This is an optimization exercise on Yosys and OpenROAD, whose aim is small area, a short achievable clock period and few clock cycles per item, not a production implementation. The RTL was checked by simulation tests, not by an equivalence proof against the original design. Some runs may be left out. An edit can pass the tests and still lose a function that they never use.

$ cat flow/constraint.sdc
create_clock -name core_clock -period 6.0 [get_ports {clk}]
set_input_delay 1.2000 -clock core_clock [delete_from_list [all_inputs] [get_ports {clk}]]
set_output_delay 1.2000 -clock core_clock [all_outputs]
set_load 0.01 [all_outputs]
$ cat flow/standard.sh
#!/bin/bash
# synth_recipe.tcl (not shown) runs the flow's synth.tcl, then flattens the netlist and writes it again
# the make line also repeats each setting of config.mk as NAME=value (left out here)
make -C /OpenROAD-flow-scripts/flow DESIGN_CONFIG=/design/flow/config.mk WORK_HOME=/design/flow/orfs CLKGATE_MAP_FILE= SYNTH_SCRIPT=/design/flow/synth_recipe.tcl "${@:-finish}"
$ cat flow/flow/run.sh
#!/bin/bash
# Standard ORFS layout, with the port buffers made of the smallest buffer cell.
set -euo pipefail
cd "$(dirname "$0")/.."
bash standard.sh 'BUFFER_PORTS_ARGS=-buffer_cell sky130_fd_sc_hd__buf_1' finish > standard_flow.log 2>&1
$ cat flow/config.mk
export PLATFORM = sky130hd
export DESIGN_NAME = booth_multiplier
export DESIGN_NICKNAME = booth_multiplier
export VERILOG_FILES = /design/flow/design.v
export SDC_FILE = /design/flow/constraint.sdc
export NUM_CORES = 4
export LEC_CHECK = 0
export CAP_MARGIN = 20
export CORE_MARGIN = 2
export CORE_UTILIZATION = 40
export SETUP_SLACK_MARGIN = 3.2
export SLEW_MARGIN = 20
export SYNTH_HIERARCHICAL = 1
export TNS_END_PERCENT = 5
$ cat flow/design.v
module _inv(a,y);  
input a;  
output y;  
assign y = ~a;  
endmodule  
module _nand2(a,b,y);  
input a,b;  
output y;  
assign y = ~(a&b);  
endmodule  
module _and2(a,b,y);  
input a,b;  
output y;  
assign y = a & b;  
endmodule  
module _or2(a,b,y);  
input a,b;  
output y;  
assign y = a | b;  
endmodule  
module _xor2(a,b,y);  
input a,b;  
output y;  
wire inv_a, inv_b;  
wire w0, w1;  
_inv U0_inv(.a(a), .y(inv_a));  
_inv U1_inv(.a(b), .y(inv_b));  
_and2 U2_and2(.a(inv_a), .b(b), .y(w0));  
_and2 U3_and2(.a(a), .b(inv_b), .y(w1));  
_or2 U4_or2(.a(w0), .b(w1), .y(y));  
endmodule  
module _and3(a,b,c,y);  
input a,b,c;  
output y;  
assign y = a & b & c;  
endmodule  
module _and4(a,b,c,d,y);  
input a,b,c,d;  
output y;  
assign y = a & b & c & d;  
endmodule  
module _and5(a,b,c,d,e,y);  
input a,b,c,d,e;  
output y;  
assign y = a & b & c & d & e;  
endmodule  
module _or3(a,b,c,y); 
input a,b,c;  
output y;  
assign y= a | b | c;  
endmodule  
module _or4(a,b,c,d,y);  
input a,b,c,d;  
output y;  
assign y = a | b | c | d;  
endmodule  
module _or5(a,b,c,d,e,y);  
input a,b,c,d,e;  
output y;  
assign y = a | b | c | d | e;  
endmodule  
module _inv_4bits(a,y);  
input [3:0] a;  
output [3:0] y;  
assign y = ~a;  
endmodule  
module _and2_4bits(a,b,y);  
input [3:0] a,b;  
output [3:0] y;  
assign y = a&b;  
endmodule  
module _or2_4bits(a,b,y);  
input [3:0] a,b;  
output [3:0] y;  
assign y =a|b;  
endmodule  
module _xor2_4bits(a,b,y);  
input [3:0] a,b;  
output [3:0] y;  
	_xor2 U0_xor2(  
	.a(a[0]),
	.b(b[0]), 
	.y(y[0])
	);
	_xor2 U1_xor2(  
	.a(a[1]),
	.b(b[1]),
	.y(y[1])
	);
	_xor2 U2_xor2(  
	.a(a[2]),
	.b(b[2]),
	.y(y[2])
	);
	_xor2 U3_xor2(  
	.a(a[3]),
	.b(b[3]),
	.y(y[3])
	);
endmodule  
module _xnor2_4bits(a,b,y);  
input [3:0] a,b;  
output [3:0] y;  
wire [3:0] w0;  
	_xor2_4bits U0_xor2_4bits(  
	.a(a),
	.b(b),
	.y(w0)
	);
	_inv_4bits U1_inv_4bits(  
	.a(w0),
	.y(y)
	);
endmodule  
module _inv_32bits(a,y);  
input [31:0] a;  
output [31:0] y;  
assign y = ~a;  
endmodule  
module _and2_32bits(a,b,y);  
input [31:0] a,b;  
output [31:0] y;  
assign y = a&b;  
endmodule  
module _or2_32bits(a,b,y);  
input [31:0] a,b;  
output [31:0] y;  
assign y = a|b;  
endmodule  
module _xor2_32bits(a,b,y);  
input [31:0] a,b;  
output [31:0] y;  
_xor2_4bits U0_xor2_4bits(  
	.a(a[3:0]),
	.b(b[3:0]),
	.y(y[3:0])
	);
_xor2_4bits U1_xor2_4bits(  
	.a(a[7:4]),
	.b(b[3:0]),
	.y(y[7:4])
	);
_xor2_4bits U2_xor2_4bits(  
	.a(a[11:8]),
	.b(b[11:8]),
	.y(y[11:8])
	);
_xor2_4bits U3_xor2_4bits(  
	.a(a[15:12]),
	.b(b[15:12]),
	.y(y[15:12])
	);
_xor2_4bits U4_xor2_4bits(  
	.a(a[19:16]),
	.b(b[19:16]),
	.y(y[19:16])
	);
_xor2_4bits U5_xor2_4bits(  
	.a(a[23:20]),
	.b(b[23:20]),
	.y(y[23:20])
	);
_xor2_4bits U6_xor2_4bits(  
	.a(a[27:24]),
	.b(b[27:24]),
	.y(y[27:24])
	);
_xor2_4bits U7_xor2_4bits(  
	.a(a[31:28]),
	.b(b[31:28]),
	.y(y[31:28])
	);
endmodule  
module _xnor2_32bits(a,b,y);  
input [31:0] a,b;  
output [31:0] y;  
_xnor2_4bits U0_xnor2_4bits(  
	.a(a[3:0]),
	.b(b[3:0]),
	.y(y[3:0])
	);
_xnor2_4bits U1_xnor2_4bits(  
	.a(a[7:4]),
	.b(b[7:4]),
	.y(y[7:4])
	);
_xnor2_4bits U2_xnor2_4bits(  
	.a(a[11:8]),
	.b(b[11:8]),
	.y(y[11:8])
	);
_xnor2_4bits U3_xnor2_4bits(  
	.a(a[15:12]),
	.b(b[15:12]),
	.y(y[15:12])
	);
_xnor2_4bits U4_xnor2_4bits(  
	.a(a[19:16]),
	.b(b[19:16]),
	.y(y[19:16])
	);
_xnor2_4bits U5_xnor2_4bits(  
	.a(a[23:20]),
	.b(b[23:20]),
	.y(y[23:20])
	);
_xnor2_4bits U6_xnor2_4bits(  
	.a(a[27:24]),
	.b(b[27:24]),
	.y(y[27:24])
	);
_xnor2_4bits U7_xnor2_4bits(  
	.a(a[31:28]),
	.b(b[31:28]),
	.y(y[31:28])
	);
endmodule  
module fa_v2(a,b,ci,s);  
input a,b,ci;  
output s;  
wire w0;  
	_xor2 U0_xor2(  
	.a(a),  
	.b(b),  
	.y(w0)  
	);
	_xor2 U1_xor2(  
	.a(w0),  
	.b(ci),  
	.y(s)  
	);
endmodule  
module clb4(a,b,ci,c1,c2,c3,co);  
input [3:0] a,b;  
input ci;  
output c1,c2,c3,co;  
wire [3:0] g,p;  
wire w0_c1;  
wire w0_c2, w1_c2;  
wire w0_c3, w1_c3, w2_c3;  
wire w0_co, w1_co, w2_co, w3_co;  
	_and2 U0_and2(  
	.a(a[0]),
	.b(b[0]),
	.y(g[0])
	);
	_and2 U1_and2(  
	.a(a[1]),
	.b(b[1]),
	.y(g[1])
	);
	_and2 U2_and2(  
	.a(a[2]),
	.b(b[2]),
	.y(g[2])
	);
	_and2 U3_and2(  
	.a(a[3]),
	.b(b[3]),
	.y(g[3])
	);
	_or2 U4_or2(  
	.a(a[0]),
	.b(b[0]),
	.y(p[0])
	);
	_or2 U5_or2(  
	.a(a[1]),
	.b(b[1]),
	.y(p[1])
	);
	_or2 U6_or2(  
	.a(a[2]),
	.b(b[2]),
	.y(p[2])
	);
	_or2 U7_or2(  
	.a(a[3]),
	.b(b[3]),
	.y(p[3])
	);
	_and2 U8_and2(  
	.a(p[0]),
	.b(ci),
	.y(w0_c1)
	);
	_or2 U9_or2(  
	.a(g[0]),
	.b(w0_c1),
	.y(c1)
	);
	_and2 U10_and2(  
	.a(p[1]),
	.b(g[0]),
	.y(w0_c2)
	);
	_and3 U11_and3(  
	.a(p[1]),
	.b(p[0]),
	.c(ci),
	.y(w1_c2)
	);
	_or3 U12_or3(  
	.a(g[1]),
	.b(w0_c2),
	.c(w1_c2),
	.y(c2)
	);
	_and2 U13_and2(  
	.a(p[2]),
	.b(g[1]),
	.y(w0_c3)
	);
	_and3 U14_and3(  
	.a(p[2]),
	.b(p[1]),
	.c(g[0]),
	.y(w1_c3)
	);
	_and4 U15_and4(  
	.a(p[2]),
	.b(p[1]),
	.c(p[0]),
	.d(ci),
	.y(w2_c3)
	);
	_or4 U16_or4(  
	.a(g[2]),
	.b(w0_c3),
	.c(w1_c3),
	.d(w2_c3),
	.y(c3)
	);
	_and2 U17_and2(  
	.a(p[3]),
	.b(g[2]),
	.y(w0_co)
	);
	_and3 U18_and3(  
	.a(p[3]),
	.b(p[2]),
	.c(g[1]),
	.y(w1_co)
	);
	_and4 U19_and4(  
	.a(p[3]),
	.b(p[2]),
	.c(p[1]),
	.d(g[0]),
	.y(w2_co)
	);
	_and5 U20_and5(  
	.a(p[3]),
	.b(p[2]),
	.c(p[1]),
	.d(p[0]),
	.e(ci),
	.y(w3_co)
	);
	_or5 U21_or5(  
	.a(g[3]),
	.b(w0_co),
	.c(w1_co),
	.d(w2_co),
	.e(w3_co),
	.y(co)
	);
endmodule  
module cla4(a,b,ci,s,co);  
input [3:0] a,b;  
input ci;  
output [3:0] s;  
output co;  
wire c1, c2, c3;  
	fa_v2 U0_fa_v2(  
	.a(a[0]),  
	.b(b[0]),  
	.ci(ci),  
	.s(s[0])  
	);
	fa_v2 U1_fa_v2(  
	.a(a[1]),  
	.b(b[1]),  
	.ci(c1),  
	.s(s[1])  
	);
	fa_v2 U2_fa_v2(  
	.a(a[2]),  
	.b(b[2]),  
	.ci(c2),  
	.s(s[2])  
	);
	fa_v2 U3_fa_v2(  
	.a(a[3]),  
	.b(b[3]),  
	.ci(c3),  
	.s(s[3])  
	);
	clb4 U4_clb4(  
	.a(a),  
	.b(b),  
	.ci(ci),  
	.c1(c1),  
	.c2(c2),  
	.c3(c3),  
	.co(co)  
	);
endmodule  
module cla8(a,b,ci,s,co);  
input [7:0] a,b;  
input ci;
output [7:0] s;  
output co;  
wire c1;  
assign {co, s} = a + b + ci;
endmodule  
module cla64(a,b,ci,s,co);  
input [63:0] a,b;  
input ci;  
output [63:0] s;  
output co;  
wire c1, c2, c3, c4, c5, c6, c7;  
assign {co, s} = a + b + ci;
endmodule  
module ns_logic(clk, reset_n, op_start, op_clear, op_done, state, counter);  
input clk, reset_n;  
input op_start, op_clear, op_done;  
output [1:0] state;  
output [6:0] counter;  
parameter start_state = 2'b00;  
parameter multiple_state = 2'b01;  
parameter clear_state = 2'b10;  
reg [1:0] state, next_state;  
reg [6:0] counter, next_counter;  
reg [6:0] temp;  
wire [6:0] temp_counter;  
wire co;  
cla8 U0_cla8(  
	.a({1'b0, next_counter}),  
	.b(8'b00000001),
	.ci(1'b0),
	.s(temp_counter),
	.co(co)
	);
always @(posedge clk or negedge reset_n)
begin
	if(reset_n == 1'b0) 
	begin
		temp = 7'b0000000;
		state <= start_state;
		counter <= 7'b0000000;
	end
	else
	begin
		temp = temp_counter[6:0];
		state <= next_state;
		counter <= next_counter;
	end
end
always @(op_start, op_clear, op_done, state, counter, temp)
begin
	if(op_clear == 1'b1)  
	begin
		next_state <= start_state;
		next_counter <= 7'b0000000;
	end
	else
	begin
		case(state)
			start_state:  
			begin
				if(op_start == 1'b1 && op_clear == 1'b0 && op_done == 1'b0)  
				begin
					next_state <= multiple_state;
					next_counter <= counter;
				end
				else
				begin
					next_state <= start_state;
					next_counter <= counter;
				end
			end
			multiple_state:  
			begin
				if(counter == 7'b1000000)  
				begin
					next_state <= clear_state;
					next_counter <= counter;
				end
				else if(op_clear == 1'b1)
				begin
					next_state <= start_state;
					next_counter <= 7'b0000000;
				end
				else
				begin
					next_state <= multiple_state;
					next_counter <= temp; 
				end
			end
			clear_state:  
			begin
				if(op_clear == 1'b1)  
				begin
					next_state <= start_state; 
					next_counter <= 7'b0000000;
				end
				else  
				begin
					next_state <= clear_state;
					next_counter <= counter;
				end
			end
			default:
			begin
				next_state <= 2'bx;
				next_counter <= 7'bx;
			end
		endcase  
	end
end
endmodule  
module o_logic(clk, reset_n, multiplier, multiplicand, counter, state, op_done, result);  
	input clk, reset_n;  
	input [63:0] multiplier;  
	input [63:0] multiplicand;  
	input [6:0] counter;  
	input [1:0] state;  
	output op_done;  
	output [127:0] result;  
	parameter start_state = 2'b00;  
	parameter multiple_state = 2'b01;  
	parameter clear_state = 2'b10;  
	reg op_done;  
	reg [127:0] result;  
	reg [127:0] next_result;  
	reg [127:0] temp;  
	reg [63:0] addition_store, subtraction_store;  
	reg last_result;  
	reg last_q;  
	wire [63:0] addition, subtraction;  
	always @(posedge clk or negedge reset_n)
	begin
		if(reset_n == 1'b0)  
		begin
			addition_store = 64'b0;
			subtraction_store = 64'b0;
			result = 128'b0;
			last_q <= 1'b0;
		end
		else
		begin
			addition_store = addition;
			subtraction_store = subtraction;
			result <= next_result;
			last_q <= last_result;
		end
	end
	always @(multiplier, multiplicand, counter, state, result, last_q, addition_store, subtraction_store)
	begin
		case(state)
			start_state:  
			begin
				next_result = {64'b0,multiplier}; 
				op_done = 1'b0;
				last_result = 1'b0;
				temp = 128'b0;
			end
			multiple_state:  
			begin
				if(counter == 7'b1000000)  
				begin 
					op_done = 1'b1;
					next_result = result;
					last_result = 1'b0;
					temp = 128'b0; 
				end
				else
				begin
					op_done = 1'b0;
					if(result[0] == 1'b0 && last_q == 1'b0)  
					begin
						temp = result;
						last_result = result[0];
						next_result = {result[127], result[127:1]};  
					end
					else if(result[0] == 1'b0 && last_q == 1'b1)  
					begin
						temp[127:64] = addition_store;
						temp[63:0] = result[63:0];
						last_result = result[0];
						next_result = {((result[127] == multiplicand[63]) ? result[127] : temp[127]), temp[127:1]};  
					end
					else if(result[0] == 1'b1 && last_q == 1'b0)  
					begin
						temp[127:64] = subtraction_store;
						temp[63:0] = result[63:0];
						last_result = result[0];
						next_result = {((result[127] != multiplicand[63]) ? result[127] : temp[127]), temp[127:1]};  
					end
					else if(result[0] == 1'b1 && last_q == 1'b1)  
					begin
						temp = result;
						last_result = result[0];
						next_result = {result[127], result[127:1]};  
					end
					else 
					begin
						temp = result;
						next_result = 128'b0;
						op_done = 1'b0;
						last_result = 1'b0;
					end
				end
			end
			clear_state:  
			begin
				next_result = result;
				op_done = 1'b1;
				last_result = 1'b0;
				temp = 128'b0;
			end
			default:
			begin
				next_result = 128'bx;
				op_done = 1'bx;
				last_result = 1'bx;
				temp = 128'bx;
			end
		endcase  
	end
	cla64 U0_cla64(  
		.a(next_result[127:64]),
		.b(multiplicand[63:0]),
		.ci(1'b0),
		.s(addition),
		.co()
		);
	cla64 U1_cla64(  
		.a(next_result[127:64]),
		.b(~multiplicand[63:0]),
		.ci(1'b1),
		.s(subtraction),
		.co()
		);
endmodule  
module booth_multiplier(clk, reset_n, multiplier, multiplicand, op_start, op_clear, op_done, result);
	input clk, reset_n;
	input [63:0] multiplier;
	input [63:0] multiplicand;
	input op_start, op_clear;
	output op_done;
	output [127:0] result;
	localparam IDLE = 2'd0, BUSY = 2'd1, DONE = 2'd2;
	reg [1:0] state;
	reg [3:0] cnt;
	reg op_done;
	reg [63:0] lo;              
	reg [64:0] acc_s, acc_c;    
	reg [7:0]  pend_s, pend_c;  
	reg        cin;             
	reg [3:0]  sel1, sel2, neg;  
	wire [8:0] win_ld = {multiplier[7:0], 1'b0};
	wire [8:0] win_nx = lo[15:7];
	wire [8:0] win = (state == IDLE) ? win_ld : win_nx;
	wire [3:0] e1, e2, en;
	genvar t;
	generate
		for (t = 0; t < 4; t = t + 1) begin : g_enc
			wire b0 = win[2*t];
			wire b1 = win[2*t+1];
			wire b2 = win[2*t+2];
			assign e1[t] = b1 ^ b0;
			assign e2[t] = (b2 & ~b1 & ~b0) | (~b2 & b1 & b0);
			assign en[t] = b2 & ~(b1 & b0);
		end
	endgenerate
	wire [63:0] nvec;
	generate
		for (t = 0; t < 32; t = t + 1) begin : g_neg
			wire xm1 = (t == 0) ? 1'b0 : multiplier[2*t-1];
			assign nvec[2*t] = multiplier[2*t+1] & ~(multiplier[2*t] & xm1);
			assign nvec[2*t+1] = 1'b0;
		end
	endgenerate
	wire [64:0] pat [0:3];
	generate
		for (t = 0; t < 4; t = t + 1) begin : g_row
			wire [64:0] mag = ({65{sel1[t]}} & {multiplicand[63], multiplicand}) | ({65{sel2[t]}} & {multiplicand, 1'b0});
			assign pat[t] = mag ^ {65{neg[t]}};
		end
	endgenerate
	wire [72:0] l3_s, l3_c;
	csa_tree u_tree(.as(acc_s), .ac(acc_c), .p0(pat[0]), .p1(pat[1]), .p2(pat[2]), .p3(pat[3]), .s(l3_s), .c(l3_c));
	wire [72:0] sum = {acc_s[64:0], pend_s} + {acc_c[64:0], pend_c} + {72'b0, cin};
	wire c8 = sum[8] ^ acc_s[0] ^ acc_c[0];
	wire idle = (state == IDLE);
	wire step = (state == BUSY) & ~cnt[3];
	wire fin = (state == BUSY) & cnt[3];
	always @(posedge clk or negedge reset_n) begin
		if (!reset_n) begin
			state <= IDLE;
			cnt <= 4'd0;
			op_done <= 1'b0;
		end else if (op_clear) begin
			state <= IDLE;
			op_done <= 1'b0;
		end else begin
			case (state)
				IDLE: if (op_start) begin state <= BUSY; cnt <= 4'd0; end
				BUSY: begin
					cnt <= cnt + 4'd1;
					if (cnt[3]) begin state <= DONE; op_done <= 1'b1; end
				end
				default: ;
			endcase
		end
	end
	always @(posedge clk) begin
		sel1 <= e1;
		sel2 <= e2;
		neg <= en;
		if (idle) begin
			acc_c <= {1'b0, nvec};
			pend_s <= 8'b0;
			pend_c <= 8'b0;
			cin <= 1'b0;
		end else begin
			acc_c <= l3_c[72:8];
			pend_s <= l3_s[7:0];
			pend_c <= l3_c[7:0];
			cin <= c8;
		end
		if (idle) begin
			lo <= multiplier;
			acc_s <= {1'b1, 64'b0};
		end else if (step) begin
			lo <= {sum[7:0], lo[63:8]};
			acc_s <= l3_s[72:8];
		end else if (fin) begin
			lo <= {sum[7:0], lo[63:8]};
			acc_s[63:0] <= sum[71:8];
		end
	end
	assign result = {acc_s[63:0], lo};
endmodule
module csa_tree(as, ac, p0, p1, p2, p3, s, c);
	input [64:0] as, ac, p0, p1, p2, p3;
	output [72:0] s, c;
	wire [72:0] a0 = {8'b0, as};
	wire [72:0] a1 = {8'b0, ac};
	wire [72:0] r0 = {7'b0, 1'b1, ~p0[64], p0[63:0]};
	wire [72:0] r1 = {5'b0, 1'b1, ~p1[64], p1[63:0], 2'b0};
	wire [72:0] r2 = {3'b0, 1'b1, ~p2[64], p2[63:0], 4'b0};
	wire [72:0] r3 = {1'b0, 1'b1, ~p3[64], p3[63:0], 6'b0};
	wire [72:0] l1a_s = a0 ^ a1 ^ r0;
	wire [72:0] l1a_c = {((a0 & a1) | (a0 & r0) | (a1 & r0)), 1'b0};
	wire [72:0] l1b_s = r1 ^ r2 ^ r3;
	wire [72:0] l1b_c = {((r1 & r2) | (r1 & r3) | (r2 & r3)), 1'b0};
	wire [72:0] l2_s = l1a_s ^ l1a_c ^ l1b_s;
	wire [72:0] l2_c = {((l1a_s & l1a_c) | (l1a_s & l1b_s) | (l1a_c & l1b_s)), 1'b0};
	assign s = l2_s ^ l2_c ^ l1b_c;
	assign c = {((l2_s & l2_c) | (l2_s & l1b_c) | (l2_c & l1b_c)), 1'b0};
endmodule
run_1/metal_density.png
The die is cut into 25 by 25 equal tiles; black is low, pale yellow is high, scaled to the fullest tile. Values are wire area over tile area, all layers added.
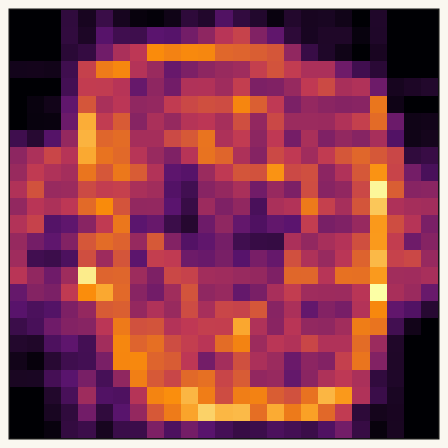
fullest tile = 0.63
tiles over half the peak = 30%
mean over tiles = 0.24
emptiest ninth of the die = north-east
nearly empty tiles = 8.2%
total number of vias: 19,900
total routing usage reported by global routing: 0.285
drt wl/cell: 25.6 µm
routed wire length: 87,100 µm

run_1/layer_met2.png
Cells faint in the background.
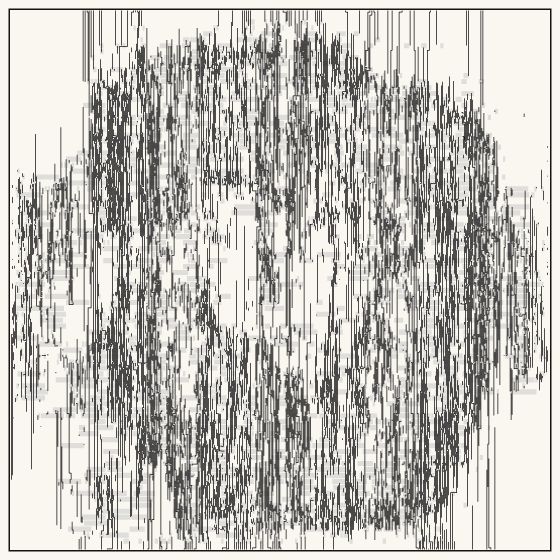
share of all routed wire = 46%
longest straight run = 91.8 µm
main direction = vertical

run_1/ir_drop.png
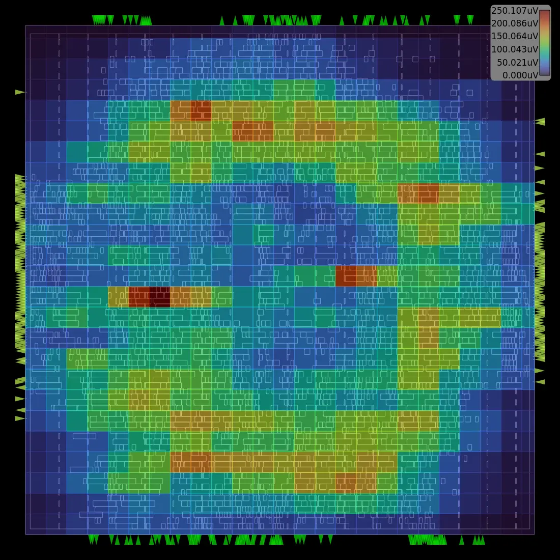

==> summary.md, run 1 <==
| Metric | Value |
|---|---|
| Syn Area/Cell | `~9 µm²` |
| Post-Synthesis Cells | `about 2,500` |
| Syn. warnings | `7` |
| Die ar. | `~0.061 mm²` |
| Largest net degree at the start of global routing | `slightly above 70` |
| Vias in the first global route | `20,300` |
| Fin nets | `3,079` |
| Hold Vio Cnt, Final | `0` |
| Crit path top cell by count | `fa_1` |
| GPL Wtd Cong | `0.890` |
| N_diodes | `0` |
| Ratio of cells with drive above 1 in the final layout | `0.122` |
| Initial drt markers | `between 1,500 and 2,000` |
| Die W | `about 250 µm` |
| Pre-antenna DRT Iters | `7` |
| Path category of the worst min-delay check | `reg -> reg` |
| Sink Count | `230` |
| DRC Markers | `0` |
| # port buffers | `260` |
| Sequential-to-total area share from yosys stat | `0.225` |
| Synth cell types | `86` |
| Most frequent cell after synthesis | `nand2_1` |
| Setup CP Type | `in -> reg` |
| RSZ-0062 raised after global routing | `yes` |
| Slew headroom | `0.259` |
| Final setup fails | `0` |
| Core box area | `between 0.05 and 0.06 mm²` |
| Post-synth top cells | `367 x nand2_1, 295 x xnor2_1, 284 x a22oi_1` |
| Synthesized area | `0.0234 mm²` |
| Final WS setup | `between 2 and 3 ns` |
| Die Span Y | `approximately 250 µm` |
| Grt total ovfl | `0` |
| Crit-path max cell delay | `0.57 ns` |
| Top cell type's share of synthesized area | `0.216` |
| Crit-path leading delay family | `adder cells` |
| Post-synth top area cell | `fa_1` |
| Post-Route Setup TNS | `0 ns` |
| WP buf/inv | `1` |
| Final period util | `0.530` |
| Post-synth EDFFs | `64` |
| CTS tree | `yes` |
| Crit path cell chain | `buf_1 > a22oi_1 > xnor2_1 > fa_1 > fa_1 > fa_1 > a22oi_1 > o21ai_0` |
| # rows | `88` |
| Flops & latches, synth | `230` |
| Crit path time final | `3.18 ns` |
| WP data required | `between 6 and 7 ns` |
| Initial antenna violation count | `1` |
| First-pass GRT wire length | `about 130,000 µm` |
| Placed cells | `~3,300` |
| Avg Vias per Cell | `a little under 6` |
| Slew Viols, Final | `0` |
| CTS clk-pin slew, worst paths | `roughly 0.060 ns` |
| Highest Clock Rate | `between 300 and 400 MHz` |
| Crit-path max FO | `8` |
| Worst-margin pin slew | `roughly 1.1 ns` |
| Hold-fix buffers, CTS | `0` |
| Synth async-reset ratio | `0.0304` |
| Setup Skew | `between 0.015 and 0.02 ns` |
| Synth area leaders | `fa_1 22%, dfxtp_1 14%, xnor2_1 11%, a22oi_1 9.1%, edfxtp_1 8.2%` |
| Skew-Pair Late Insertion Delay | `0.58 ns` |
| ANT nets after route | `0` |
| Pre-CTS setup slack | `slightly above 2 ns` |
| Main flop type after synthesis | `dfxtp_1` |
| CP Launch Type | `input port` |
| Initial Utilization | `0.406` |
| Status | `timing/DRC/antenna clean` |
| TritonCTS Buffers | `30` |
| Critical Path AT | `between 3 and 4 ns` |
| Max-Cap Viols | `0` |
| P&R area growth vs syn | `13.0%` |
| Fin cells | `roughly 3,400` |
| CP endpoint kind | `flop` |
| H-tree lvl count | `1` |
| Post-DP HPWL | `just over 60,000 µm` |
| Slowest-stage cell, CP | `fa_1` |
| Total I/O pin count | `roughly 260` |
| Clk root buf | `clkbuf_16` |
| Max Root-Sink Buffers | `3` |
Testbench counts for the RTL of run 1, summed over its fixed seeds: cycles 5,632, items 512.
[run 1: Yosys stat by module (local to each module, per instance)]
module / cells inside / area, µm² / flip-flops and latches
csa_tree: 309 / 5380 / 0
booth_multiplier: 2222 / 18100 / 230
[run 1: cells by family (layout without fill, tap and decap cells)]
family	Yosys count	count (layout)	synth area share
xor gates and xnor gates	326	326	0.122
AOI/OAI and AO/OA	633	633	0.187
adders and majority gates	341	341	0.263
DFF	230	230	0.225
other	2	6	0.000320
and+or+nand+nor	612	612	0.116
buffers and inverters	356	451	0.0735
muxes	31	31	0.0133
[run 1: worst min-delay path, cell delays in order, from the launching register on]
cell and delay (ns):
dfrtp_1 0.34, nor2_1 0.05, nor2_1 0.08
[run 1: layout make-up]
type                       instances  area, µm²
clock buffer                      35        865
clock inverter                    21        171
fill                            5626      31300
inverter                          57        215
multi-input combinational       1949      16900
sequential                       230       5340
tap                              765        957
timing repair buffer             338       2050
[run 1: flip-flops by register name, summed over array words and instances (netlist names), 8 cells and up]
signal / flops
acc_c: 65
pend_s: 8
pend_c: 8
acc_s: 65
lo: 64
[run 1: final timing paths]
| path | depth (start not counted) | slack (ns) | endpoint | start |
|---|---|---|---|---|
| worst max-delay path | 8 | 2.82 | acc_s[56] | multiplicand[60] |
| worst min-delay path | 2 | 0.51 | op_done | op_done |
| worst max register to register | 12 | 2.84 | acc_s[42] | pend_s[0] |
| worst min register to register | 2 | 0.51 | op_done | op_done |
| max in group asynchronous | 1 | 5.04 | cnt[3] | reset_n |
| min in group asynchronous | 1 | 0.57 | op_done | reset_n |
[run 1: per-layer routing]
| layer | wire length, µm | share of wire | track usage | vias to the layer above |
|---|---|---|---|---|
| met5 | 0 | 0 | 0 | - |
| met4 | 3560 | 0.041 | 0.102 | 0 |
| met3 | 6530 | 0.075 | 0.0475 | 167 |
| met2 | 40300 | 0.46 | 0.460 | 897 |
| met1 | 36700 | 0.42 | 0.385 | 10100 |
| li1 | - | - | - | 8821 |
[run 1: per-stage QoR]
step	util	hold WS [ns]	cell area, µm²
2_1_floorplan	-	0.465	23500
3_3_place_gp	0.419	0.482	24200
3_5_place_dp	0.419	0.501	24200
4_1_cts	0.453	0.515	26200
5_1_grt	0.458	0.543	26500
6_report	0.458	0.511	26500
[run 1: repair_timing]
item                       CTS  global route
pin swaps                   28            32
setup endpoints to repair  135           138
gates resized for setup    104            73
buffers inserted            45             6
[run 1: cells in the final DEF (no fill, tap or decap), drive strengths merged, types with 88 or more instances in the layout]
cell type / count
a21oi: 93
a22oi: 284
buf: 324
dfxtp: 159
fa: 253
ha: 88
nand2: 368
o21ai: 121
xnor2: 295
run_1/power_grid.png
Pins as bars on the die edge. Tap cells in grey.
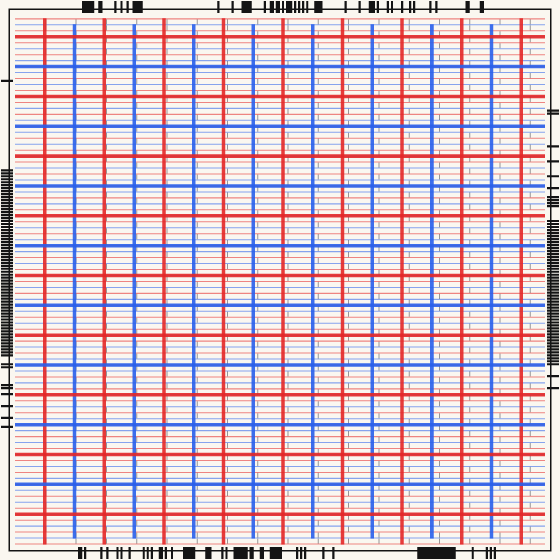

==> run 2, diff against run 1 <==
--- a/flow/config.mk
+++ b/flow/config.mk
@@ -7,2 +7,3 @@
 export LEC_CHECK = 0
+export ABC_AREA = 1
 export CAP_MARGIN = 20
run_2/power_grid.png
Pins as bars on the die edge. Tap cells in grey.
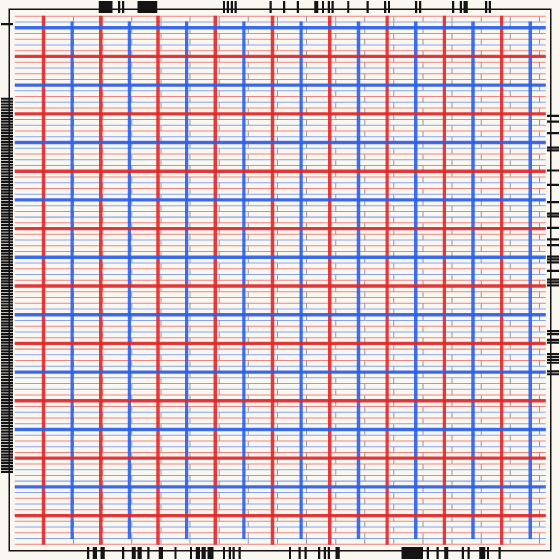
blue -> VDD
red -> VSS
signal pins = 261
met4 straps = 18
met5 straps = 18
met1 rails = 93
tap cells = 846
Die Span Y: 256 µm
core box area: 0.0630 mm²
Die W: 256 µm

run_2/placement.png
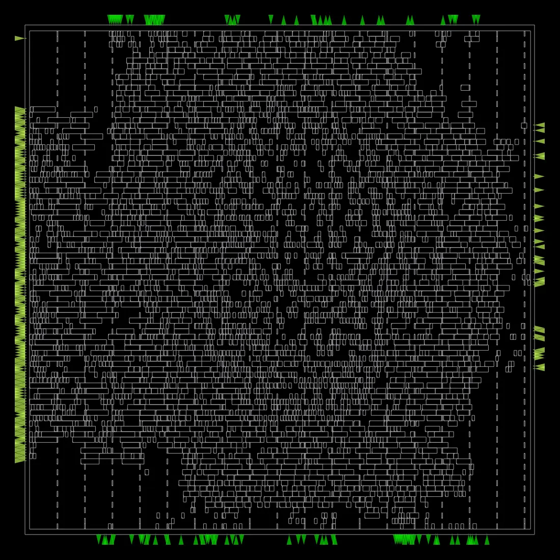
fin cells: 4,426
Tap Count: 846
# rows: 92

==> run 2 against run 1 <==
Effect of this change: critical path type unchanged; routed wire length increased by 16%; worst hold slack lost 0.048 ns; clock skew is 0.016 ns higher; highest routed layer is now met5; design area up 13%.
==> summary.md, run 2 <==
| Metric | Value |
|---|---|
| Setup Skew | `0.0306 ns (was 0.0151 ns)` |
| Die ar. | `0.0655 mm² (was 0.0606 mm²)` |
| Path category of the worst min-delay check | `reg -> reg (unchanged)` |
| Top cell type's share of synthesized area | `0.200 (was 0.216)` |
| Critical Path AT | `3.65 ns (was 3.62 ns)` |
| Drt wl/cell | `22.9 µm (was 25.6 µm)` |
| Max Root-Sink Buffers | `3 (unchanged)` |
| Worst setup endpoint | `acc_s[27] (was acc_s[56])` |
| Largest registers | `acc_c x65, acc_s x65, lo x64 (unchanged)` |
| Crit path cell chain | `buf_6 > clkinv_4 > o22ai_2 > xor2_1 > fa_1 > fa_2 > fa_1 > nand2_1 > nand2_1 > nand2_1 > nand2_1 (was buf_1 > a22oi_1 > xnor2_1 > fa_1 > fa_1 > fa_1 > a22oi_1 > o21ai_0)` |
| Flops & latches, synth | `230 (unchanged)` |
| Crit-path max FO | `8 (unchanged)` |
| Fin nets | `4,031 (was 3,079)` |
| Largest net degree at the start of global routing | `71 (unchanged)` |
| CTS clk-pin slew, worst paths | `0.06 ns (about the same)` |
| Post-synth top area cell | `fa_1 (unchanged)` |
| Synth async-reset ratio | `0.0304 (unchanged)` |
| Ratio of cells with drive above 1 in the final layout | `0.128 (was 0.122)` |
| Post-synth EDFFs | `64 (unchanged)` |
| P&R area growth vs syn | `17.4% (was 13.0%)` |
| Sequential-to-total area share from yosys stat | `0.208 (was 0.225)` |
| Final period util | `0.530 (about the same)` |
| Total routing usage reported by global routing | `0.286 (was 0.285)` |
| Synthesized area | `0.0254 mm² (was 0.0234 mm²)` |
| First-pass GRT wire length | `143,000 µm (was 130,000 µm)` |
| Skew-Pair Late Insertion Delay | `0.60 ns (was 0.58 ns)` |
| Cell count of the worst reg-to-reg path | `11 (was 12)` |
| DRC Markers | `0 (unchanged)` |
| H-tree lvl count | `1 (unchanged)` |
| Routed wire length | `101,000 µm (was 87,100 µm)` |
| Hold-fix buffers, CTS | `0 (unchanged)` |
| Most frequent cell after synthesis | `nand2_1 (unchanged)` |
| Synth area leaders | `fa_1 20%, nand2_1 14%, dfxtp_1 13%, xor2_1 9.4%, edfxtp_1 7.6% (was fa_1 22%, dfxtp_1 14%, xnor2_1 11%, a22oi_1 9.1%, edfxtp_1 8.2%)` |
| Avg Vias per Cell | `5.34 (was 5.87)` |
| GPL Wtd Cong | `0.969 (was 0.890)` |
| Initial Utilization | `0.403 (was 0.406)` |
| Initial antenna violation count | `4 (was 1)` |
| Final setup fails | `0 (unchanged)` |
| RSZ-0062 raised after global routing | `yes (unchanged)` |
| Crit path top cell by count | `nand2_1 (was fa_1)` |
| Finished Core Util | `0.473 (was 0.458)` |
| Status | `timing/DRC/antenna clean (unchanged)` |
| CP endpoint kind | `flop (unchanged)` |
| CTS tree | `yes (unchanged)` |
| Sink Count | `230 (unchanged)` |
| Initial drt markers | `2,203 (was 1,795)` |
| R2r startpoint | `sel1[3] (was pend_s[0])` |
| Slew Viols, Final | `0 (unchanged)` |
| Most frequent cells in the layout | `925 x nand2_1, 381 x inv_1, 250 x fa_1 (was 367 x nand2_1, 285 x xnor2_1, 251 x fa_1)` |
| Post-Synthesis Cells | `3,380 (was 2,531)` |
| Post-DP HPWL | `71,800 µm (was 62,100 µm)` |
| Max-Cap Viols | `0 (unchanged)` |
| Clk root buf | `clkbuf_16 (unchanged)` |
| ANT nets after route | `0 (unchanged)` |
| WP data required | `6.47 ns (was 6.44 ns)` |
| Crit-path max cell delay | `0.60 ns (was 0.57 ns)` |
| Vias in the first global route | `23,300 (was 20,300)` |
| # port buffers | `260 (unchanged)` |
| Total number of vias | `23,600 (was 19,900)` |
| Total I/O pin count | `261 (unchanged)` |
| Synth cell types | `48 (was 86)` |
| Main flop type after synthesis | `dfxtp_1 (unchanged)` |
| Crit path time final | `3.18 ns (about the same)` |
| Slowest-stage cell, CP | `fa_2 (was fa_1)` |
| Syn Area/Cell | `7.51 µm² (was 9.26 µm²)` |
| Post-synth top cells | `925 x nand2_1, 444 x inv_1, 273 x xor2_1 (was 367 x nand2_1, 295 x xnor2_1, 284 x a22oi_1)` |
| Worst-margin pin slew | `0.913 ns (was 1.11 ns)` |
| Pre-antenna DRT Iters | `5 (was 7)` |
| Crit path launch | `multiplicand[33] (was multiplicand[60])` |
| CP Launch Type | `input port (unchanged)` |
| Syn. warnings | `7 (unchanged)` |
| Slew headroom | `0.392 (was 0.259)` |
| Reg2reg end | `acc_s[27] (was acc_s[42])` |
[run 2: changes by cell type after synthesis, moves of 54 or more]
cell      change
nand2_1     +558
a22oi_1     -284
nor2_1      +151
xnor2_1     -280
inv_1       +387
xor2_1      +242
nand3_1      +54
o22ai_1     +251
clkbuf_2     -63
[run 2: per-module statistics from Yosys (local to each module, per instance)]
module | flops+latches | copies in the design | cells inside | area, µm²
booth_multiplier | 230 | 1 | 3071 | 20000
csa_tree | 0 | 1 | 309 | 5380
[run 2: metrics by stage]
stage	setup slack (ns)	hold slack (ns)	instance area [µm²]	std cells
after floorplan	2.47	0.429	25400	3384
after global placement	2.12	0.446	26600	4316
after detailed placement	2.09	0.456	26600	4317
after CTS	2.85	0.469	28300	4389
after global routing	2.77	0.499	29800	4425
final	2.82	0.464	29800	4426
[run 2: layout make-up]
cell class / count / area [µm²]
Timing Repair Buffer: 329 / 2120
Sequential cell: 230 / 5330
Timing Repair inverter: 9 / 88.8
Tap cell: 846 / 1060
Antenna cell: 1 / 2.50
Inverter: 471 / 2000
Clock buffer: 42 / 783
Multi-Input combinational cell: 2489 / 18300
Clock inverter: 9 / 146
Fill cell: 6514 / 33200
[run 2: logic make-up after synthesis]
family / Yosys count / share of synthesized area
flip-flops: 230 / 0.208
other: 2 / 0.000296
XOR/XNOR: 288 / 0.0994
buffers and inverters: 665 / 0.110
AO/OA/AOI/OAI: 517 / 0.122
AND/OR/NAND/NOR: 1337 / 0.217
adder cells (fa/ha/maj): 341 / 0.243
[run 2: how the worst min path moves through the flow]
stage / start / to / slack [ns] / cells past startpoint
floorplan: acc_s[64] / acc_s[64] / 0.43 / 2
global placement: acc_s[64] / acc_s[64] / 0.45 / 2
detailed placement: acc_s[64] / acc_s[64] / 0.46 / 2
CTS: acc_s[64] / acc_s[64] / 0.47 / 2
global route: reset_n / op_done / 0.50 / 1
finish: acc_s[64] / acc_s[64] / 0.46 / 2
[run 2: worst max-delay path: cells and delay by family]
kind	cells	cell delay, ns
buffers and inverters	2	0.17
AO/OA/AOI/OAI	1	0.19
XOR/XNOR	1	0.25
AND/OR/NAND/NOR	4	0.31
adder cells (fa/ha/maj)	3	1.53
[run 2: timing repair]
action,in CTS,in global routing
endpoints found under the hold margin,0,0
setup buffers,16,21
gates resized for setup,144,237
pin swaps,38,111
setup endpoints to repair,132,147
gates cloned,5,15
[run 2: metal layers]
| layer | global-route usage | wire, µm |
|---|---|---|
| met4 | 0.0918 | 3690 |
| met3 | 0.0663 | 9070 |
| met5 | 0 | 13 |
| met1 | 0.380 | 42300 |
| met2 | 0.462 | 46100 |
run_2/layer_met2.png
Cells faint in the background.
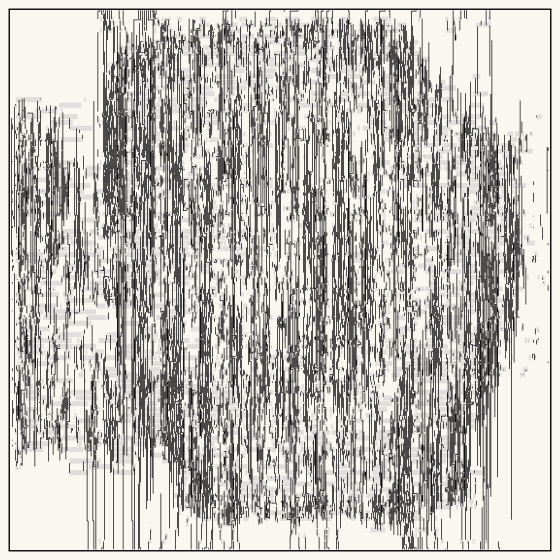

==> run 3, diff against run 2 <==
--- a/flow/config.mk
+++ b/flow/config.mk
@@ -7,3 +7,2 @@
 export LEC_CHECK = 0
-export ABC_AREA = 1
 export CAP_MARGIN = 20
@@ -11,2 +10,3 @@
 export CORE_UTILIZATION = 40
+export PLACE_DENSITY = 0.8
 export SETUP_SLACK_MARGIN = 3.2
run_3/layer_met2.png
Cells faint in the background.
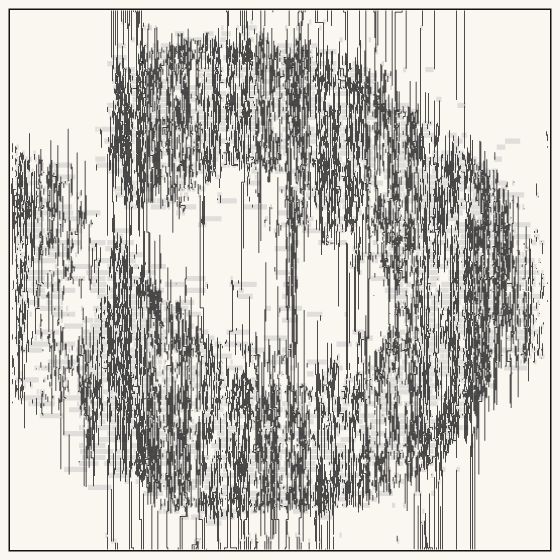
wire length on this layer = 37.6 mm
nets with wire on the layer = 2,658
longest straight run = 70.6 µm

run_3/metal_density.png
The die is cut into 25 by 25 equal tiles; black is low, pale yellow is high, scaled to the fullest tile. Values are wire area over tile area, all layers added.
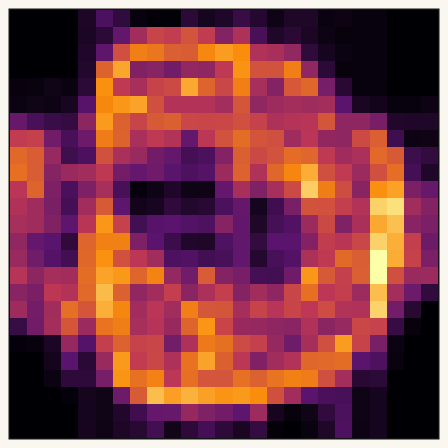
emptiest ninth of the die = north-east
tiles over half the peak = 31%
nearly empty tiles = 12%
total routing usage reported by global routing: 0.272
routed wire length: 84,600 µm
drt wl/cell: 24.9 µm
total number of vias: 20,300

==> run 3 against run 2 <==
Effect of this change: critical path depth rose by 1; cell count down 23%; clock skew decreased by 0.013 ns; synthesized area is 7.6% lower; still clean; synthesized cell count down 25%.
==> summary.md, run 3 <==
| Metric | Value |
|---|---|
| Status | `timing/DRC/antenna clean (unchanged)` |
| Hold Path Stages | `2 (unchanged)` |
| Synth cell types | `86 (was 48)` |
| Adder-Cell Fraction of Synth Area | `0.263 (was 0.243)` |
| ANT nets after route | `0 (unchanged)` |
| Crit-path max FO | `3 (was 8)` |
| Hold-fix buffers, CTS | `0 (unchanged)` |
| Ratio of cells with drive above 1 in the final layout | `0.120 (was 0.128)` |
| Most frequent cells in the layout | `367 x nand2_1, 281 x xnor2_1, 247 x fa_1 (was 925 x nand2_1, 381 x inv_1, 250 x fa_1)` |
| Final setup fails | `0 (unchanged)` |
| Post-synth top cells | `367 x nand2_1, 295 x xnor2_1, 284 x a22oi_1 (was 925 x nand2_1, 444 x inv_1, 273 x xor2_1)` |
| Final period util | `0.543 (was 0.530)` |
| Largest family of logic cells by synthesized area | `adder cells (unchanged)` |
| CTS clk-pin slew, worst paths | `0.07 ns (was 0.06 ns)` |
| Avg Vias per Cell | `5.99 (was 5.34)` |
| TritonCTS Buffers | `28 (unchanged)` |
| Synth area leaders | `fa_1 22%, dfxtp_1 14%, xnor2_1 11%, a22oi_1 9.1%, edfxtp_1 8.2% (was fa_1 20%, nand2_1 14%, dfxtp_1 13%, xor2_1 9.4%, edfxtp_1 7.6%)` |
| Hold Vio Cnt, Final | `0 (unchanged)` |
| Critical Path AT | `3.72 ns (was 3.65 ns)` |
| Main flop type after synthesis | `dfxtp_1 (unchanged)` |
| CP Launch Type | `flop (was input port)` |
| Final WS setup | `2.74 ns (was 2.82 ns)` |
| Post-Route Setup TNS | `0 ns (unchanged)` |
| DRC Markers | `0 (unchanged)` |
| P&R area growth vs syn | `13.0% (was 17.4%)` |
| Crit-path leading delay family | `compound AO/OA/AOI/OAI gates (was adder cells)` |
| # rows | `88 (was 92)` |
| CTS tree | `yes (unchanged)` |
| Initial antenna violation count | `5 (was 4)` |
| Core box area | `0.0578 mm² (was 0.0630 mm²)` |
| Post-synthesis xor/xnor area fraction | `0.122 (was 0.0994)` |
| WP data required | `6.46 ns (was 6.47 ns)` |
| Post-Synthesis Cells | `2,531 (was 3,380)` |
| Pre-antenna DRT Iters | `6 (was 5)` |
| Post-synth top area cell | `fa_1 (unchanged)` |
| Syn. warnings | `7 (unchanged)` |
| Filler instances | `5,388 (was 6,514)` |
| Crit path cell chain | `fa_2 > fa_2 > a211o_1 > a21oi_2 > nand3_2 > a41o_1 > or2_4 > a31o_4 > buf_12 > a31oi_4 > xnor2_1 > o21ai_1 (was buf_6 > clkinv_4 > o22ai_2 > xor2_1 > fa_1 > fa_2 > fa_1 > nand2_1 > nand2_1 > nand2_1 > nand2_1)` |
| CP endpoint kind | `flop (unchanged)` |
| Largest net degree at the start of global routing | `68 (was 71)` |
| Total I/O pin count | `261 (unchanged)` |
| Die ar. | `0.0606 mm² (was 0.0655 mm²)` |
| Simple-gate share of the synthesized area | `0.116 (was 0.217)` |
| Most common cell after layout, fill and taps aside | `nand2_1 (unchanged)` |
| Cell area after layout | `0.0265 mm² (was 0.0298 mm²)` |
| Slowest-stage cell, CP | `fa_2 (unchanged)` |
| Worst-margin pin slew | `1.05 ns (was 0.913 ns)` |
| First-pass GRT wire length | `126,000 µm (was 143,000 µm)` |
| Skew-Pair Late Insertion Delay | `0.58 ns (was 0.60 ns)` |
| Sink Count | `230 (unchanged)` |
| Setup Skew | `0.0172 ns (was 0.0306 ns)` |
| Synthesized area | `0.0234 mm² (was 0.0254 mm²)` |
| Critical path depth in cells | `12 (was 11)` |
| Post-synth EDFFs | `64 (unchanged)` |
| WP buf/inv | `1 (was 2)` |
| Initial drt markers | `2,007 (was 2,203)` |
| Max Root-Sink Buffers | `3 (unchanged)` |
| Syn Area/Cell | `9.26 µm² (was 7.51 µm²)` |
| Grt total ovfl | `0 (unchanged)` |
| H-tree lvl count | `1 (unchanged)` |
| Post-DP HPWL | `61,300 µm (was 71,800 µm)` |
| Flops & latches, synth | `230 (unchanged)` |
| Die W | `246 µm (was 256 µm)` |
| Vias in the first global route | `20,500 (was 23,300)` |
| Sequential-to-total area share from yosys stat | `0.225 (was 0.208)` |
| Crit path top cell by count | `fa_2 (was nand2_1)` |
| # port buffers | `260 (unchanged)` |
| RSZ-0062 raised after global routing | `yes (unchanged)` |
| Synth Area in Compound Gates | `0.187 (was 0.122)` |
| Fin nets | `3,075 (was 4,031)` |
| GPL Wtd Cong | `0.925 (was 0.969)` |
| Setup CP Type | `reg -> reg (was in -> reg)` |
| Max-Cap Viols | `0 (unchanged)` |
| Top cell type's share of synthesized area | `0.216 (was 0.200)` |
| Largest registers | `acc_c x65, acc_s x65, lo x64 (unchanged)` |
| Initial Utilization | `0.406 (was 0.403)` |
| Highest Clock Rate | `307 MHz (was 315 MHz)` |
| DP Area | `0.0242 mm² (was 0.0266 mm²)` |
| Clk root buf | `clkbuf_16 (unchanged)` |
| Hold_ws | `0.509 ns (was 0.464 ns)` |
| Cell count of the worst reg-to-reg path | `12 (was 11)` |
| Crit-path max cell delay | `0.40 ns (was 0.60 ns)` |
| Mux contribution to synthesized area | `0.0133 (was 0)` |
| Crit path time final | `3.26 ns (was 3.18 ns)` |
| Slew Viols, Final | `0 (unchanged)` |
| Most frequent cell after synthesis | `nand2_1 (unchanged)` |
| Die Span Y | `246 µm (was 256 µm)` |
| Synth async-reset ratio | `0.0304 (unchanged)` |
| Path category of the worst min-delay check | `reg -> reg (unchanged)` |
| Pre-CTS setup slack | `2.11 ns (was 2.09 ns)` |
| Slew headroom | `0.303 (was 0.392)` |
run 3: changes by cell type after synthesis, sizes merged, moves of 242 or more:
cell / delta
a22oi: +284
xor2: -242
inv: -414
nand2: -587
xnor2: +280
o22ai: -251
run 3: per-layer routing:
layer,global-route usage,vias up,part of all wire
met2,0.422,1290,0.44
met1,0.358,9958,0.40
li1,-,8831,-
met5,0,-,0.00028
met4,0.119,4,0.052
met3,0.0699,239,0.11
run 3: path summary, 6_finish.rpt:
path	startpoint	endpoint	slack (ns)
max	pend_s[0]	acc_s[34]	2.74
min	acc_s[64]	acc_s[64]	0.51
max reg2reg	pend_s[0]	acc_s[34]	2.74
min reg2reg	acc_s[64]	acc_s[64]	0.51
max in group asynchronous	reset_n	cnt[3]	5.01
min in group asynchronous	reset_n	state[1]	0.59
run 3: final cells by class:
cell class | instances | area [µm²] | area share
inverters | 57 | 215 | 0.00812
clock buffers | 41 | 828 | 0.0312
multi-input cells | 1949 | 17000 | 0.641
flip-flops and latches | 230 | 5330 | 0.201
well taps | 765 | 957 | 0.0361
diodes | 4 | 10.0 | 0.000378
repair buffers | 336 | 2090 | 0.0789
clock inverters | 11 | 92.6 | 0.00349
run 3: logic make-up after synthesis:
| family | after synthesis |
|---|---|
| adder cells (fa/ha/maj) | 341 |
| AND/OR/NAND/NOR | 612 |
| flip-flops | 230 |
| buffers and inverters | 356 |
| multiplexers | 31 |
| AO/OA/AOI/OAI | 633 |
| other | 2 |
| XOR/XNOR | 326 |
run 3: through the flow:
step / instances / util
global placement: 3287 / 0.419
global route: 3391 / 0.458
finish: 3393 / 0.459
CTS: 3365 / 0.447
floorplan: 2535 / -
detailed placement: 3287 / 0.419
run 3: repair_timing:
item / CTS / global route
gates cloned: 0 / 0
gates resized for setup: 102 / 143
pin swaps: 38 / 49
setup buffers: 26 / 23
endpoints found under the setup margin: 135 / 131
run 3: worst min-delay path, delay by kind of cell, from the launching register on:
family | cells | cell delay, ns
and+or+nand+nor | 1 | 0.07
DFF | 1 | 0.32
AOI/OAI and AO/OA | 1 | 0.07
run 3: modules after synthesis, one instance, submodules excluded:
module / cell area (µm²) / flops+latches
booth_multiplier: 18100 / 230
csa_tree: 5380 / 0
run_3/wires.png
Bar = 50 µm.
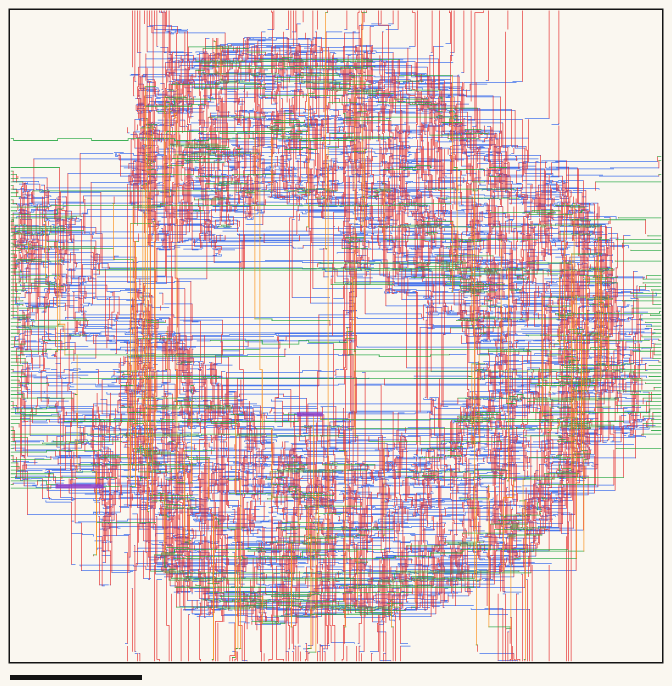

==> run 4, diff against run 3 <==
--- a/flow/config.mk
+++ b/flow/config.mk
@@ -10,3 +10,2 @@
 export CORE_UTILIZATION = 40
-export PLACE_DENSITY = 0.8
 export SETUP_SLACK_MARGIN = 3.2
@@ -14,2 +13,2 @@
 export SYNTH_HIERARCHICAL = 1
-export TNS_END_PERCENT = 5
+export TNS_END_PERCENT = 0
run_4/wires.png
Bar = 50 µm.
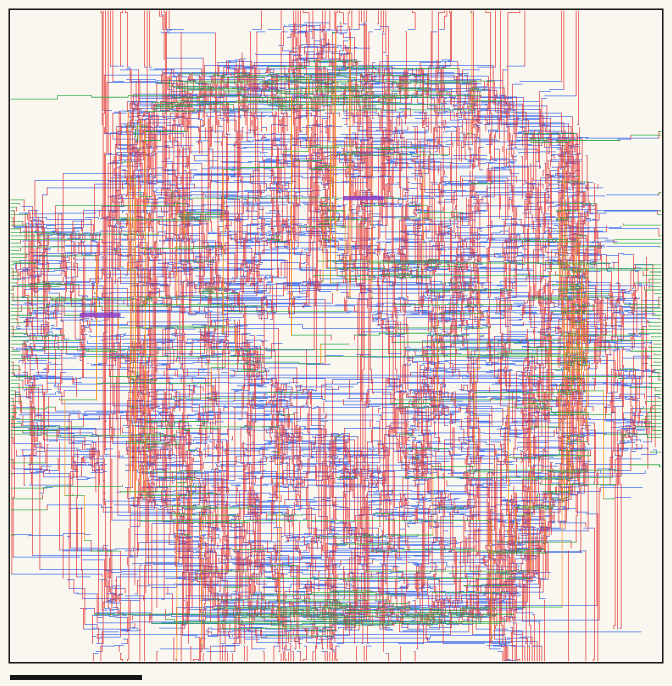
blue -> metal 1  # wire length 35.6 mm
purple -> metal 5  # wire length 27.6 µm
red -> metal 2  # wire length 40.1 mm
orange -> metal 4  # wire length 2,680 µm
green -> metal 3  # wire length 8,100 µm

==> run 4 against run 3 <==
Effect of this change: flip-flop and latch count stayed put; first-iteration DRC count is 9.3% lower; synthesized cell count stayed put; die area stayed put; global-route usage is 0.77 points higher; sequential share of layout area is 0.45 points higher; clock skew is 0.0032 ns lower; utilization is 0.99 points lower; largest cell class unchanged.
==> summary.md, run 4 <==
| Metric | Value |
|---|---|
| Status | `timing/DRC/antenna clean (unchanged)` |
| Multi-input logic area | `0.0166 mm² (was 0.0170 mm²)` |
| WP data required | `6.46 ns (about the same)` |
| P&R area growth vs syn | `10.6% (was 13.0%)` |
| Crit-path max FO | `8 (was 3)` |
| Setup CP Type | `in -> reg (was reg -> reg)` |
| Worst-margin pin slew | `1.14 ns (was 1.05 ns)` |
| Initial drt markers | `1,821 (was 2,007)` |
| Syn Area/Cell | `9.26 µm² (unchanged)` |
| Total I/O pin count | `261 (unchanged)` |
| Post-synth top cells | `367 x nand2_1, 295 x xnor2_1, 284 x a22oi_1 (unchanged)` |
| Cell area after layout | `0.0259 mm² (was 0.0265 mm²)` |
| Path category of the worst min-delay check | `in -> async (was reg -> reg)` |
| Most frequent cells in the layout | `367 x nand2_1, 295 x xnor2_1, 278 x a22oi_1 (was 367 x nand2_1, 281 x xnor2_1, 247 x fa_1)` |
| Slew headroom | `0.240 (was 0.303)` |
| Final setup fails | `0 (unchanged)` |
| CP Launch Type | `input port (was flop)` |
| Total routing usage reported by global routing | `0.280 (was 0.272)` |
| Initial antenna violation count | `3 (was 5)` |
| Setup Skew | `0.0140 ns (was 0.0172 ns)` |
| Filler instances | `5,688 (was 5,388)` |
| Slew Viols, Final | `0 (unchanged)` |
| Placed cells | `3,284 (was 3,287)` |
| Clk root buf | `clkbuf_16 (unchanged)` |
| Sink Count | `230 (unchanged)` |
| Max-Cap Viols | `0 (unchanged)` |
| Sequential-to-total area share from yosys stat | `0.225 (unchanged)` |
| Synth async-reset ratio | `0.0304 (unchanged)` |
| Crit path top cell by count | `fa_1 (was fa_2)` |
| Post-Route Setup TNS | `0 ns (unchanged)` |
| Largest registers | `acc_c x65, acc_s x65, lo x64 (unchanged)` |
| # rows | `88 (unchanged)` |
| CP endpoint kind | `flop (unchanged)` |
| Post-synth EDFFs | `64 (unchanged)` |
| Die Span Y | `246 µm (unchanged)` |
| # port buffers | `260 (unchanged)` |
| Avg Vias per Cell | `5.91 (was 5.99)` |
| Final period util | `0.551 (was 0.543)` |
| Skew-Pair Late Insertion Delay | `0.59 ns (was 0.58 ns)` |
| Routed wire length | `86,500 µm (was 84,600 µm)` |
| Total number of vias | `20,000 (was 20,300)` |
| Most frequent cell after synthesis | `nand2_1 (unchanged)` |
| Grt total ovfl | `0 (unchanged)` |
| Fin nets | `3,059 (was 3,075)` |
| DRC Markers | `0 (unchanged)` |
| CTS clk-pin slew, worst paths | `0.06 ns (was 0.07 ns)` |
| DP Area | `0.0242 mm² (about the same)` |
| Synth area leaders | `fa_1 22%, dfxtp_1 14%, xnor2_1 11%, a22oi_1 9.1%, edfxtp_1 8.2% (unchanged)` |
| Fin cells | `3,377 (was 3,393)` |
| Largest net degree at the start of global routing | `72 (was 68)` |
| Hold Vio Cnt, Final | `0 (unchanged)` |
| Main flop type after synthesis | `dfxtp_1 (unchanged)` |
| Flops & latches, synth | `230 (unchanged)` |
| Highest Clock Rate | `303 MHz (was 307 MHz)` |
| Initial Utilization | `0.406 (unchanged)` |
| Post-Synthesis Cells | `2,531 (unchanged)` |
| Crit-path max cell delay | `0.51 ns (was 0.40 ns)` |
| Pre-antenna DRT Iters | `6 (unchanged)` |
| RSZ-0062 raised after global routing | `yes (unchanged)` |
| Pre-CTS setup slack | `2.01 ns (was 2.11 ns)` |
| Post-synth top area cell | `fa_1 (unchanged)` |
| Most common cell after layout, fill and taps aside | `nand2_1 (unchanged)` |
| TritonCTS Buffers | `31 (was 28)` |
| Hold-fix buffers, CTS | `0 (unchanged)` |
| Crit path time final | `3.30 ns (was 3.26 ns)` |
| CTS tree | `yes (unchanged)` |
| Synthesized area | `0.0234 mm² (unchanged)` |
| Max Root-Sink Buffers | `3 (unchanged)` |
| Hold_ws | `0.490 ns (was 0.509 ns)` |
| Drt wl/cell | `25.6 µm (was 24.9 µm)` |
| ANT nets after route | `0 (unchanged)` |
| H-tree lvl count | `1 (unchanged)` |
| Slowest-stage cell, CP | `fa_1 (was fa_2)` |
| First-pass GRT wire length | `128,000 µm (was 126,000 µm)` |
| Finished Core Util | `0.449 (was 0.459)` |
| Syn. warnings | `7 (unchanged)` |
| Die ar. | `0.0606 mm² (unchanged)` |
| Die W | `246 µm (unchanged)` |
| Crit path cell chain | `buf_1 > a22oi_1 > xnor2_1 > fa_1 > fa_1 > fa_1 > a32oi_1 > o21ai_1 (was fa_2 > fa_2 > a211o_1 > a21oi_2 > nand3_2 > a41o_1 > or2_4 > a31o_4 > buf_12 > a31oi_4 > xnor2_1 > o21ai_1)` |
| Final WS setup | `2.70 ns (was 2.74 ns)` |
| Ratio of cells with drive above 1 in the final layout | `0.0747 (was 0.120)` |
| Storage cell area | `0.00533 mm² (about the same)` |
| Top cell type's share of synthesized area | `0.216 (unchanged)` |
| Critical Path AT | `3.77 ns (was 3.72 ns)` |
| Core box area | `0.0578 mm² (unchanged)` |
| Post-DP HPWL | `62,200 µm (was 61,300 µm)` |
| GPL Wtd Cong | `0.915 (was 0.925)` |
| Vias in the first global route | `19,900 (was 20,500)` |
| Synth cell types | `86 (unchanged)` |
run_4/power_grid.png
Pins as bars on the die edge. Tap cells in grey.
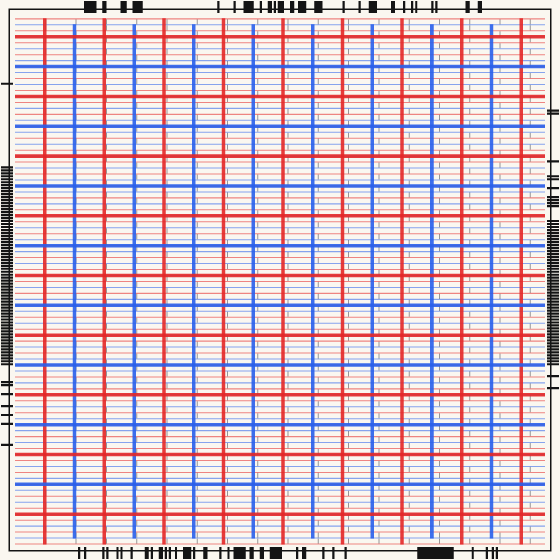
red -> VSS
blue -> VDD
met1 rails = 89
rows = 88

[run 4: final timing paths]
| kind | from | endpoint | slack (ns) | cells past startpoint |
|---|---|---|---|---|
| min reg2reg | op_done | op_done | 0.50 | 2 |
| min in group core_clock | op_done | op_done | 0.50 | 2 |
| max reg2reg | sel2[3] | acc_s[37] | 2.73 | 8 |
| min | reset_n | cnt[2] | 0.49 | 1 |
| max | multiplicand[49] | acc_s[49] | 2.70 | 8 |
| max in group asynchronous | reset_n | cnt[3] | 5.22 | 1 |
[run 4: per-module statistics from Yosys (local to each module, per instance)]
module            area (µm²)  cells inside
booth_multiplier       18100          2222
csa_tree                5380           309
[run 4: routing by layer]
metal,wire (µm),vias up,global-route usage
met5,27,-,0
met4,2680,4,0.0770
met3,8100,155,0.0676
met2,40100,1013,0.452
met1,35600,10000,0.373
li1,-,8787,-
[run 4: cells by family after synthesis]
group           Yosys count  share of synthesized area
compound gates          633                      0.187
simple gates            612                      0.116
buf+inv                 356                     0.0735
fa+ha+maj               341                      0.263
xor+xnor                326                      0.122
flops                   230                      0.225
mux                      31                     0.0133
other cells               2                   0.000320
[run 4: critical path: cells and delay by family]
| kind | cells | cell delay (ns) |
|---|---|---|
| AO/OA/AOI/OAI | 3 | 0.56 |
| adder cells (fa/ha/maj) | 3 | 1.46 |
| buffers and inverters | 1 | 0.31 |
| XOR/XNOR | 1 | 0.23 |
[run 4: timing repair]
item | 4_1_cts | 5_1_grt
pin swaps | 7 | 8
resized for setup | 43 | 24
endpoints found under the setup margin | 159 | 181
buffers inserted | 28 | 6
[run 4: layout make-up]
| class | instances | area share |
|---|---|---|
| Clock inverter | 18 | 0.00593 |
| Sequential cell | 230 | 0.205 |
| Multi-Input combinational cell | 1949 | 0.641 |
| Tap cell | 765 | 0.0369 |
| Timing Repair Buffer | 317 | 0.0691 |
| Clock buffer | 40 | 0.0332 |
| Inverter | 57 | 0.00830 |
| Antenna cell | 1 | 0.0000965 |
run_4/layer_met2.png
Cells faint in the background.
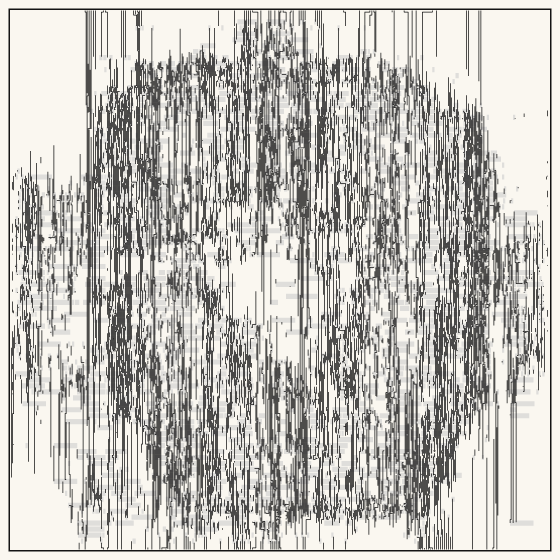

==> run 5, diff against run 4 <==
--- a/flow/config.mk
+++ b/flow/config.mk
@@ -9,3 +9,3 @@
 export CORE_MARGIN = 2
-export CORE_UTILIZATION = 40
+export CORE_UTILIZATION = 55
 export SETUP_SLACK_MARGIN = 3.2
@@ -13,2 +13,2 @@
 export SYNTH_HIERARCHICAL = 1
-export TNS_END_PERCENT = 0
+export TNS_END_PERCENT = 5
run_5/layer_met2.png
Cells faint in the background.
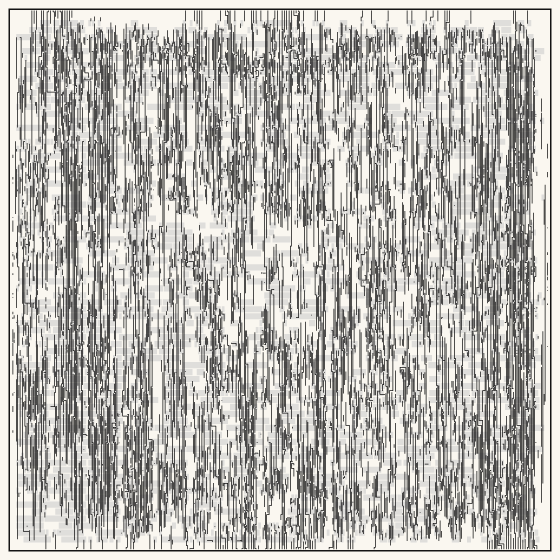
wire length on this layer = 38.1 mm
nets with wire on the layer = 2,643
longest straight run = 122 µm
main direction = vertical
share of all routed wire = 45%

==> run 5 against run 4 <==
Effect of this change: cell count fell by 6.3%; via count rose by 1.4%; routed wire length fell by 1.5%; synthesized area did not move; die area fell by 27%; non-clock buffer count rose by 24; flip-flop and latch count did not move; clock skew rose by 0.0031 ns; critical path type unchanged; critical endpoint is now acc_s[2].
==> summary.md, run 5 <==
| Metric | Value |
|---|---|
| Crit path time final | `3.23 ns (was 3.30 ns)` |
| Crit path cell chain | `buf_2 > a22oi_2 > xnor2_1 > fa_1 > fa_1 > fa_1 > nand2_1 > o21a_1 > o21ai_0 (was buf_1 > a22oi_1 > xnor2_1 > fa_1 > fa_1 > fa_1 > a32oi_1 > o21ai_1)` |
| Grt total ovfl | `0 (unchanged)` |
| Initial drt markers | `2,284 (was 1,821)` |
| WP data required | `6.48 ns (was 6.46 ns)` |
| N_diodes | `0 (was 1)` |
| R2R setup slack | `2.84 ns (was 2.73 ns)` |
| Crit path top cell by count | `fa_1 (unchanged)` |
| Max Root-Sink Buffers | `3 (unchanged)` |
| Post-Route Setup TNS | `0 ns (unchanged)` |
| Crit-path max cell delay | `0.55 ns (was 0.51 ns)` |
| Synth cell types | `86 (unchanged)` |
| Top cell type's share of synthesized area | `0.216 (unchanged)` |
| Highest Clock Rate | `309 MHz (was 303 MHz)` |
| Status | `timing/DRC/antenna clean (unchanged)` |
| Reg2reg end | `acc_s[58] (was acc_s[37])` |
| Clk root buf | `clkbuf_16 (unchanged)` |
| GPL Wtd Cong | `0.923 (was 0.915)` |
| Path category of the worst min-delay check | `reg -> reg (was in -> async)` |
| Post-Synthesis Cells | `2,531 (unchanged)` |
| CP endpoint kind | `flop (unchanged)` |
| # port buffers | `260 (unchanged)` |
| CTS clk-pin slew, worst paths | `0.06 ns (about the same)` |
| Slew Viols, Final | `0 (unchanged)` |
| Hold Vio Cnt, Final | `0 (unchanged)` |
| Flops & latches, synth | `230 (unchanged)` |
| Slew headroom | `0.238 (was 0.240)` |
| Avg Vias per Cell | `6.40 (was 5.91)` |
| Main flop type after synthesis | `dfxtp_1 (unchanged)` |
| CP Launch Type | `input port (unchanged)` |
| Largest registers | `acc_c x65, acc_s x65, lo x64 (unchanged)` |
| Vias in the first global route | `20,300 (was 19,900)` |
| Total I/O pin count | `261 (unchanged)` |
| Cell count of the worst reg-to-reg path | `12 (was 8)` |
| Die Span Y | `210 µm (was 246 µm)` |
| Setup CP Type | `in -> reg (unchanged)` |
| Synth async-reset ratio | `0.0304 (unchanged)` |
| Setup Skew | `0.0171 ns (was 0.0140 ns)` |
| First-pass GRT wire length | `127,000 µm (was 128,000 µm)` |
| Hold Path Stages | `1` |
| Worst-margin pin slew | `1.14 ns (about the same)` |
| Ratio of cells with drive above 1 in the final layout | `0.139 (was 0.0747)` |
| Sequential-to-total area share from yosys stat | `0.225 (unchanged)` |
| Post-synth top cells | `367 x nand2_1, 295 x xnor2_1, 284 x a22oi_1 (unchanged)` |
| Crit-path leading delay family | `adder cells (unchanged)` |
| Initial antenna violation count | `1 (was 3)` |
| Pre-CTS setup slack | `2.08 ns (was 2.01 ns)` |
| Initial Utilization | `0.558 (was 0.406)` |
| Cell area after layout | `0.0266 mm² (was 0.0259 mm²)` |
| DP Area | `0.0239 mm² (was 0.0242 mm²)` |
| Most frequent cell after synthesis | `nand2_1 (unchanged)` |
| RSZ-0062 raised after global routing | `yes (unchanged)` |
| Max-Cap Viols | `0 (unchanged)` |
| Core box area | `0.0420 mm² (was 0.0578 mm²)` |
| Skew-Pair Late Insertion Delay | `0.57 ns (was 0.59 ns)` |
| Die W | `210 µm (was 246 µm)` |
| Syn. warnings | `7 (unchanged)` |
| ANT nets after route | `0 (unchanged)` |
| Crit-path max FO | `8 (unchanged)` |
| Sink Count | `230 (unchanged)` |
| Final WS setup | `2.77 ns (was 2.70 ns)` |
| R2r startpoint | `pend_s[0] (was sel2[3])` |
| Most common cell after layout, fill and taps aside | `nand2_1 (unchanged)` |
| Synthesized area | `0.0234 mm² (unchanged)` |
| Critical Path AT | `3.72 ns (was 3.77 ns)` |
| Syn Area/Cell | `9.26 µm² (unchanged)` |
| Hold Crit Start | `cnt[0]` |
| Hold-fix buffers, CTS | `0 (unchanged)` |
| Die ar. | `0.0443 mm² (was 0.0606 mm²)` |
| Fin nets | `3,079 (was 3,059)` |
run_5/wires.png
Bar = 50 µm.
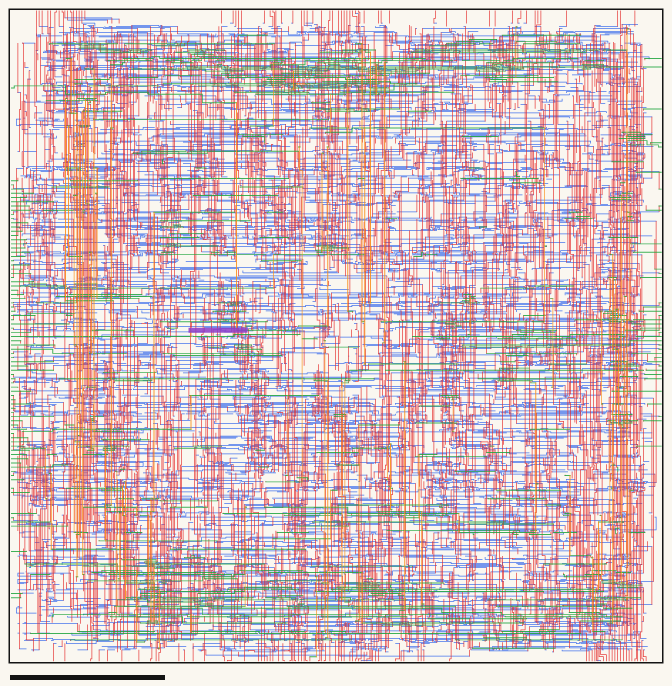
orange -> metal 4  # wire length 3,880 µm
green -> metal 3  # wire length 7,870 µm
red -> metal 2  # wire length 38.1 mm
purple -> metal 5  # wire length 17.5 µm
blue -> metal 1  # wire length 35.4 mm
total routing usage reported by global routing: 0.382
total number of vias: 20,300
routed wire length: 85,200 µm
drt wl/cell: 26.9 µm

## run 5: cell counts after synthesis
No cell type changed its count.
## run 5: timing repair
action                     4_1_cts  5_1_grt
pin swaps                       33       51
setup endpoints to repair      139      151
cloned                           0        0
setup buffers                   42       15
resized for setup              128      151
## run 5: area by class of cell
cell class / instances / area (µm²)
multi-input combinational: 1949 / 17200
clock buffer: 34 / 785
fill: 3638 / 15500
timing repair buffer: 341 / 2200
sequential: 230 / 5350
clock inverter: 15 / 110
tap: 539 / 674
inverter: 57 / 215
## run 5: worst register-to-register path, stage by stage (launching register included)
cell and delay, ns:
dfxtp_2 0.32, fa_2 0.40, fa_2 0.35, a211o_1 0.34, a21oi_2 0.18, nand3_1 0.10
a41o_1 0.25, o2111ai_2 0.26, nand2_4 0.13, a211oi_4 0.33, nor2_2 0.08, xnor2_1 0.22
o21ai_1 0.08
## run 5: cell families (layout without fill, tap and decap cells)
logic type / after synthesis / after routing / synth area share
compound gates: 633 / 633 / 0.187
xor+xnor: 326 / 326 / 0.122
fa+ha+maj: 341 / 341 / 0.263
buf+inv: 356 / 447 / 0.0735
flops: 230 / 230 / 0.225
mux: 31 / 31 / 0.0133
other cells: 2 / 6 / 0.000320
simple gates: 612 / 612 / 0.116
## run 5: worst max-delay path by stage
stage,start,end,slack [ns],cells after the start
finish,multiplicand[4],acc_s[2],2.77,9
global route,multiplicand[4],acc_s[2],2.68,9
CTS,cin,acc_s[30],2.85,11
detailed placement,multiplicand[6],acc_s[2],2.08,9
global placement,multiplicand[10],acc_s[8],2.09,8
floorplan,multiplicand[48],acc_s[40],2.50,8
## run 5: per-layer routing
metal | part of all wire | global-route usage
met4 | 0.046 | 0.161
met3 | 0.092 | 0.0751
met1 | 0.42 | 0.531
met5 | 0.00020 | 0
met2 | 0.45 | 0.586
## run 5: modules after synthesis (local to each module, per instance)
module	flops+latches	cells
booth_multiplier	230	2222
csa_tree	0	309
## run 5: stage by stage
step	std cells
finish	3165
global route	3165
CTS	3149
detailed placement	3058
global placement	3058
floorplan	2535
run_5/ir_drop.png
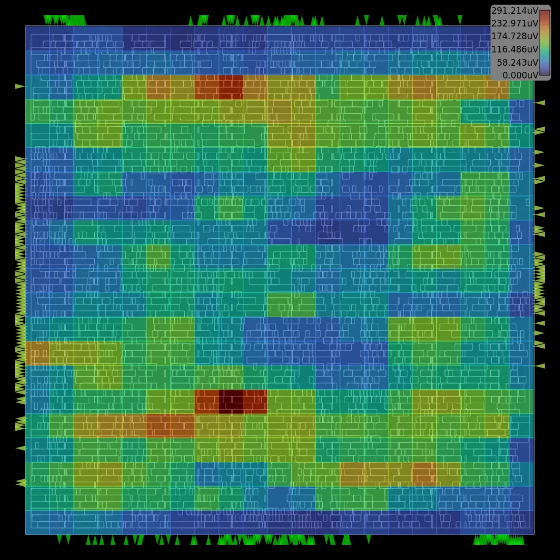

==> run 6, diff against run 5 <==
--- a/flow/config.mk
+++ b/flow/config.mk
@@ -9,3 +9,3 @@
 export CORE_MARGIN = 2
-export CORE_UTILIZATION = 55
+export CORE_UTILIZATION = 45
 export SETUP_SLACK_MARGIN = 3.2
@@ -13,2 +13,2 @@
 export SYNTH_HIERARCHICAL = 1
-export TNS_END_PERCENT = 5
+export TNS_END_PERCENT = 10
run_6/ir_drop.png
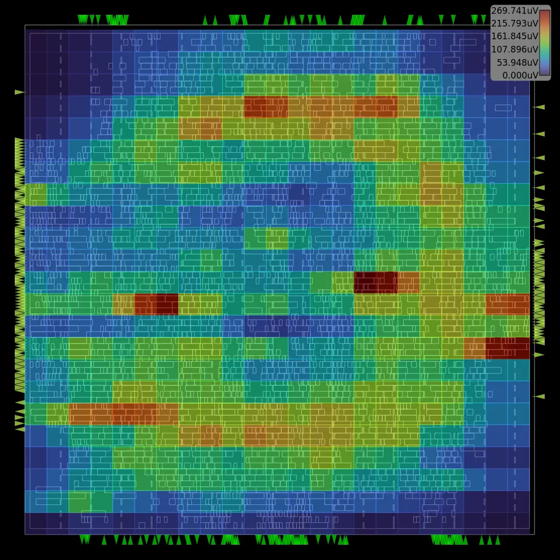

run_6/layer_met2.png
Cells faint in the background.
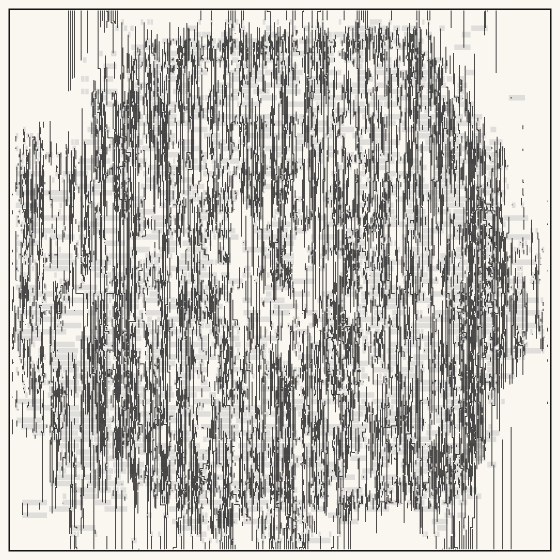
nets with wire on the layer = 2,691
share of all routed wire = 46%

==> run 6 against run 5 <==
Effect of this change: critical endpoint is now cin; die area up 22%; highest routed layer unchanged; non-clock buffer count up 18; critical path type is now reg -> reg.
==> summary.md, run 6 <==
| Metric | Value |
|---|---|
| Path category of the worst min-delay check | `reg -> reg (unchanged)` |
| CP Launch Type | `flop (was input port)` |
| Most common cell after layout, fill and taps aside | `nand2_1 (unchanged)` |
| TritonCTS Buffers | `31 (was 27)` |
| Post-Synthesis Cells | `2,531 (unchanged)` |
| ANT nets after route | `0 (unchanged)` |
| Die Span Y | `232 µm (was 210 µm)` |
| H-tree lvl count | `1 (unchanged)` |
| DP Area | `0.0241 mm² (was 0.0239 mm²)` |
| Synthesized area | `0.0234 mm² (unchanged)` |
| Final WS setup | `2.74 ns (was 2.77 ns)` |
| Flops & latches, synth | `230 (unchanged)` |
| Crit path cell chain | `fa_2 > fa_2 > a211o_1 > a21oi_2 > buf_4 > buf_4 > buf_4 > buf_4 > buf_4 > buf_4 > buf_4 > buf_4 > buf_4 > buf_4 > o21ai_1 > xor2_1 > xnor2_1 > nor2_1 (was buf_2 > a22oi_2 > xnor2_1 > fa_1 > fa_1 > fa_1 > nand2_1 > o21a_1 > o21ai_0)` |
| Cell area after layout | `0.0275 mm² (was 0.0266 mm²)` |
| Routed wire length | `85,400 µm (was 85,200 µm)` |
| Largest net degree at the start of global routing | `77 (was 71)` |
| Syn Area/Cell | `9.26 µm² (unchanged)` |
| # port buffers | `260 (unchanged)` |
| Slew headroom | `0.282 (was 0.238)` |
| Post-synth top cells | `367 x nand2_1, 295 x xnor2_1, 284 x a22oi_1 (unchanged)` |
| Post-synth EDFFs | `64 (unchanged)` |
| Vias in the first global route | `20,000 (was 20,300)` |
| Filler instances | `4,679 (was 3,638)` |
| N_diodes | `0 (unchanged)` |
| Multi-input logic area | `0.0176 mm² (was 0.0172 mm²)` |
| Storage cell area | `0.00536 mm² (was 0.00535 mm²)` |
| Die W | `232 µm (was 210 µm)` |
| Sink Count | `230 (unchanged)` |
| Hold-fix buffers, CTS | `0 (unchanged)` |
| Grt total ovfl | `0 (unchanged)` |
| Slew Viols, Final | `0 (unchanged)` |
| Critical Path AT | `3.71 ns (was 3.72 ns)` |
| Skew-Pair Late Insertion Delay | `0.60 ns (was 0.57 ns)` |
| Crit-path max cell delay | `0.39 ns (was 0.55 ns)` |
| Highest Clock Rate | `306 MHz (was 309 MHz)` |
| Most frequent cell after synthesis | `nand2_1 (unchanged)` |
| Pre-antenna DRT Iters | `6 (was 8)` |
| CTS clk-pin slew, worst paths | `0.06 ns (about the same)` |
| Syn. warnings | `7 (unchanged)` |
| CTS tree | `yes (unchanged)` |
| DRC Markers | `0 (unchanged)` |
| Hold Vio Cnt, Final | `0 (unchanged)` |
| Post-synth top area cell | `fa_1 (unchanged)` |
| WP buf/inv | `10 (was 1)` |
| Fin nets | `3,101 (was 3,079)` |
| Post-DP HPWL | `59,800 µm (was 60,000 µm)` |
| Total I/O pin count | `261 (unchanged)` |
| Total number of vias | `20,200 (was 20,300)` |
| Setup Skew | `0.0207 ns (was 0.0171 ns)` |
| Crit path top cell by count | `buf_4 (was fa_1)` |
| Most frequent cells in the layout | `363 x nand2_1, 273 x xnor2_1, 248 x fa_1 (was 364 x nand2_1, 286 x xnor2_1, 248 x fa_1)` |
| Core box area | `0.0514 mm² (was 0.0420 mm²)` |
| First-pass GRT wire length | `126,000 µm (was 127,000 µm)` |
| CP endpoint kind | `flop (unchanged)` |
| Crit-path leading delay family | `buffers and inverters (was adder cells)` |
| Initial Utilization | `0.456 (was 0.558)` |
| Ratio of cells with drive above 1 in the final layout | `0.167 (was 0.139)` |
| Initial antenna violation count | `3 (was 1)` |
| Post-Route Setup TNS | `0 ns (unchanged)` |
| GPL Wtd Cong | `0.930 (was 0.923)` |
| Synth area leaders | `fa_1 22%, dfxtp_1 14%, xnor2_1 11%, a22oi_1 9.1%, edfxtp_1 8.2% (unchanged)` |
| Avg Vias per Cell | `6.06 (was 6.40)` |
| P&R area growth vs syn | `17.4% (was 13.3%)` |
| Clk root buf | `clkbuf_16 (unchanged)` |
| Crit-path max FO | `2 (was 8)` |
| Status | `timing/DRC/antenna clean (unchanged)` |
| Initial drt markers | `1,980 (was 2,284)` |
| Sequential-to-total area share from yosys stat | `0.225 (unchanged)` |
| Top cell type's share of synthesized area | `0.216 (unchanged)` |
| # rows | `83 (was 75)` |
| Main flop type after synthesis | `dfxtp_1 (unchanged)` |
| Total routing usage reported by global routing | `0.309 (was 0.382)` |
| Worst-margin pin slew | `1.07 ns (was 1.14 ns)` |
| Final setup fails | `0 (unchanged)` |
| WP data required | `6.45 ns (was 6.48 ns)` |
| Synth async-reset ratio | `0.0304 (unchanged)` |
| Drt wl/cell | `25.6 µm (was 26.9 µm)` |
| Max-Cap Viols | `0 (unchanged)` |
| Pre-CTS setup slack | `1.99 ns (was 2.08 ns)` |
| Die ar. | `0.0539 mm² (was 0.0443 mm²)` |
| Finished Core Util | `0.535 (was 0.632)` |
| Max Root-Sink Buffers | `3 (unchanged)` |
| Setup CP Type | `reg -> reg (was in -> reg)` |
| Slowest-stage cell, CP | `fa_2 (was fa_1)` |
| Final period util | `0.544 (was 0.539)` |
| Crit path time final | `3.26 ns (was 3.23 ns)` |
| RSZ-0062 raised after global routing | `yes (unchanged)` |
| Largest registers | `acc_c x65, acc_s x65, lo x64 (unchanged)` |
| Synth cell types | `86 (unchanged)` |
==> run 6: cell counts after synthesis <==
Identical to the previous run, type by type.
==> run 6: worst min-delay path, cell delays in order, from the launching register on <==
cell     delay [ns]
dfrtp_1        0.34
nor2_1         0.05
nor2_1         0.08
==> run 6: path summary, 6_finish.rpt <==
kind | start | slack, ns | to | depth (start not counted)
min reg2reg | op_done | 0.51 | op_done | 2
max | cin | 2.74 | cin | 18
min in group asynchronous | reset_n | 0.57 | cnt[1] | 1
max in group asynchronous | reset_n | 5.00 | state[1] | 1
min | op_done | 0.51 | op_done | 2
max reg2reg | cin | 2.74 | cin | 18
==> run 6: repair_timing <==
action                     CTS  global route
gates cloned                 0             2
setup buffers               56            21
pin swaps                   89            54
setup endpoints to repair  137           129
gates resized for setup    190           176
==> run 6: modules after synthesis (local to each module, per instance) <==
module | cell area, µm² | cells inside | times used
booth_multiplier | 18100 | 2222 | 1
csa_tree | 5380 | 309 | 1
==> run 6: logic make-up after synthesis <==
kind of cell / synth area share
AOI/OAI and AO/OA: 0.187
xor gates and xnor gates: 0.122
adders and majority gates: 0.263
buffers and inverters: 0.0735
DFF: 0.225
muxes: 0.0133
other: 0.000320
and+or+nand+nor: 0.116
==> run 6: cell type report <==
| cell class | instances | share of cell area |
|---|---|---|
| Sequential cell | 230 | 0.195 |
| Timing Repair Buffer | 359 | 0.0896 |
| Multi-Input combinational cell | 1949 | 0.640 |
| Tap cell | 680 | 0.0309 |
| Clock inverter | 11 | 0.00282 |
| Clock buffer | 45 | 0.0344 |
| Inverter | 57 | 0.00782 |
==> run 6: metrics by stage <==
step	instances	hold WS [ns]
after detailed placement	3196	0.499
after floorplan	2535	0.465
final	3331	0.510
after global placement	3196	0.482
after global routing	3331	0.550
after CTS	3308	0.512
==> run 6: per-layer routing <==
| metal | GRT usage | up-vias | part of all wire | wire length [µm] |
|---|---|---|---|---|
| met2 | 0.491 | 1042 | 0.46 | 38900 |
| met5 | 0 | - | 0.00014 | 12 |
| met1 | 0.424 | 10100 | 0.41 | 34900 |
| met4 | 0.0974 | 2 | 0.041 | 3540 |
| li1 | - | 8869 | - | - |
| met3 | 0.0611 | 197 | 0.094 | 8030 |
run_6/metal_density.png
The die is cut into 23 by 23 equal tiles; black is low, pale yellow is high, scaled to the fullest tile. Values are wire area over tile area, all layers added.
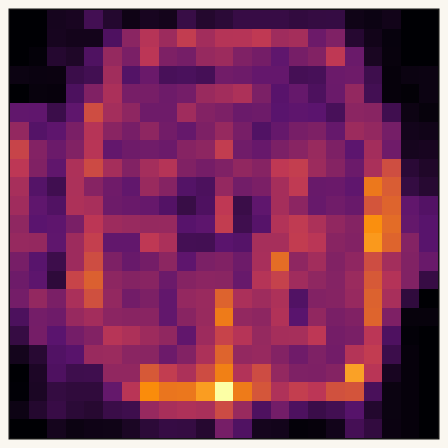

==> run 7, diff against run 6 <==
--- a/flow/config.mk
+++ b/flow/config.mk
@@ -9,3 +9,5 @@
 export CORE_MARGIN = 2
-export CORE_UTILIZATION = 45
+export CORE_UTILIZATION = 50
+export GPL_ROUTABILITY_DRIVEN = 0
+export PLACE_DENSITY = 0.7
 export SETUP_SLACK_MARGIN = 3.2
@@ -13,2 +15,2 @@
 export SYNTH_HIERARCHICAL = 1
-export TNS_END_PERCENT = 10
+export TNS_END_PERCENT = 5
run_7/metal_density.png
The die is cut into 22 by 22 equal tiles; black is low, pale yellow is high, scaled to the fullest tile. Values are wire area over tile area, all layers added.
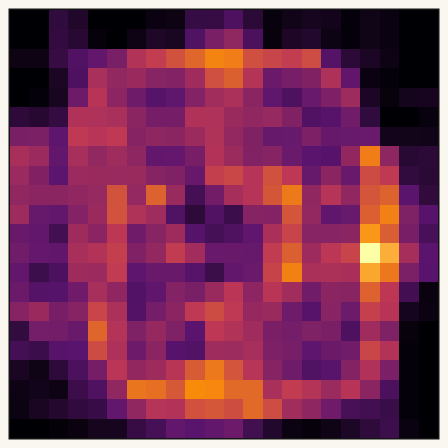
emptiest ninth of the die = north-east
mean over tiles = 0.29
fullest tile = 0.94
routed wire length: 81,900 µm
total number of vias: 20,400
total routing usage reported by global routing: 0.335
drt wl/cell: 25.4 µm

==> run 7 against run 6 <==
Effect of this change: design area shrank 4.2%; via count grew 1.1%; first-iteration DRC count grew 19%; still clean on timing, DRC and antenna; fmax grew 0.16%; synthesized cell count is the same; clock skew shrank 0.0058 ns.
==> summary.md, run 7 <==
| Metric | Value |
|---|---|
| Crit-path max FO | `8 (was 2)` |
| Slowest-stage cell, CP | `dfxtp_1 (was fa_2)` |
| Initial drt markers | `2,353 (was 1,980)` |
| Hold Vio Cnt, Final | `0 (unchanged)` |
| Main flop type after synthesis | `dfxtp_1 (unchanged)` |
| TritonCTS Buffers | `29 (was 31)` |
| Syn. warnings | `7 (unchanged)` |
| CP Launch Type | `flop (unchanged)` |
| N_diodes | `0 (unchanged)` |
| WP buf/inv | `0 (was 10)` |
| Pre-antenna DRT Iters | `7 (was 6)` |
| Post-synth EDFFs | `64 (unchanged)` |
| Final period util | `0.543 (was 0.544)` |
| CP endpoint kind | `flop (unchanged)` |
| Crit-path max cell delay | `0.47 ns (was 0.39 ns)` |
| DRC Markers | `0 (unchanged)` |
| CTS clk-pin slew, worst paths | `0.07 ns (was 0.06 ns)` |
| Hold_ws | `0.504 ns (was 0.510 ns)` |
| H-tree lvl count | `1 (unchanged)` |
| Crit path cell chain | `ha_1 > a21o_2 > a31oi_1 > a21boi_0 > o21ai_0 > a31oi_1 > a21boi_2 > o21ai_0 > a21oi_1 > mux2i_1 > nand2_1 (was fa_2 > fa_2 > a211o_1 > a21oi_2 > buf_4 > buf_4 > buf_4 > buf_4 > buf_4 > buf_4 > buf_4 > buf_4 > buf_4 > buf_4 > o21ai_1 > xor2_1 > xnor2_1 > nor2_1)` |
| M1 WL | `31,500 µm (was 34,900 µm)` |
| Die ar. | `0.0486 mm² (was 0.0539 mm²)` |
| Setup Skew | `0.0149 ns (was 0.0207 ns)` |
| Max-Cap Viols | `0 (unchanged)` |
| Die W | `221 µm (was 232 µm)` |
| Initial antenna violation count | `0 (was 3)` |
| Setup CP Type | `reg -> reg (unchanged)` |
| Worst-margin pin slew | `1.12 ns (was 1.07 ns)` |
| Synth async-reset ratio | `0.0304 (unchanged)` |
| ANT nets after route | `0 (unchanged)` |
| CTS tree | `yes (unchanged)` |
| Final setup fails | `0 (unchanged)` |
| Max Root-Sink Buffers | `3 (unchanged)` |
| # port buffers | `260 (unchanged)` |
| Path category of the worst min-delay check | `in -> async (was reg -> reg)` |
| WP data required | `6.47 ns (was 6.45 ns)` |
| Avg Vias per Cell | `6.32 (was 6.06)` |
| Post-Synthesis Cells | `2,531 (unchanged)` |
| Hold-fix buffers, CTS | `0 (unchanged)` |
| Vias in the first global route | `20,600 (was 20,000)` |
| Flops & latches, synth | `230 (unchanged)` |
| Most frequent cells in the layout | `366 x nand2_1, 283 x xnor2_1, 250 x fa_1 (was 363 x nand2_1, 273 x xnor2_1, 248 x fa_1)` |
| Slew Viols, Final | `0 (unchanged)` |
| Syn Area/Cell | `9.26 µm² (unchanged)` |
| Highest metal used | `met4 (was met5)` |
| Routed length on met3 | `9840 µm (was 8030 µm)` |
| Skew-Pair Late Insertion Delay | `0.59 ns (was 0.60 ns)` |
| Crit path time final | `3.26 ns (about the same)` |
| First-pass GRT wire length | `123,000 µm (was 126,000 µm)` |
| Crit-path leading delay family | `compound AO/OA/AOI/OAI gates (was buffers and inverters)` |
| Synth area leaders | `fa_1 22%, dfxtp_1 14%, xnor2_1 11%, a22oi_1 9.1%, edfxtp_1 8.2% (unchanged)` |
| Sequential-to-total area share from yosys stat | `0.225 (unchanged)` |
| Filler instances | `4,021 (was 4,679)` |
| Grt total ovfl | `0 (unchanged)` |
| Met2 WL | `36,400 µm (was 38,900 µm)` |
| RSZ-0062 raised after global routing | `yes (unchanged)` |
| Post-DP HPWL | `58,000 µm (was 59,800 µm)` |
| Slew headroom | `0.251 (was 0.282)` |
| Ratio of cells with drive above 1 in the final layout | `0.120 (was 0.167)` |
| Finished Core Util | `0.567 (was 0.535)` |
| Highest Clock Rate | `307 MHz (was 306 MHz)` |
| Status | `timing/DRC/antenna clean (unchanged)` |
| Largest net degree at the start of global routing | `71 (was 77)` |
| Most common cell after layout, fill and taps aside | `nand2_1 (unchanged)` |
| Die Span Y | `221 µm (was 232 µm)` |
| Most frequent cell after synthesis | `nand2_1 (unchanged)` |
| R2R setup slack | `2.74 ns (about the same)` |
| Total I/O pin count | `261 (unchanged)` |
| Synth cell types | `86 (unchanged)` |
| Fin nets | `3,072 (was 3,101)` |
| Sink Count | `230 (unchanged)` |
| Top cell type's share of synthesized area | `0.216 (unchanged)` |
| Synthesized area | `0.0234 mm² (unchanged)` |
| Initial Utilization | `0.505 (was 0.456)` |
| Core box area | `0.0465 mm² (was 0.0514 mm²)` |
| # rows | `79 (was 83)` |
| Post-synth top area cell | `fa_1 (unchanged)` |
| P&R area growth vs syn | `12.4% (was 17.4%)` |
| Critical Path AT | `3.72 ns (was 3.71 ns)` |
| Largest registers | `acc_c x65, acc_s x65, lo x64 (unchanged)` |
| Post-Route Setup TNS | `0 ns (unchanged)` |
| Clk root buf | `clkbuf_16 (unchanged)` |
| Post-synth top cells | `367 x nand2_1, 295 x xnor2_1, 284 x a22oi_1 (unchanged)` |
run_7/layer_met2.png
Cells faint in the background.
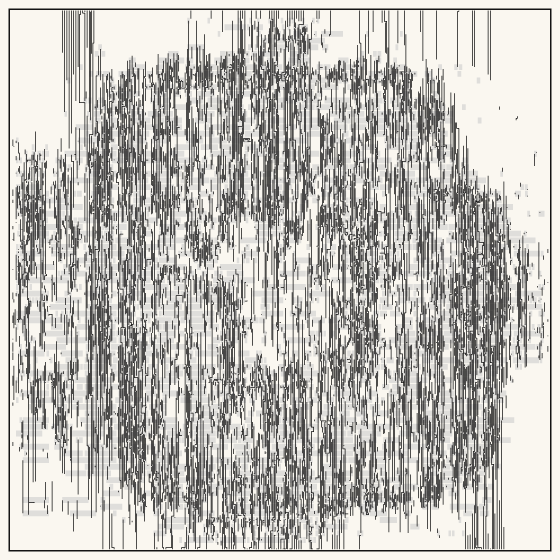
nets with wire on the layer = 2,675
wire length on this layer = 36.4 mm

## run 7: area by class of cell
type | count | area [µm²] | share of cell area
clock buffer | 42 | 877 | 0.0333
timing repair buffer | 332 | 2130 | 0.0809
inverter | 57 | 215 | 0.00816
sequential | 230 | 5330 | 0.202
clock inverter | 12 | 85.1 | 0.00323
multi-input combinational | 1949 | 17000 | 0.644
tap | 607 | 759 | 0.0288
## run 7: per-stage QoR
stage | worst slack, ns | cell area, µm² | cells
6_report | 2.74 | 26400 | 3229
2_1_floorplan | 2.50 | 23500 | 2535
5_1_grt | 2.67 | 26400 | 3229
4_1_cts | 2.84 | 26000 | 3220
3_3_place_gp | 2.14 | 24000 | 3124
3_5_place_dp | 2.06 | 24000 | 3124
## run 7: cells by family (layout without fill, tap and decap cells)
| group | count (synthesis) | count (layout) | synth area share |
|---|---|---|---|
| adder cells (fa/ha/maj) | 341 | 341 | 0.263 |
| other | 2 | 6 | 0.000320 |
| flip-flops | 230 | 230 | 0.225 |
| AO/OA/AOI/OAI | 633 | 633 | 0.187 |
| AND/OR/NAND/NOR | 612 | 612 | 0.116 |
| buffers and inverters | 356 | 443 | 0.0735 |
| XOR/XNOR | 326 | 326 | 0.122 |
| multiplexers | 31 | 31 | 0.0133 |
## run 7: path summary, 6_finish.rpt
check                          start        end  cells after the start
max                        acc_s[12]  acc_s[41]                     11
min                          reset_n     cnt[2]                      1
max reg2reg                acc_s[12]  acc_s[41]                     11
min reg2reg                  op_done    op_done                      2
max in group asynchronous    reset_n     cnt[3]                      1
min in group core_clock      op_done    op_done                      2
## run 7: Yosys stat by module (local to each module, per instance)
module | cells | copies in the design | flops+latches
csa_tree | 309 | 1 | 0
booth_multiplier | 2222 | 1 | 230
## run 7: layer usage
layer,global-route usage,vias to the layer above
li1,-,8812
met1,0.436,10100
met2,0.518,1289
met3,0.0990,246
met4,0.146,0
met5,0,-
## run 7: repair_timing
action	4_1_cts	5_1_grt
pin swaps	56	47
setup buffers	42	9
setup endpoints to repair	161	201
gates resized for setup	158	66
run_7/ir_drop.png
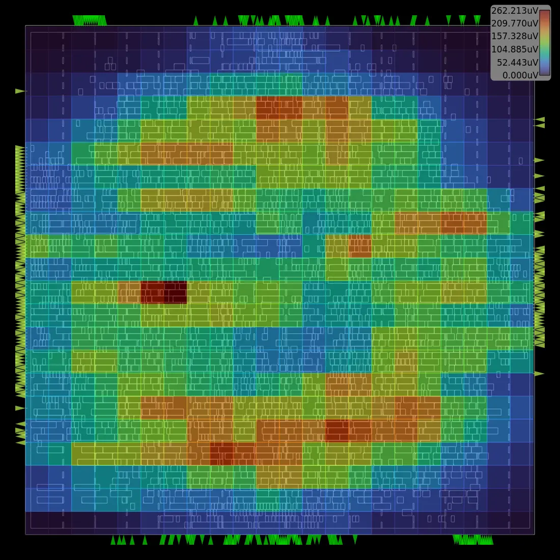

==> run 8, diff against run 7 <==
--- a/flow/config.mk
+++ b/flow/config.mk
@@ -9,5 +9,5 @@
 export CORE_MARGIN = 2
-export CORE_UTILIZATION = 50
-export GPL_ROUTABILITY_DRIVEN = 0
-export PLACE_DENSITY = 0.7
+export CORE_UTILIZATION = 40
+export CTS_CLUSTER_DIAMETER = 70
+export CTS_CLUSTER_SIZE = 24
 export SETUP_SLACK_MARGIN = 3.2
run_8/ir_drop.png
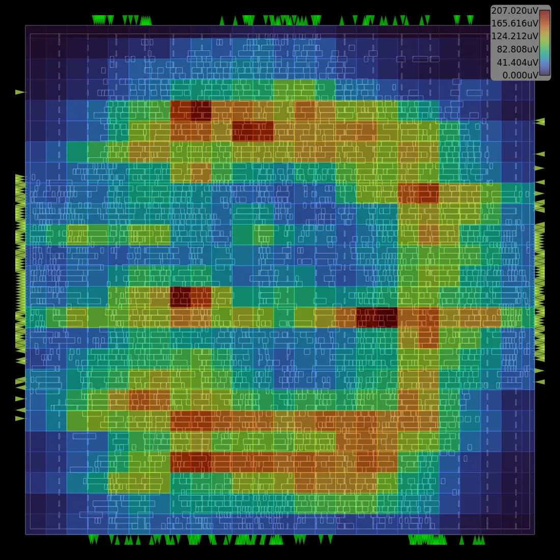

==> run 8 against run 7 <==
Effect of this change: clock-buffer cell count fell by 13; global-route usage is 5.2 points lower; flip-flop and latch count stayed put; still clean on timing, DRC and antenna; critical endpoint is now acc_s[56]; design area up 0.68%; utilization fell by 11 points.
==> summary.md, run 8 <==
| Metric | Value |
|---|---|
| Status | `timing/DRC/antenna clean (unchanged)` |
| Crit path time final | `3.19 ns (was 3.26 ns)` |
| Initial antenna violation count | `1 (was 0)` |
| Max-Cap Viols | `0 (unchanged)` |
| Vias in the first global route | `20,200 (was 20,600)` |
| Highest Clock Rate | `314 MHz (was 307 MHz)` |
| Post-synth EDFFs | `64 (unchanged)` |
| Total number of vias | `19,900 (was 20,400)` |
| TritonCTS Buffers | `25 (was 29)` |
| Final period util | `0.531 (was 0.543)` |
| Synth Area in Compound Gates | `0.187 (unchanged)` |
| P&R area growth vs syn | `13.2% (was 12.4%)` |
| CP endpoint kind | `flop (unchanged)` |
| Worst-margin pin slew | `1.13 ns (was 1.12 ns)` |
| Grt total ovfl | `0 (unchanged)` |
| Largest registers | `acc_c x65, acc_s x65, lo x64 (unchanged)` |
| Total I/O pin count | `261 (unchanged)` |
| Syn Area/Cell | `9.26 µm² (unchanged)` |
| Main flop type after synthesis | `dfxtp_1 (unchanged)` |
| Clk root buf | `clkbuf_16 (unchanged)` |
| Cell area after layout | `0.0265 mm² (was 0.0264 mm²)` |
| Largest net degree at the start of global routing | `71 (unchanged)` |
| GPL Wtd Cong | `0.890` |
| Path category of the worst min-delay check | `reg -> reg (was in -> async)` |
| Routed wire length | `86,600 µm (was 81,900 µm)` |
| Synthesized area | `0.0234 mm² (unchanged)` |
| Die Span Y | `246 µm (was 221 µm)` |
| Most frequent cell after synthesis | `nand2_1 (unchanged)` |
| Skew-Pair Late Insertion Delay | `0.59 ns (about the same)` |
| Die W | `246 µm (was 221 µm)` |
| DRC Markers | `0 (unchanged)` |
| Sequential-to-total area share from yosys stat | `0.225 (unchanged)` |
| Post-synth top cells | `367 x nand2_1, 295 x xnor2_1, 284 x a22oi_1 (unchanged)` |
| Fin nets | `3,075 (was 3,072)` |
| Post-Synthesis Cells | `2,531 (unchanged)` |
| Slew headroom | `0.247 (was 0.251)` |
| Simple-gate share of the synthesized area | `0.116 (unchanged)` |
| Final WS setup | `2.81 ns (was 2.74 ns)` |
| CTS clk-pin slew, worst paths | `0.07 ns (about the same)` |
| Sink Count | `230 (unchanged)` |
| Initial drt markers | `1,939 (was 2,353)` |
| CTS tree | `yes (unchanged)` |
| Hold Vio Cnt, Final | `0 (unchanged)` |
| Post-Route Setup TNS | `0 ns (unchanged)` |
| Synth cell types | `86 (unchanged)` |
| First-pass GRT wire length | `129,000 µm (was 123,000 µm)` |
| Initial Utilization | `0.406 (was 0.505)` |
| CP Launch Type | `input port (was flop)` |
| Hold-fix buffers, CTS | `0 (unchanged)` |
| # port buffers | `260 (unchanged)` |
| Flops & latches, synth | `230 (unchanged)` |
| Ratio of cells with drive above 1 in the final layout | `0.123 (was 0.120)` |
| WP data required | `6.45 ns (was 6.47 ns)` |
| Top cell type's share of synthesized area | `0.216 (unchanged)` |
| DP Area | `0.0242 mm² (was 0.0240 mm²)` |
| ANT nets after route | `0 (unchanged)` |
| Most frequent cells in the layout | `366 x nand2_1, 280 x xnor2_1, 250 x a22oi_1 (was 366 x nand2_1, 283 x xnor2_1, 250 x fa_1)` |
| Setup CP Type | `in -> reg (was reg -> reg)` |
| Drt wl/cell | `25.6 µm (was 25.4 µm)` |
| Setup Skew | `0.0368 ns (was 0.0149 ns)` |
| Post-DP HPWL | `62,100 µm (was 58,000 µm)` |
| H-tree lvl count | `1 (unchanged)` |
| Critical Path AT | `3.63 ns (was 3.72 ns)` |
| Max Root-Sink Buffers | `3 (unchanged)` |
| Placed cells | `3,287 (was 3,124)` |
| Avg Vias per Cell | `5.87 (was 6.32)` |
| Pre-antenna DRT Iters | `5 (was 7)` |
| Post-synthesis xor/xnor area fraction | `0.122 (unchanged)` |
| Synth area leaders | `fa_1 22%, dfxtp_1 14%, xnor2_1 11%, a22oi_1 9.1%, edfxtp_1 8.2% (unchanged)` |
| Adder-Cell Fraction of Synth Area | `0.263 (unchanged)` |
| Syn. warnings | `7 (unchanged)` |
| Largest family of logic cells by synthesized area | `adder cells (unchanged)` |
| Most common cell after layout, fill and taps aside | `nand2_1 (unchanged)` |
| Die ar. | `0.0606 mm² (was 0.0486 mm²)` |
| RSZ-0062 raised after global routing | `yes (unchanged)` |
| Slew Viols, Final | `0 (unchanged)` |
| Crit-path max FO | `8 (unchanged)` |
| Pre-CTS setup slack | `2.04 ns (was 2.06 ns)` |
| Total routing usage reported by global routing | `0.282 (was 0.335)` |
| Synth async-reset ratio | `0.0304 (unchanged)` |
| Mux contribution to synthesized area | `0.0133 (unchanged)` |
| Final setup fails | `0 (unchanged)` |
| Finished Core Util | `0.459 (was 0.567)` |
| Post-synth top area cell | `fa_1 (unchanged)` |
run_8/placement.png
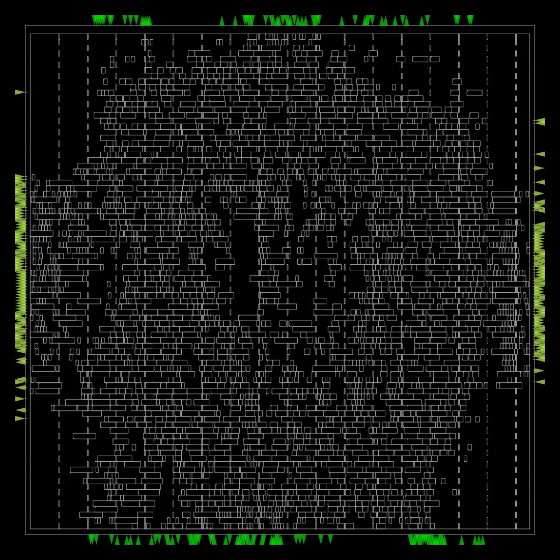
fin cells: 3,388
# rows: 88
core box area: 0.0578 mm²
filler instances: 5,605

==> run 8: cell counts after synthesis <==
Identical to the previous run, type by type.
==> run 8: final timing paths <==
kind,start,to,slack [ns],cells after the start
worst max-delay path,multiplicand[60],acc_s[56],2.81,8
worst min-delay path,op_done,op_done,0.51,2
worst max register to register,cin,acc_s[38],2.82,12
worst min register to register,op_done,op_done,0.51,2
max in group asynchronous,reset_n,cnt[3],4.99,1
min in group asynchronous,reset_n,op_done,0.58,1
==> run 8: critical path, cell delays in order <==
cell and delay, ns:
buf_1 0.29, a22oi_1 0.17, xnor2_1 0.21, fa_1 0.49
fa_1 0.57, fa_1 0.44, a22oi_1 0.15, o21ai_0 0.11
==> run 8: layout make-up <==
class                   count  area (µm²)  area share
clock inverters            17         176     0.00665
multi-input cells        1949       17000       0.639
flip-flops and latches    230        5340       0.201
diodes                      2        5.00    0.000189
repair buffers            339        2220      0.0835
clock buffers              29         671      0.0253
well taps                 765         957      0.0361
inverters                  57         215     0.00811
==> run 8: per-layer routing <==
metal,up-vias,GRT usage,wire (µm)
met5,-,0,0
met2,920,0.453,40000
met3,163,0.0465,6360
met4,0,0.106,3630
met1,10000,0.381,36700
li1,8809,-,-
==> run 8: Yosys stat by module, one instance, submodules excluded <==
module	cells inside	flops+latches	area [µm²]
booth_multiplier	2222	230	18100
csa_tree	309	0	5380
==> run 8: stage by stage <==
stage                     hold WS [ns]
final                            0.511
after global routing             0.544
after CTS                        0.517
after detailed placement         0.501
after global placement           0.482
after floorplan                  0.465
==> run 8: timing repair <==
action                     4_1_cts  5_1_grt
pin swaps                       32       61
resized for setup              113      133
setup endpoints to repair      135      138
gates cloned                     0        0
setup buffers                   46        6
==> run 8: cell families (layout without fill, tap and decap cells) <==
kind of cell	after synthesis	count (layout)
XOR/XNOR	326	326
other	2	8
AND/OR/NAND/NOR	612	612
adder cells (fa/ha/maj)	341	341
buffers and inverters	356	442
AO/OA/AOI/OAI	633	633
multiplexers	31	31
flip-flops	230	230
run_8/metal_density.png
The die is cut into 25 by 25 equal tiles; black is low, pale yellow is high, scaled to the fullest tile. Values are wire area over tile area, all layers added.
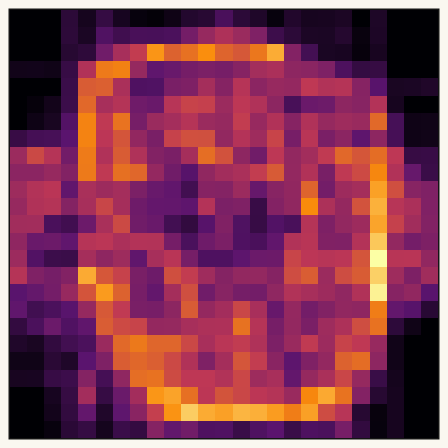

==> run 9, diff against run 8 <==
--- a/flow/config.mk
+++ b/flow/config.mk
@@ -12,3 +12,3 @@
 export CTS_CLUSTER_SIZE = 24
-export SETUP_SLACK_MARGIN = 3.2
+export SETUP_SLACK_MARGIN = 3.0
 export SLEW_MARGIN = 20
run_9/metal_density.png
The die is cut into 25 by 25 equal tiles; black is low, pale yellow is high, scaled to the fullest tile. Values are wire area over tile area, all layers added.
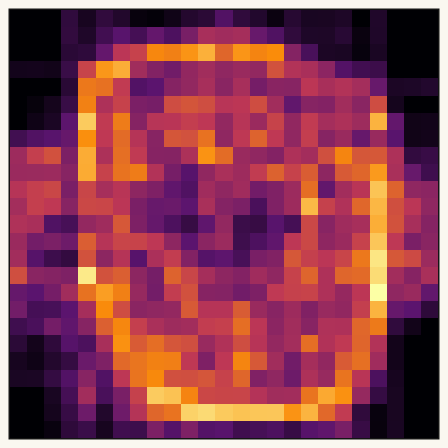
tiles over half the peak = 29%
nearly empty tiles = 8.0%
fullest tile = 0.62
mean over tiles = 0.23
emptiest ninth of the die = north-east
drt wl/cell: 25.5 µm
routed wire length: 86,400 µm
total routing usage reported by global routing: 0.282
total number of vias: 20,000

run_9/placement.png
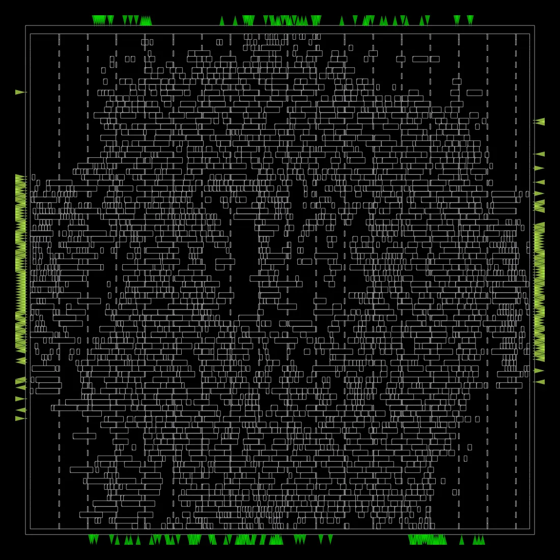
filler instances: 5,625
FFs & Latches: 230
Finished Core Util: 0.456
Tap Count: 765

==> run 9 against run 8 <==
Effect of this change: non-clock buffer count decreased by 1; clock skew increased by 0.0011 ns; critical endpoint unchanged.
==> summary.md, run 9 <==
| Metric | Value |
|---|---|
| Status | `timing/DRC/antenna clean (unchanged)` |
| Ratio of cells with drive above 1 in the final layout | `0.118 (was 0.123)` |
| TritonCTS Buffers | `25 (unchanged)` |
| Storage cell area | `0.00534 mm² (about the same)` |
| Pre-CTS setup slack | `2.04 ns (unchanged)` |
| Clk root buf | `clkbuf_16 (unchanged)` |
| Worst-margin pin slew | `1.10 ns (was 1.13 ns)` |
| Largest registers | `acc_c x65, acc_s x65, lo x64 (unchanged)` |
| Crit path launch | `multiplicand[60] (unchanged)` |
| RSZ-0062 raised after global routing | `yes (unchanged)` |
| Multi-input logic area | `0.0169 mm² (was 0.0170 mm²)` |
| Synth cell types | `86 (unchanged)` |
| Grt total ovfl | `0 (unchanged)` |
| Highest Clock Rate | `314 MHz (about the same)` |
| CP Launch Type | `input port (unchanged)` |
| Largest net degree at the start of global routing | `71 (unchanged)` |
| First-pass GRT wire length | `129,000 µm (unchanged)` |
| Syn Area/Cell | `9.26 µm² (unchanged)` |
| Post-synth EDFFs | `64 (unchanged)` |
| Path category of the worst min-delay check | `reg -> reg (unchanged)` |
| Hold-fix buffers, CTS | `0 (unchanged)` |
| Synth area leaders | `fa_1 22%, dfxtp_1 14%, xnor2_1 11%, a22oi_1 9.1%, edfxtp_1 8.2% (unchanged)` |
| Slew Viols, Final | `0 (unchanged)` |
| Slew headroom | `0.266 (was 0.247)` |
| Flops & latches, synth | `230 (unchanged)` |
| Die ar. | `0.0606 mm² (unchanged)` |
| Sequential-to-total area share from yosys stat | `0.225 (unchanged)` |
| Placed cells | `3,287 (unchanged)` |
| Most frequent cell after synthesis | `nand2_1 (unchanged)` |
| Synthesized area | `0.0234 mm² (unchanged)` |
| Synth async-reset ratio | `0.0304 (unchanged)` |
| Post-DP HPWL | `62,100 µm (unchanged)` |
| DRC Markers | `0 (unchanged)` |
| Final period util | `0.531 (about the same)` |
| Max Root-Sink Buffers | `3 (unchanged)` |
| Most frequent cells in the layout | `366 x nand2_1, 285 x xnor2_1, 256 x a22oi_1 (was 366 x nand2_1, 280 x xnor2_1, 250 x a22oi_1)` |
| Post-Route Setup TNS | `0 ns (unchanged)` |
| Critical Path AT | `3.63 ns (about the same)` |
| WP data required | `6.45 ns (about the same)` |
| CTS tree | `yes (unchanged)` |
| Initial antenna violation count | `1 (unchanged)` |
| Most common cell after layout, fill and taps aside | `nand2_1 (unchanged)` |
| Vias in the first global route | `20,200 (unchanged)` |
| # port buffers | `260 (unchanged)` |
| CTS clk-pin slew, worst paths | `0.07 ns (about the same)` |
| Hold Crit Start | `op_done (unchanged)` |
| Total I/O pin count | `261 (unchanged)` |
| Main flop type after synthesis | `dfxtp_1 (unchanged)` |
| Final setup fails | `0 (unchanged)` |
| Crit-path max FO | `8 (unchanged)` |
| Die W | `246 µm (unchanged)` |
| Setup CP Type | `in -> reg (unchanged)` |
| Final WS setup | `2.81 ns (about the same)` |
| Fin cells | `3,386 (was 3,388)` |
| Initial Utilization | `0.406 (unchanged)` |
| # rows | `88 (unchanged)` |
| Max-Cap Viols | `0 (unchanged)` |
| CP endpoint kind | `flop (unchanged)` |
| GPL Wtd Cong | `0.890 (unchanged)` |
| Fin nets | `3,074 (was 3,075)` |
| H-tree lvl count | `1 (unchanged)` |
| Crit path time final | `3.19 ns (about the same)` |
| Sink Count | `230 (unchanged)` |
| Post-synth top cells | `367 x nand2_1, 295 x xnor2_1, 284 x a22oi_1 (unchanged)` |
| Initial drt markers | `1,846 (was 1,939)` |
| Die Span Y | `246 µm (unchanged)` |
| Avg Vias per Cell | `5.90 (was 5.87)` |
| Setup Skew | `0.0379 ns (was 0.0368 ns)` |
| Pre-antenna DRT Iters | `6 (was 5)` |
| Hold Vio Cnt, Final | `0 (unchanged)` |
| Post-Synthesis Cells | `2,531 (unchanged)` |
| P&R area growth vs syn | `12.4% (was 13.2%)` |
| Top cell type's share of synthesized area | `0.216 (unchanged)` |
| Core box area | `0.0578 mm² (unchanged)` |
| R2r startpoint | `cin (unchanged)` |
| Syn. warnings | `7 (unchanged)` |
| ANT nets after route | `0 (unchanged)` |
| Post-synth top area cell | `fa_1 (unchanged)` |
| Skew-Pair Late Insertion Delay | `0.59 ns (about the same)` |
run 9: changes by cell type in the layout (fill, tap and decap cells not counted), sizes merged:
cell / delta
buf: -2
clkbuf: +1
diode: -1
run 9: repair_timing:
item	CTS	global route
gates resized for setup	113	77
buffers inserted	46	5
pin swaps	32	34
endpoints found under the setup margin	129	94
run 9: logic make-up (layout without fill, tap and decap cells):
group	after synthesis	after routing	synth area share
buffers and inverters	356	441	0.0735
AOI/OAI and AO/OA	633	633	0.187
and+or+nand+nor	612	612	0.116
other	2	7	0.000320
adders and majority gates	341	341	0.263
muxes	31	31	0.0133
xor gates and xnor gates	326	326	0.122
DFF	230	230	0.225
run 9: layout make-up:
type / instances / area share
Tap cell: 765 / 0.0363
Sequential cell: 230 / 0.203
Clock buffer: 29 / 0.0254
Timing Repair Buffer: 338 / 0.0803
Antenna cell: 1 / 0.0000949
Multi-Input combinational cell: 1949 / 0.640
Clock inverter: 17 / 0.00669
Inverter: 57 / 0.00816
run 9: critical path: stages:
cell and delay, ns:
buf_1 0.29, a22oi_1 0.17, xnor2_1 0.21, fa_1 0.49
fa_1 0.57, fa_1 0.44, a22oi_1 0.15, o21ai_0 0.11
run 9: Yosys stat by module, one instance, submodules excluded:
| module | copies in the design | area [µm²] |
|---|---|---|
| booth_multiplier | 1 | 18100 |
| csa_tree | 1 | 5380 |
run 9: final timing paths:
path	to	slack (ns)	cells after the start
hold reg to reg	op_done	0.51	2
hold / removal	op_done	0.51	2
setup / recovery	acc_s[56]	2.81	8
min in group asynchronous	op_done	0.57	1
max in group asynchronous	cnt[3]	5.01	1
setup reg to reg	acc_s[20]	2.82	13
run 9: routing by layer:
| layer | wire length, µm | GRT usage |
|---|---|---|
| met1 | 36600 | 0.381 |
| met2 | 40100 | 0.453 |
| met3 | 6340 | 0.0465 |
| met4 | 3400 | 0.106 |
| met5 | 0 | 0 |
run 9: metrics by stage:
stage / utilization / cell area, µm² / hold WS (ns)
floorplan: - / 23500 / 0.465
global placement: 0.419 / 24200 / 0.482
finish: 0.456 / 26400 / 0.512
global route: 0.456 / 26400 / 0.544
CTS: 0.451 / 26000 / 0.517
detailed placement: 0.419 / 24200 / 0.501

==> screenshots <==
Signal wires by layer.
Bar = 50 µm.
Plate I
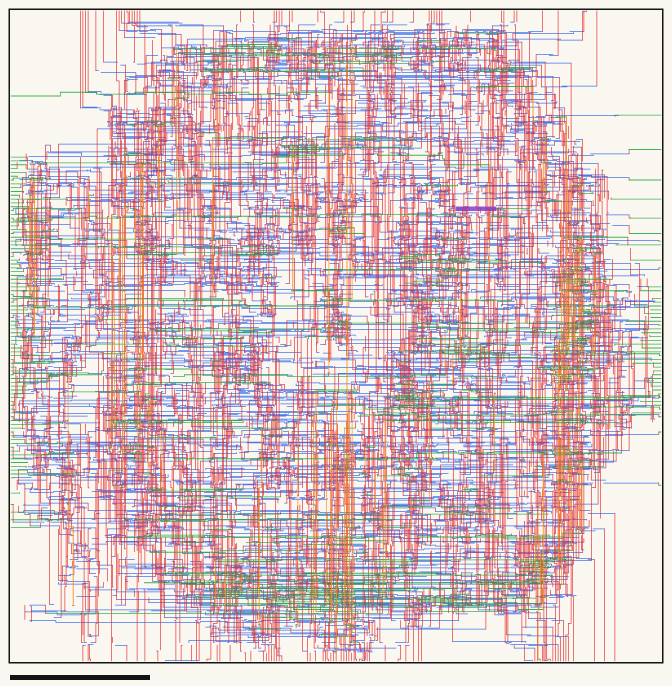
Plate II
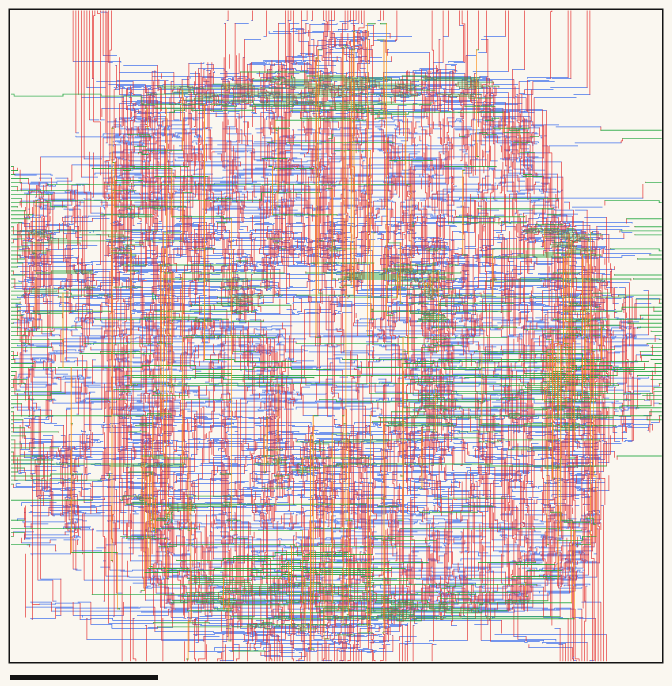
Plate III
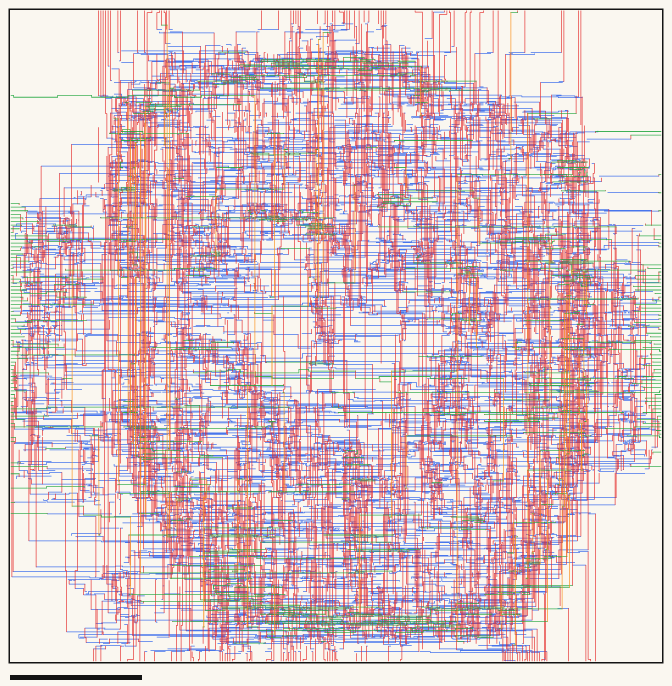
| picture | from |
|---|---|
| Plate II | run 7 |
| Plate I | run 6 |
| Plate III | run 9 |

Key to Plate III:
red -> metal 2  # wire length 40.1 mm
green -> metal 3  # wire length 6,340 µm
blue -> metal 1  # wire length 36.6 mm
orange -> metal 4  # wire length 3,400 µm


==> gallery <==
Floorplan with the power grid.
Pins as bars on the die edge. Tap cells in grey.
image #1
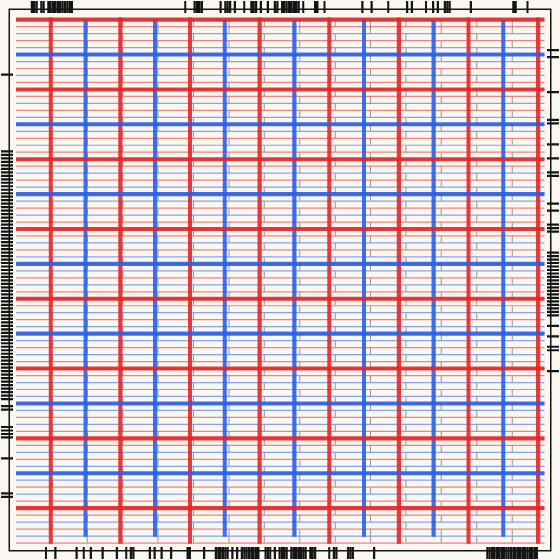
image #2
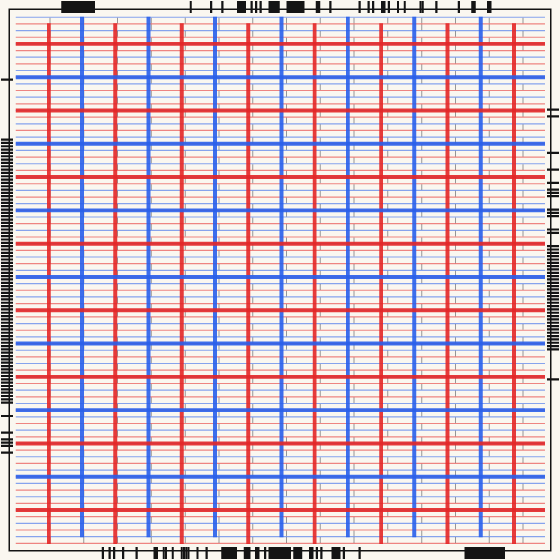
- image #2 = run 7
- image #1 = run 5

Key to image #1:
blue -> VDD
red -> VSS
met4 straps = 15
signal pins = 261
tap cells = 539
met5 straps = 15
rows = 75

-- port drivers added, routing unchanged --
In the flow no input, the clock included, has a driving cell. The finished layouts below were timed again as built, in two steps. Step 1 sets driving cells, clkbuf_16 on the clock port and buf_2 on the other inputs (assumed; they add their load-dependent delay and slew). Step 2 moves the port delays by t, midway between the first and last clock arrival at a register: inputs arrive t later, outputs are due t later. That takes back most of the time a late clock gives input paths. Three values: ideal ports, drivers, drivers and shift; two values: the first two.
run | t, ns | setup slack, ns | clock arrival spread, ns | worst data-port slew with drivers (ns) | pins driven straight from the clock port
run 1 | 0.635 | 2.820 / 2.840 / 2.205 | 0.015 / 0.015 | 0.08 | 1
run 2 | 0.647 | 2.821 / 2.841 / 2.194 | 0.031 / 0.031 | 0.08 | 1
run 3 | 0.630 | 2.741 / 2.741 / 2.148 | 0.018 / 0.018 | 0.09 | 1
run 4 | 0.646 | 2.697 / 2.718 / 2.072 | 0.014 / 0.014 | 0.07 | 1
run 5 | 0.617 | 2.766 / 2.802 / 2.186 | 0.017 / 0.017 | 0.08 | 1
run 6 | 0.652 | 2.737 / 2.737 / 2.236 | 0.021 / 0.022 | 0.07 | 1
run 7 | 0.637 | 2.742 / 2.742 / 2.149 | 0.018 / 0.017 | 0.08 | 1
run 8 | 0.628 | 2.811 / 2.821 / 2.202 | 0.039 / 0.038 | 0.08 | 1
run 9 | 0.628 | 2.813 / 2.822 / 2.203 | 0.039 / 0.040 | 0.08 | 1
After both steps every run listed still meets setup and hold. The setup slack of run 2, which loses most, moves by +0.020 ns with the drivers and by -0.627 ns with both steps.
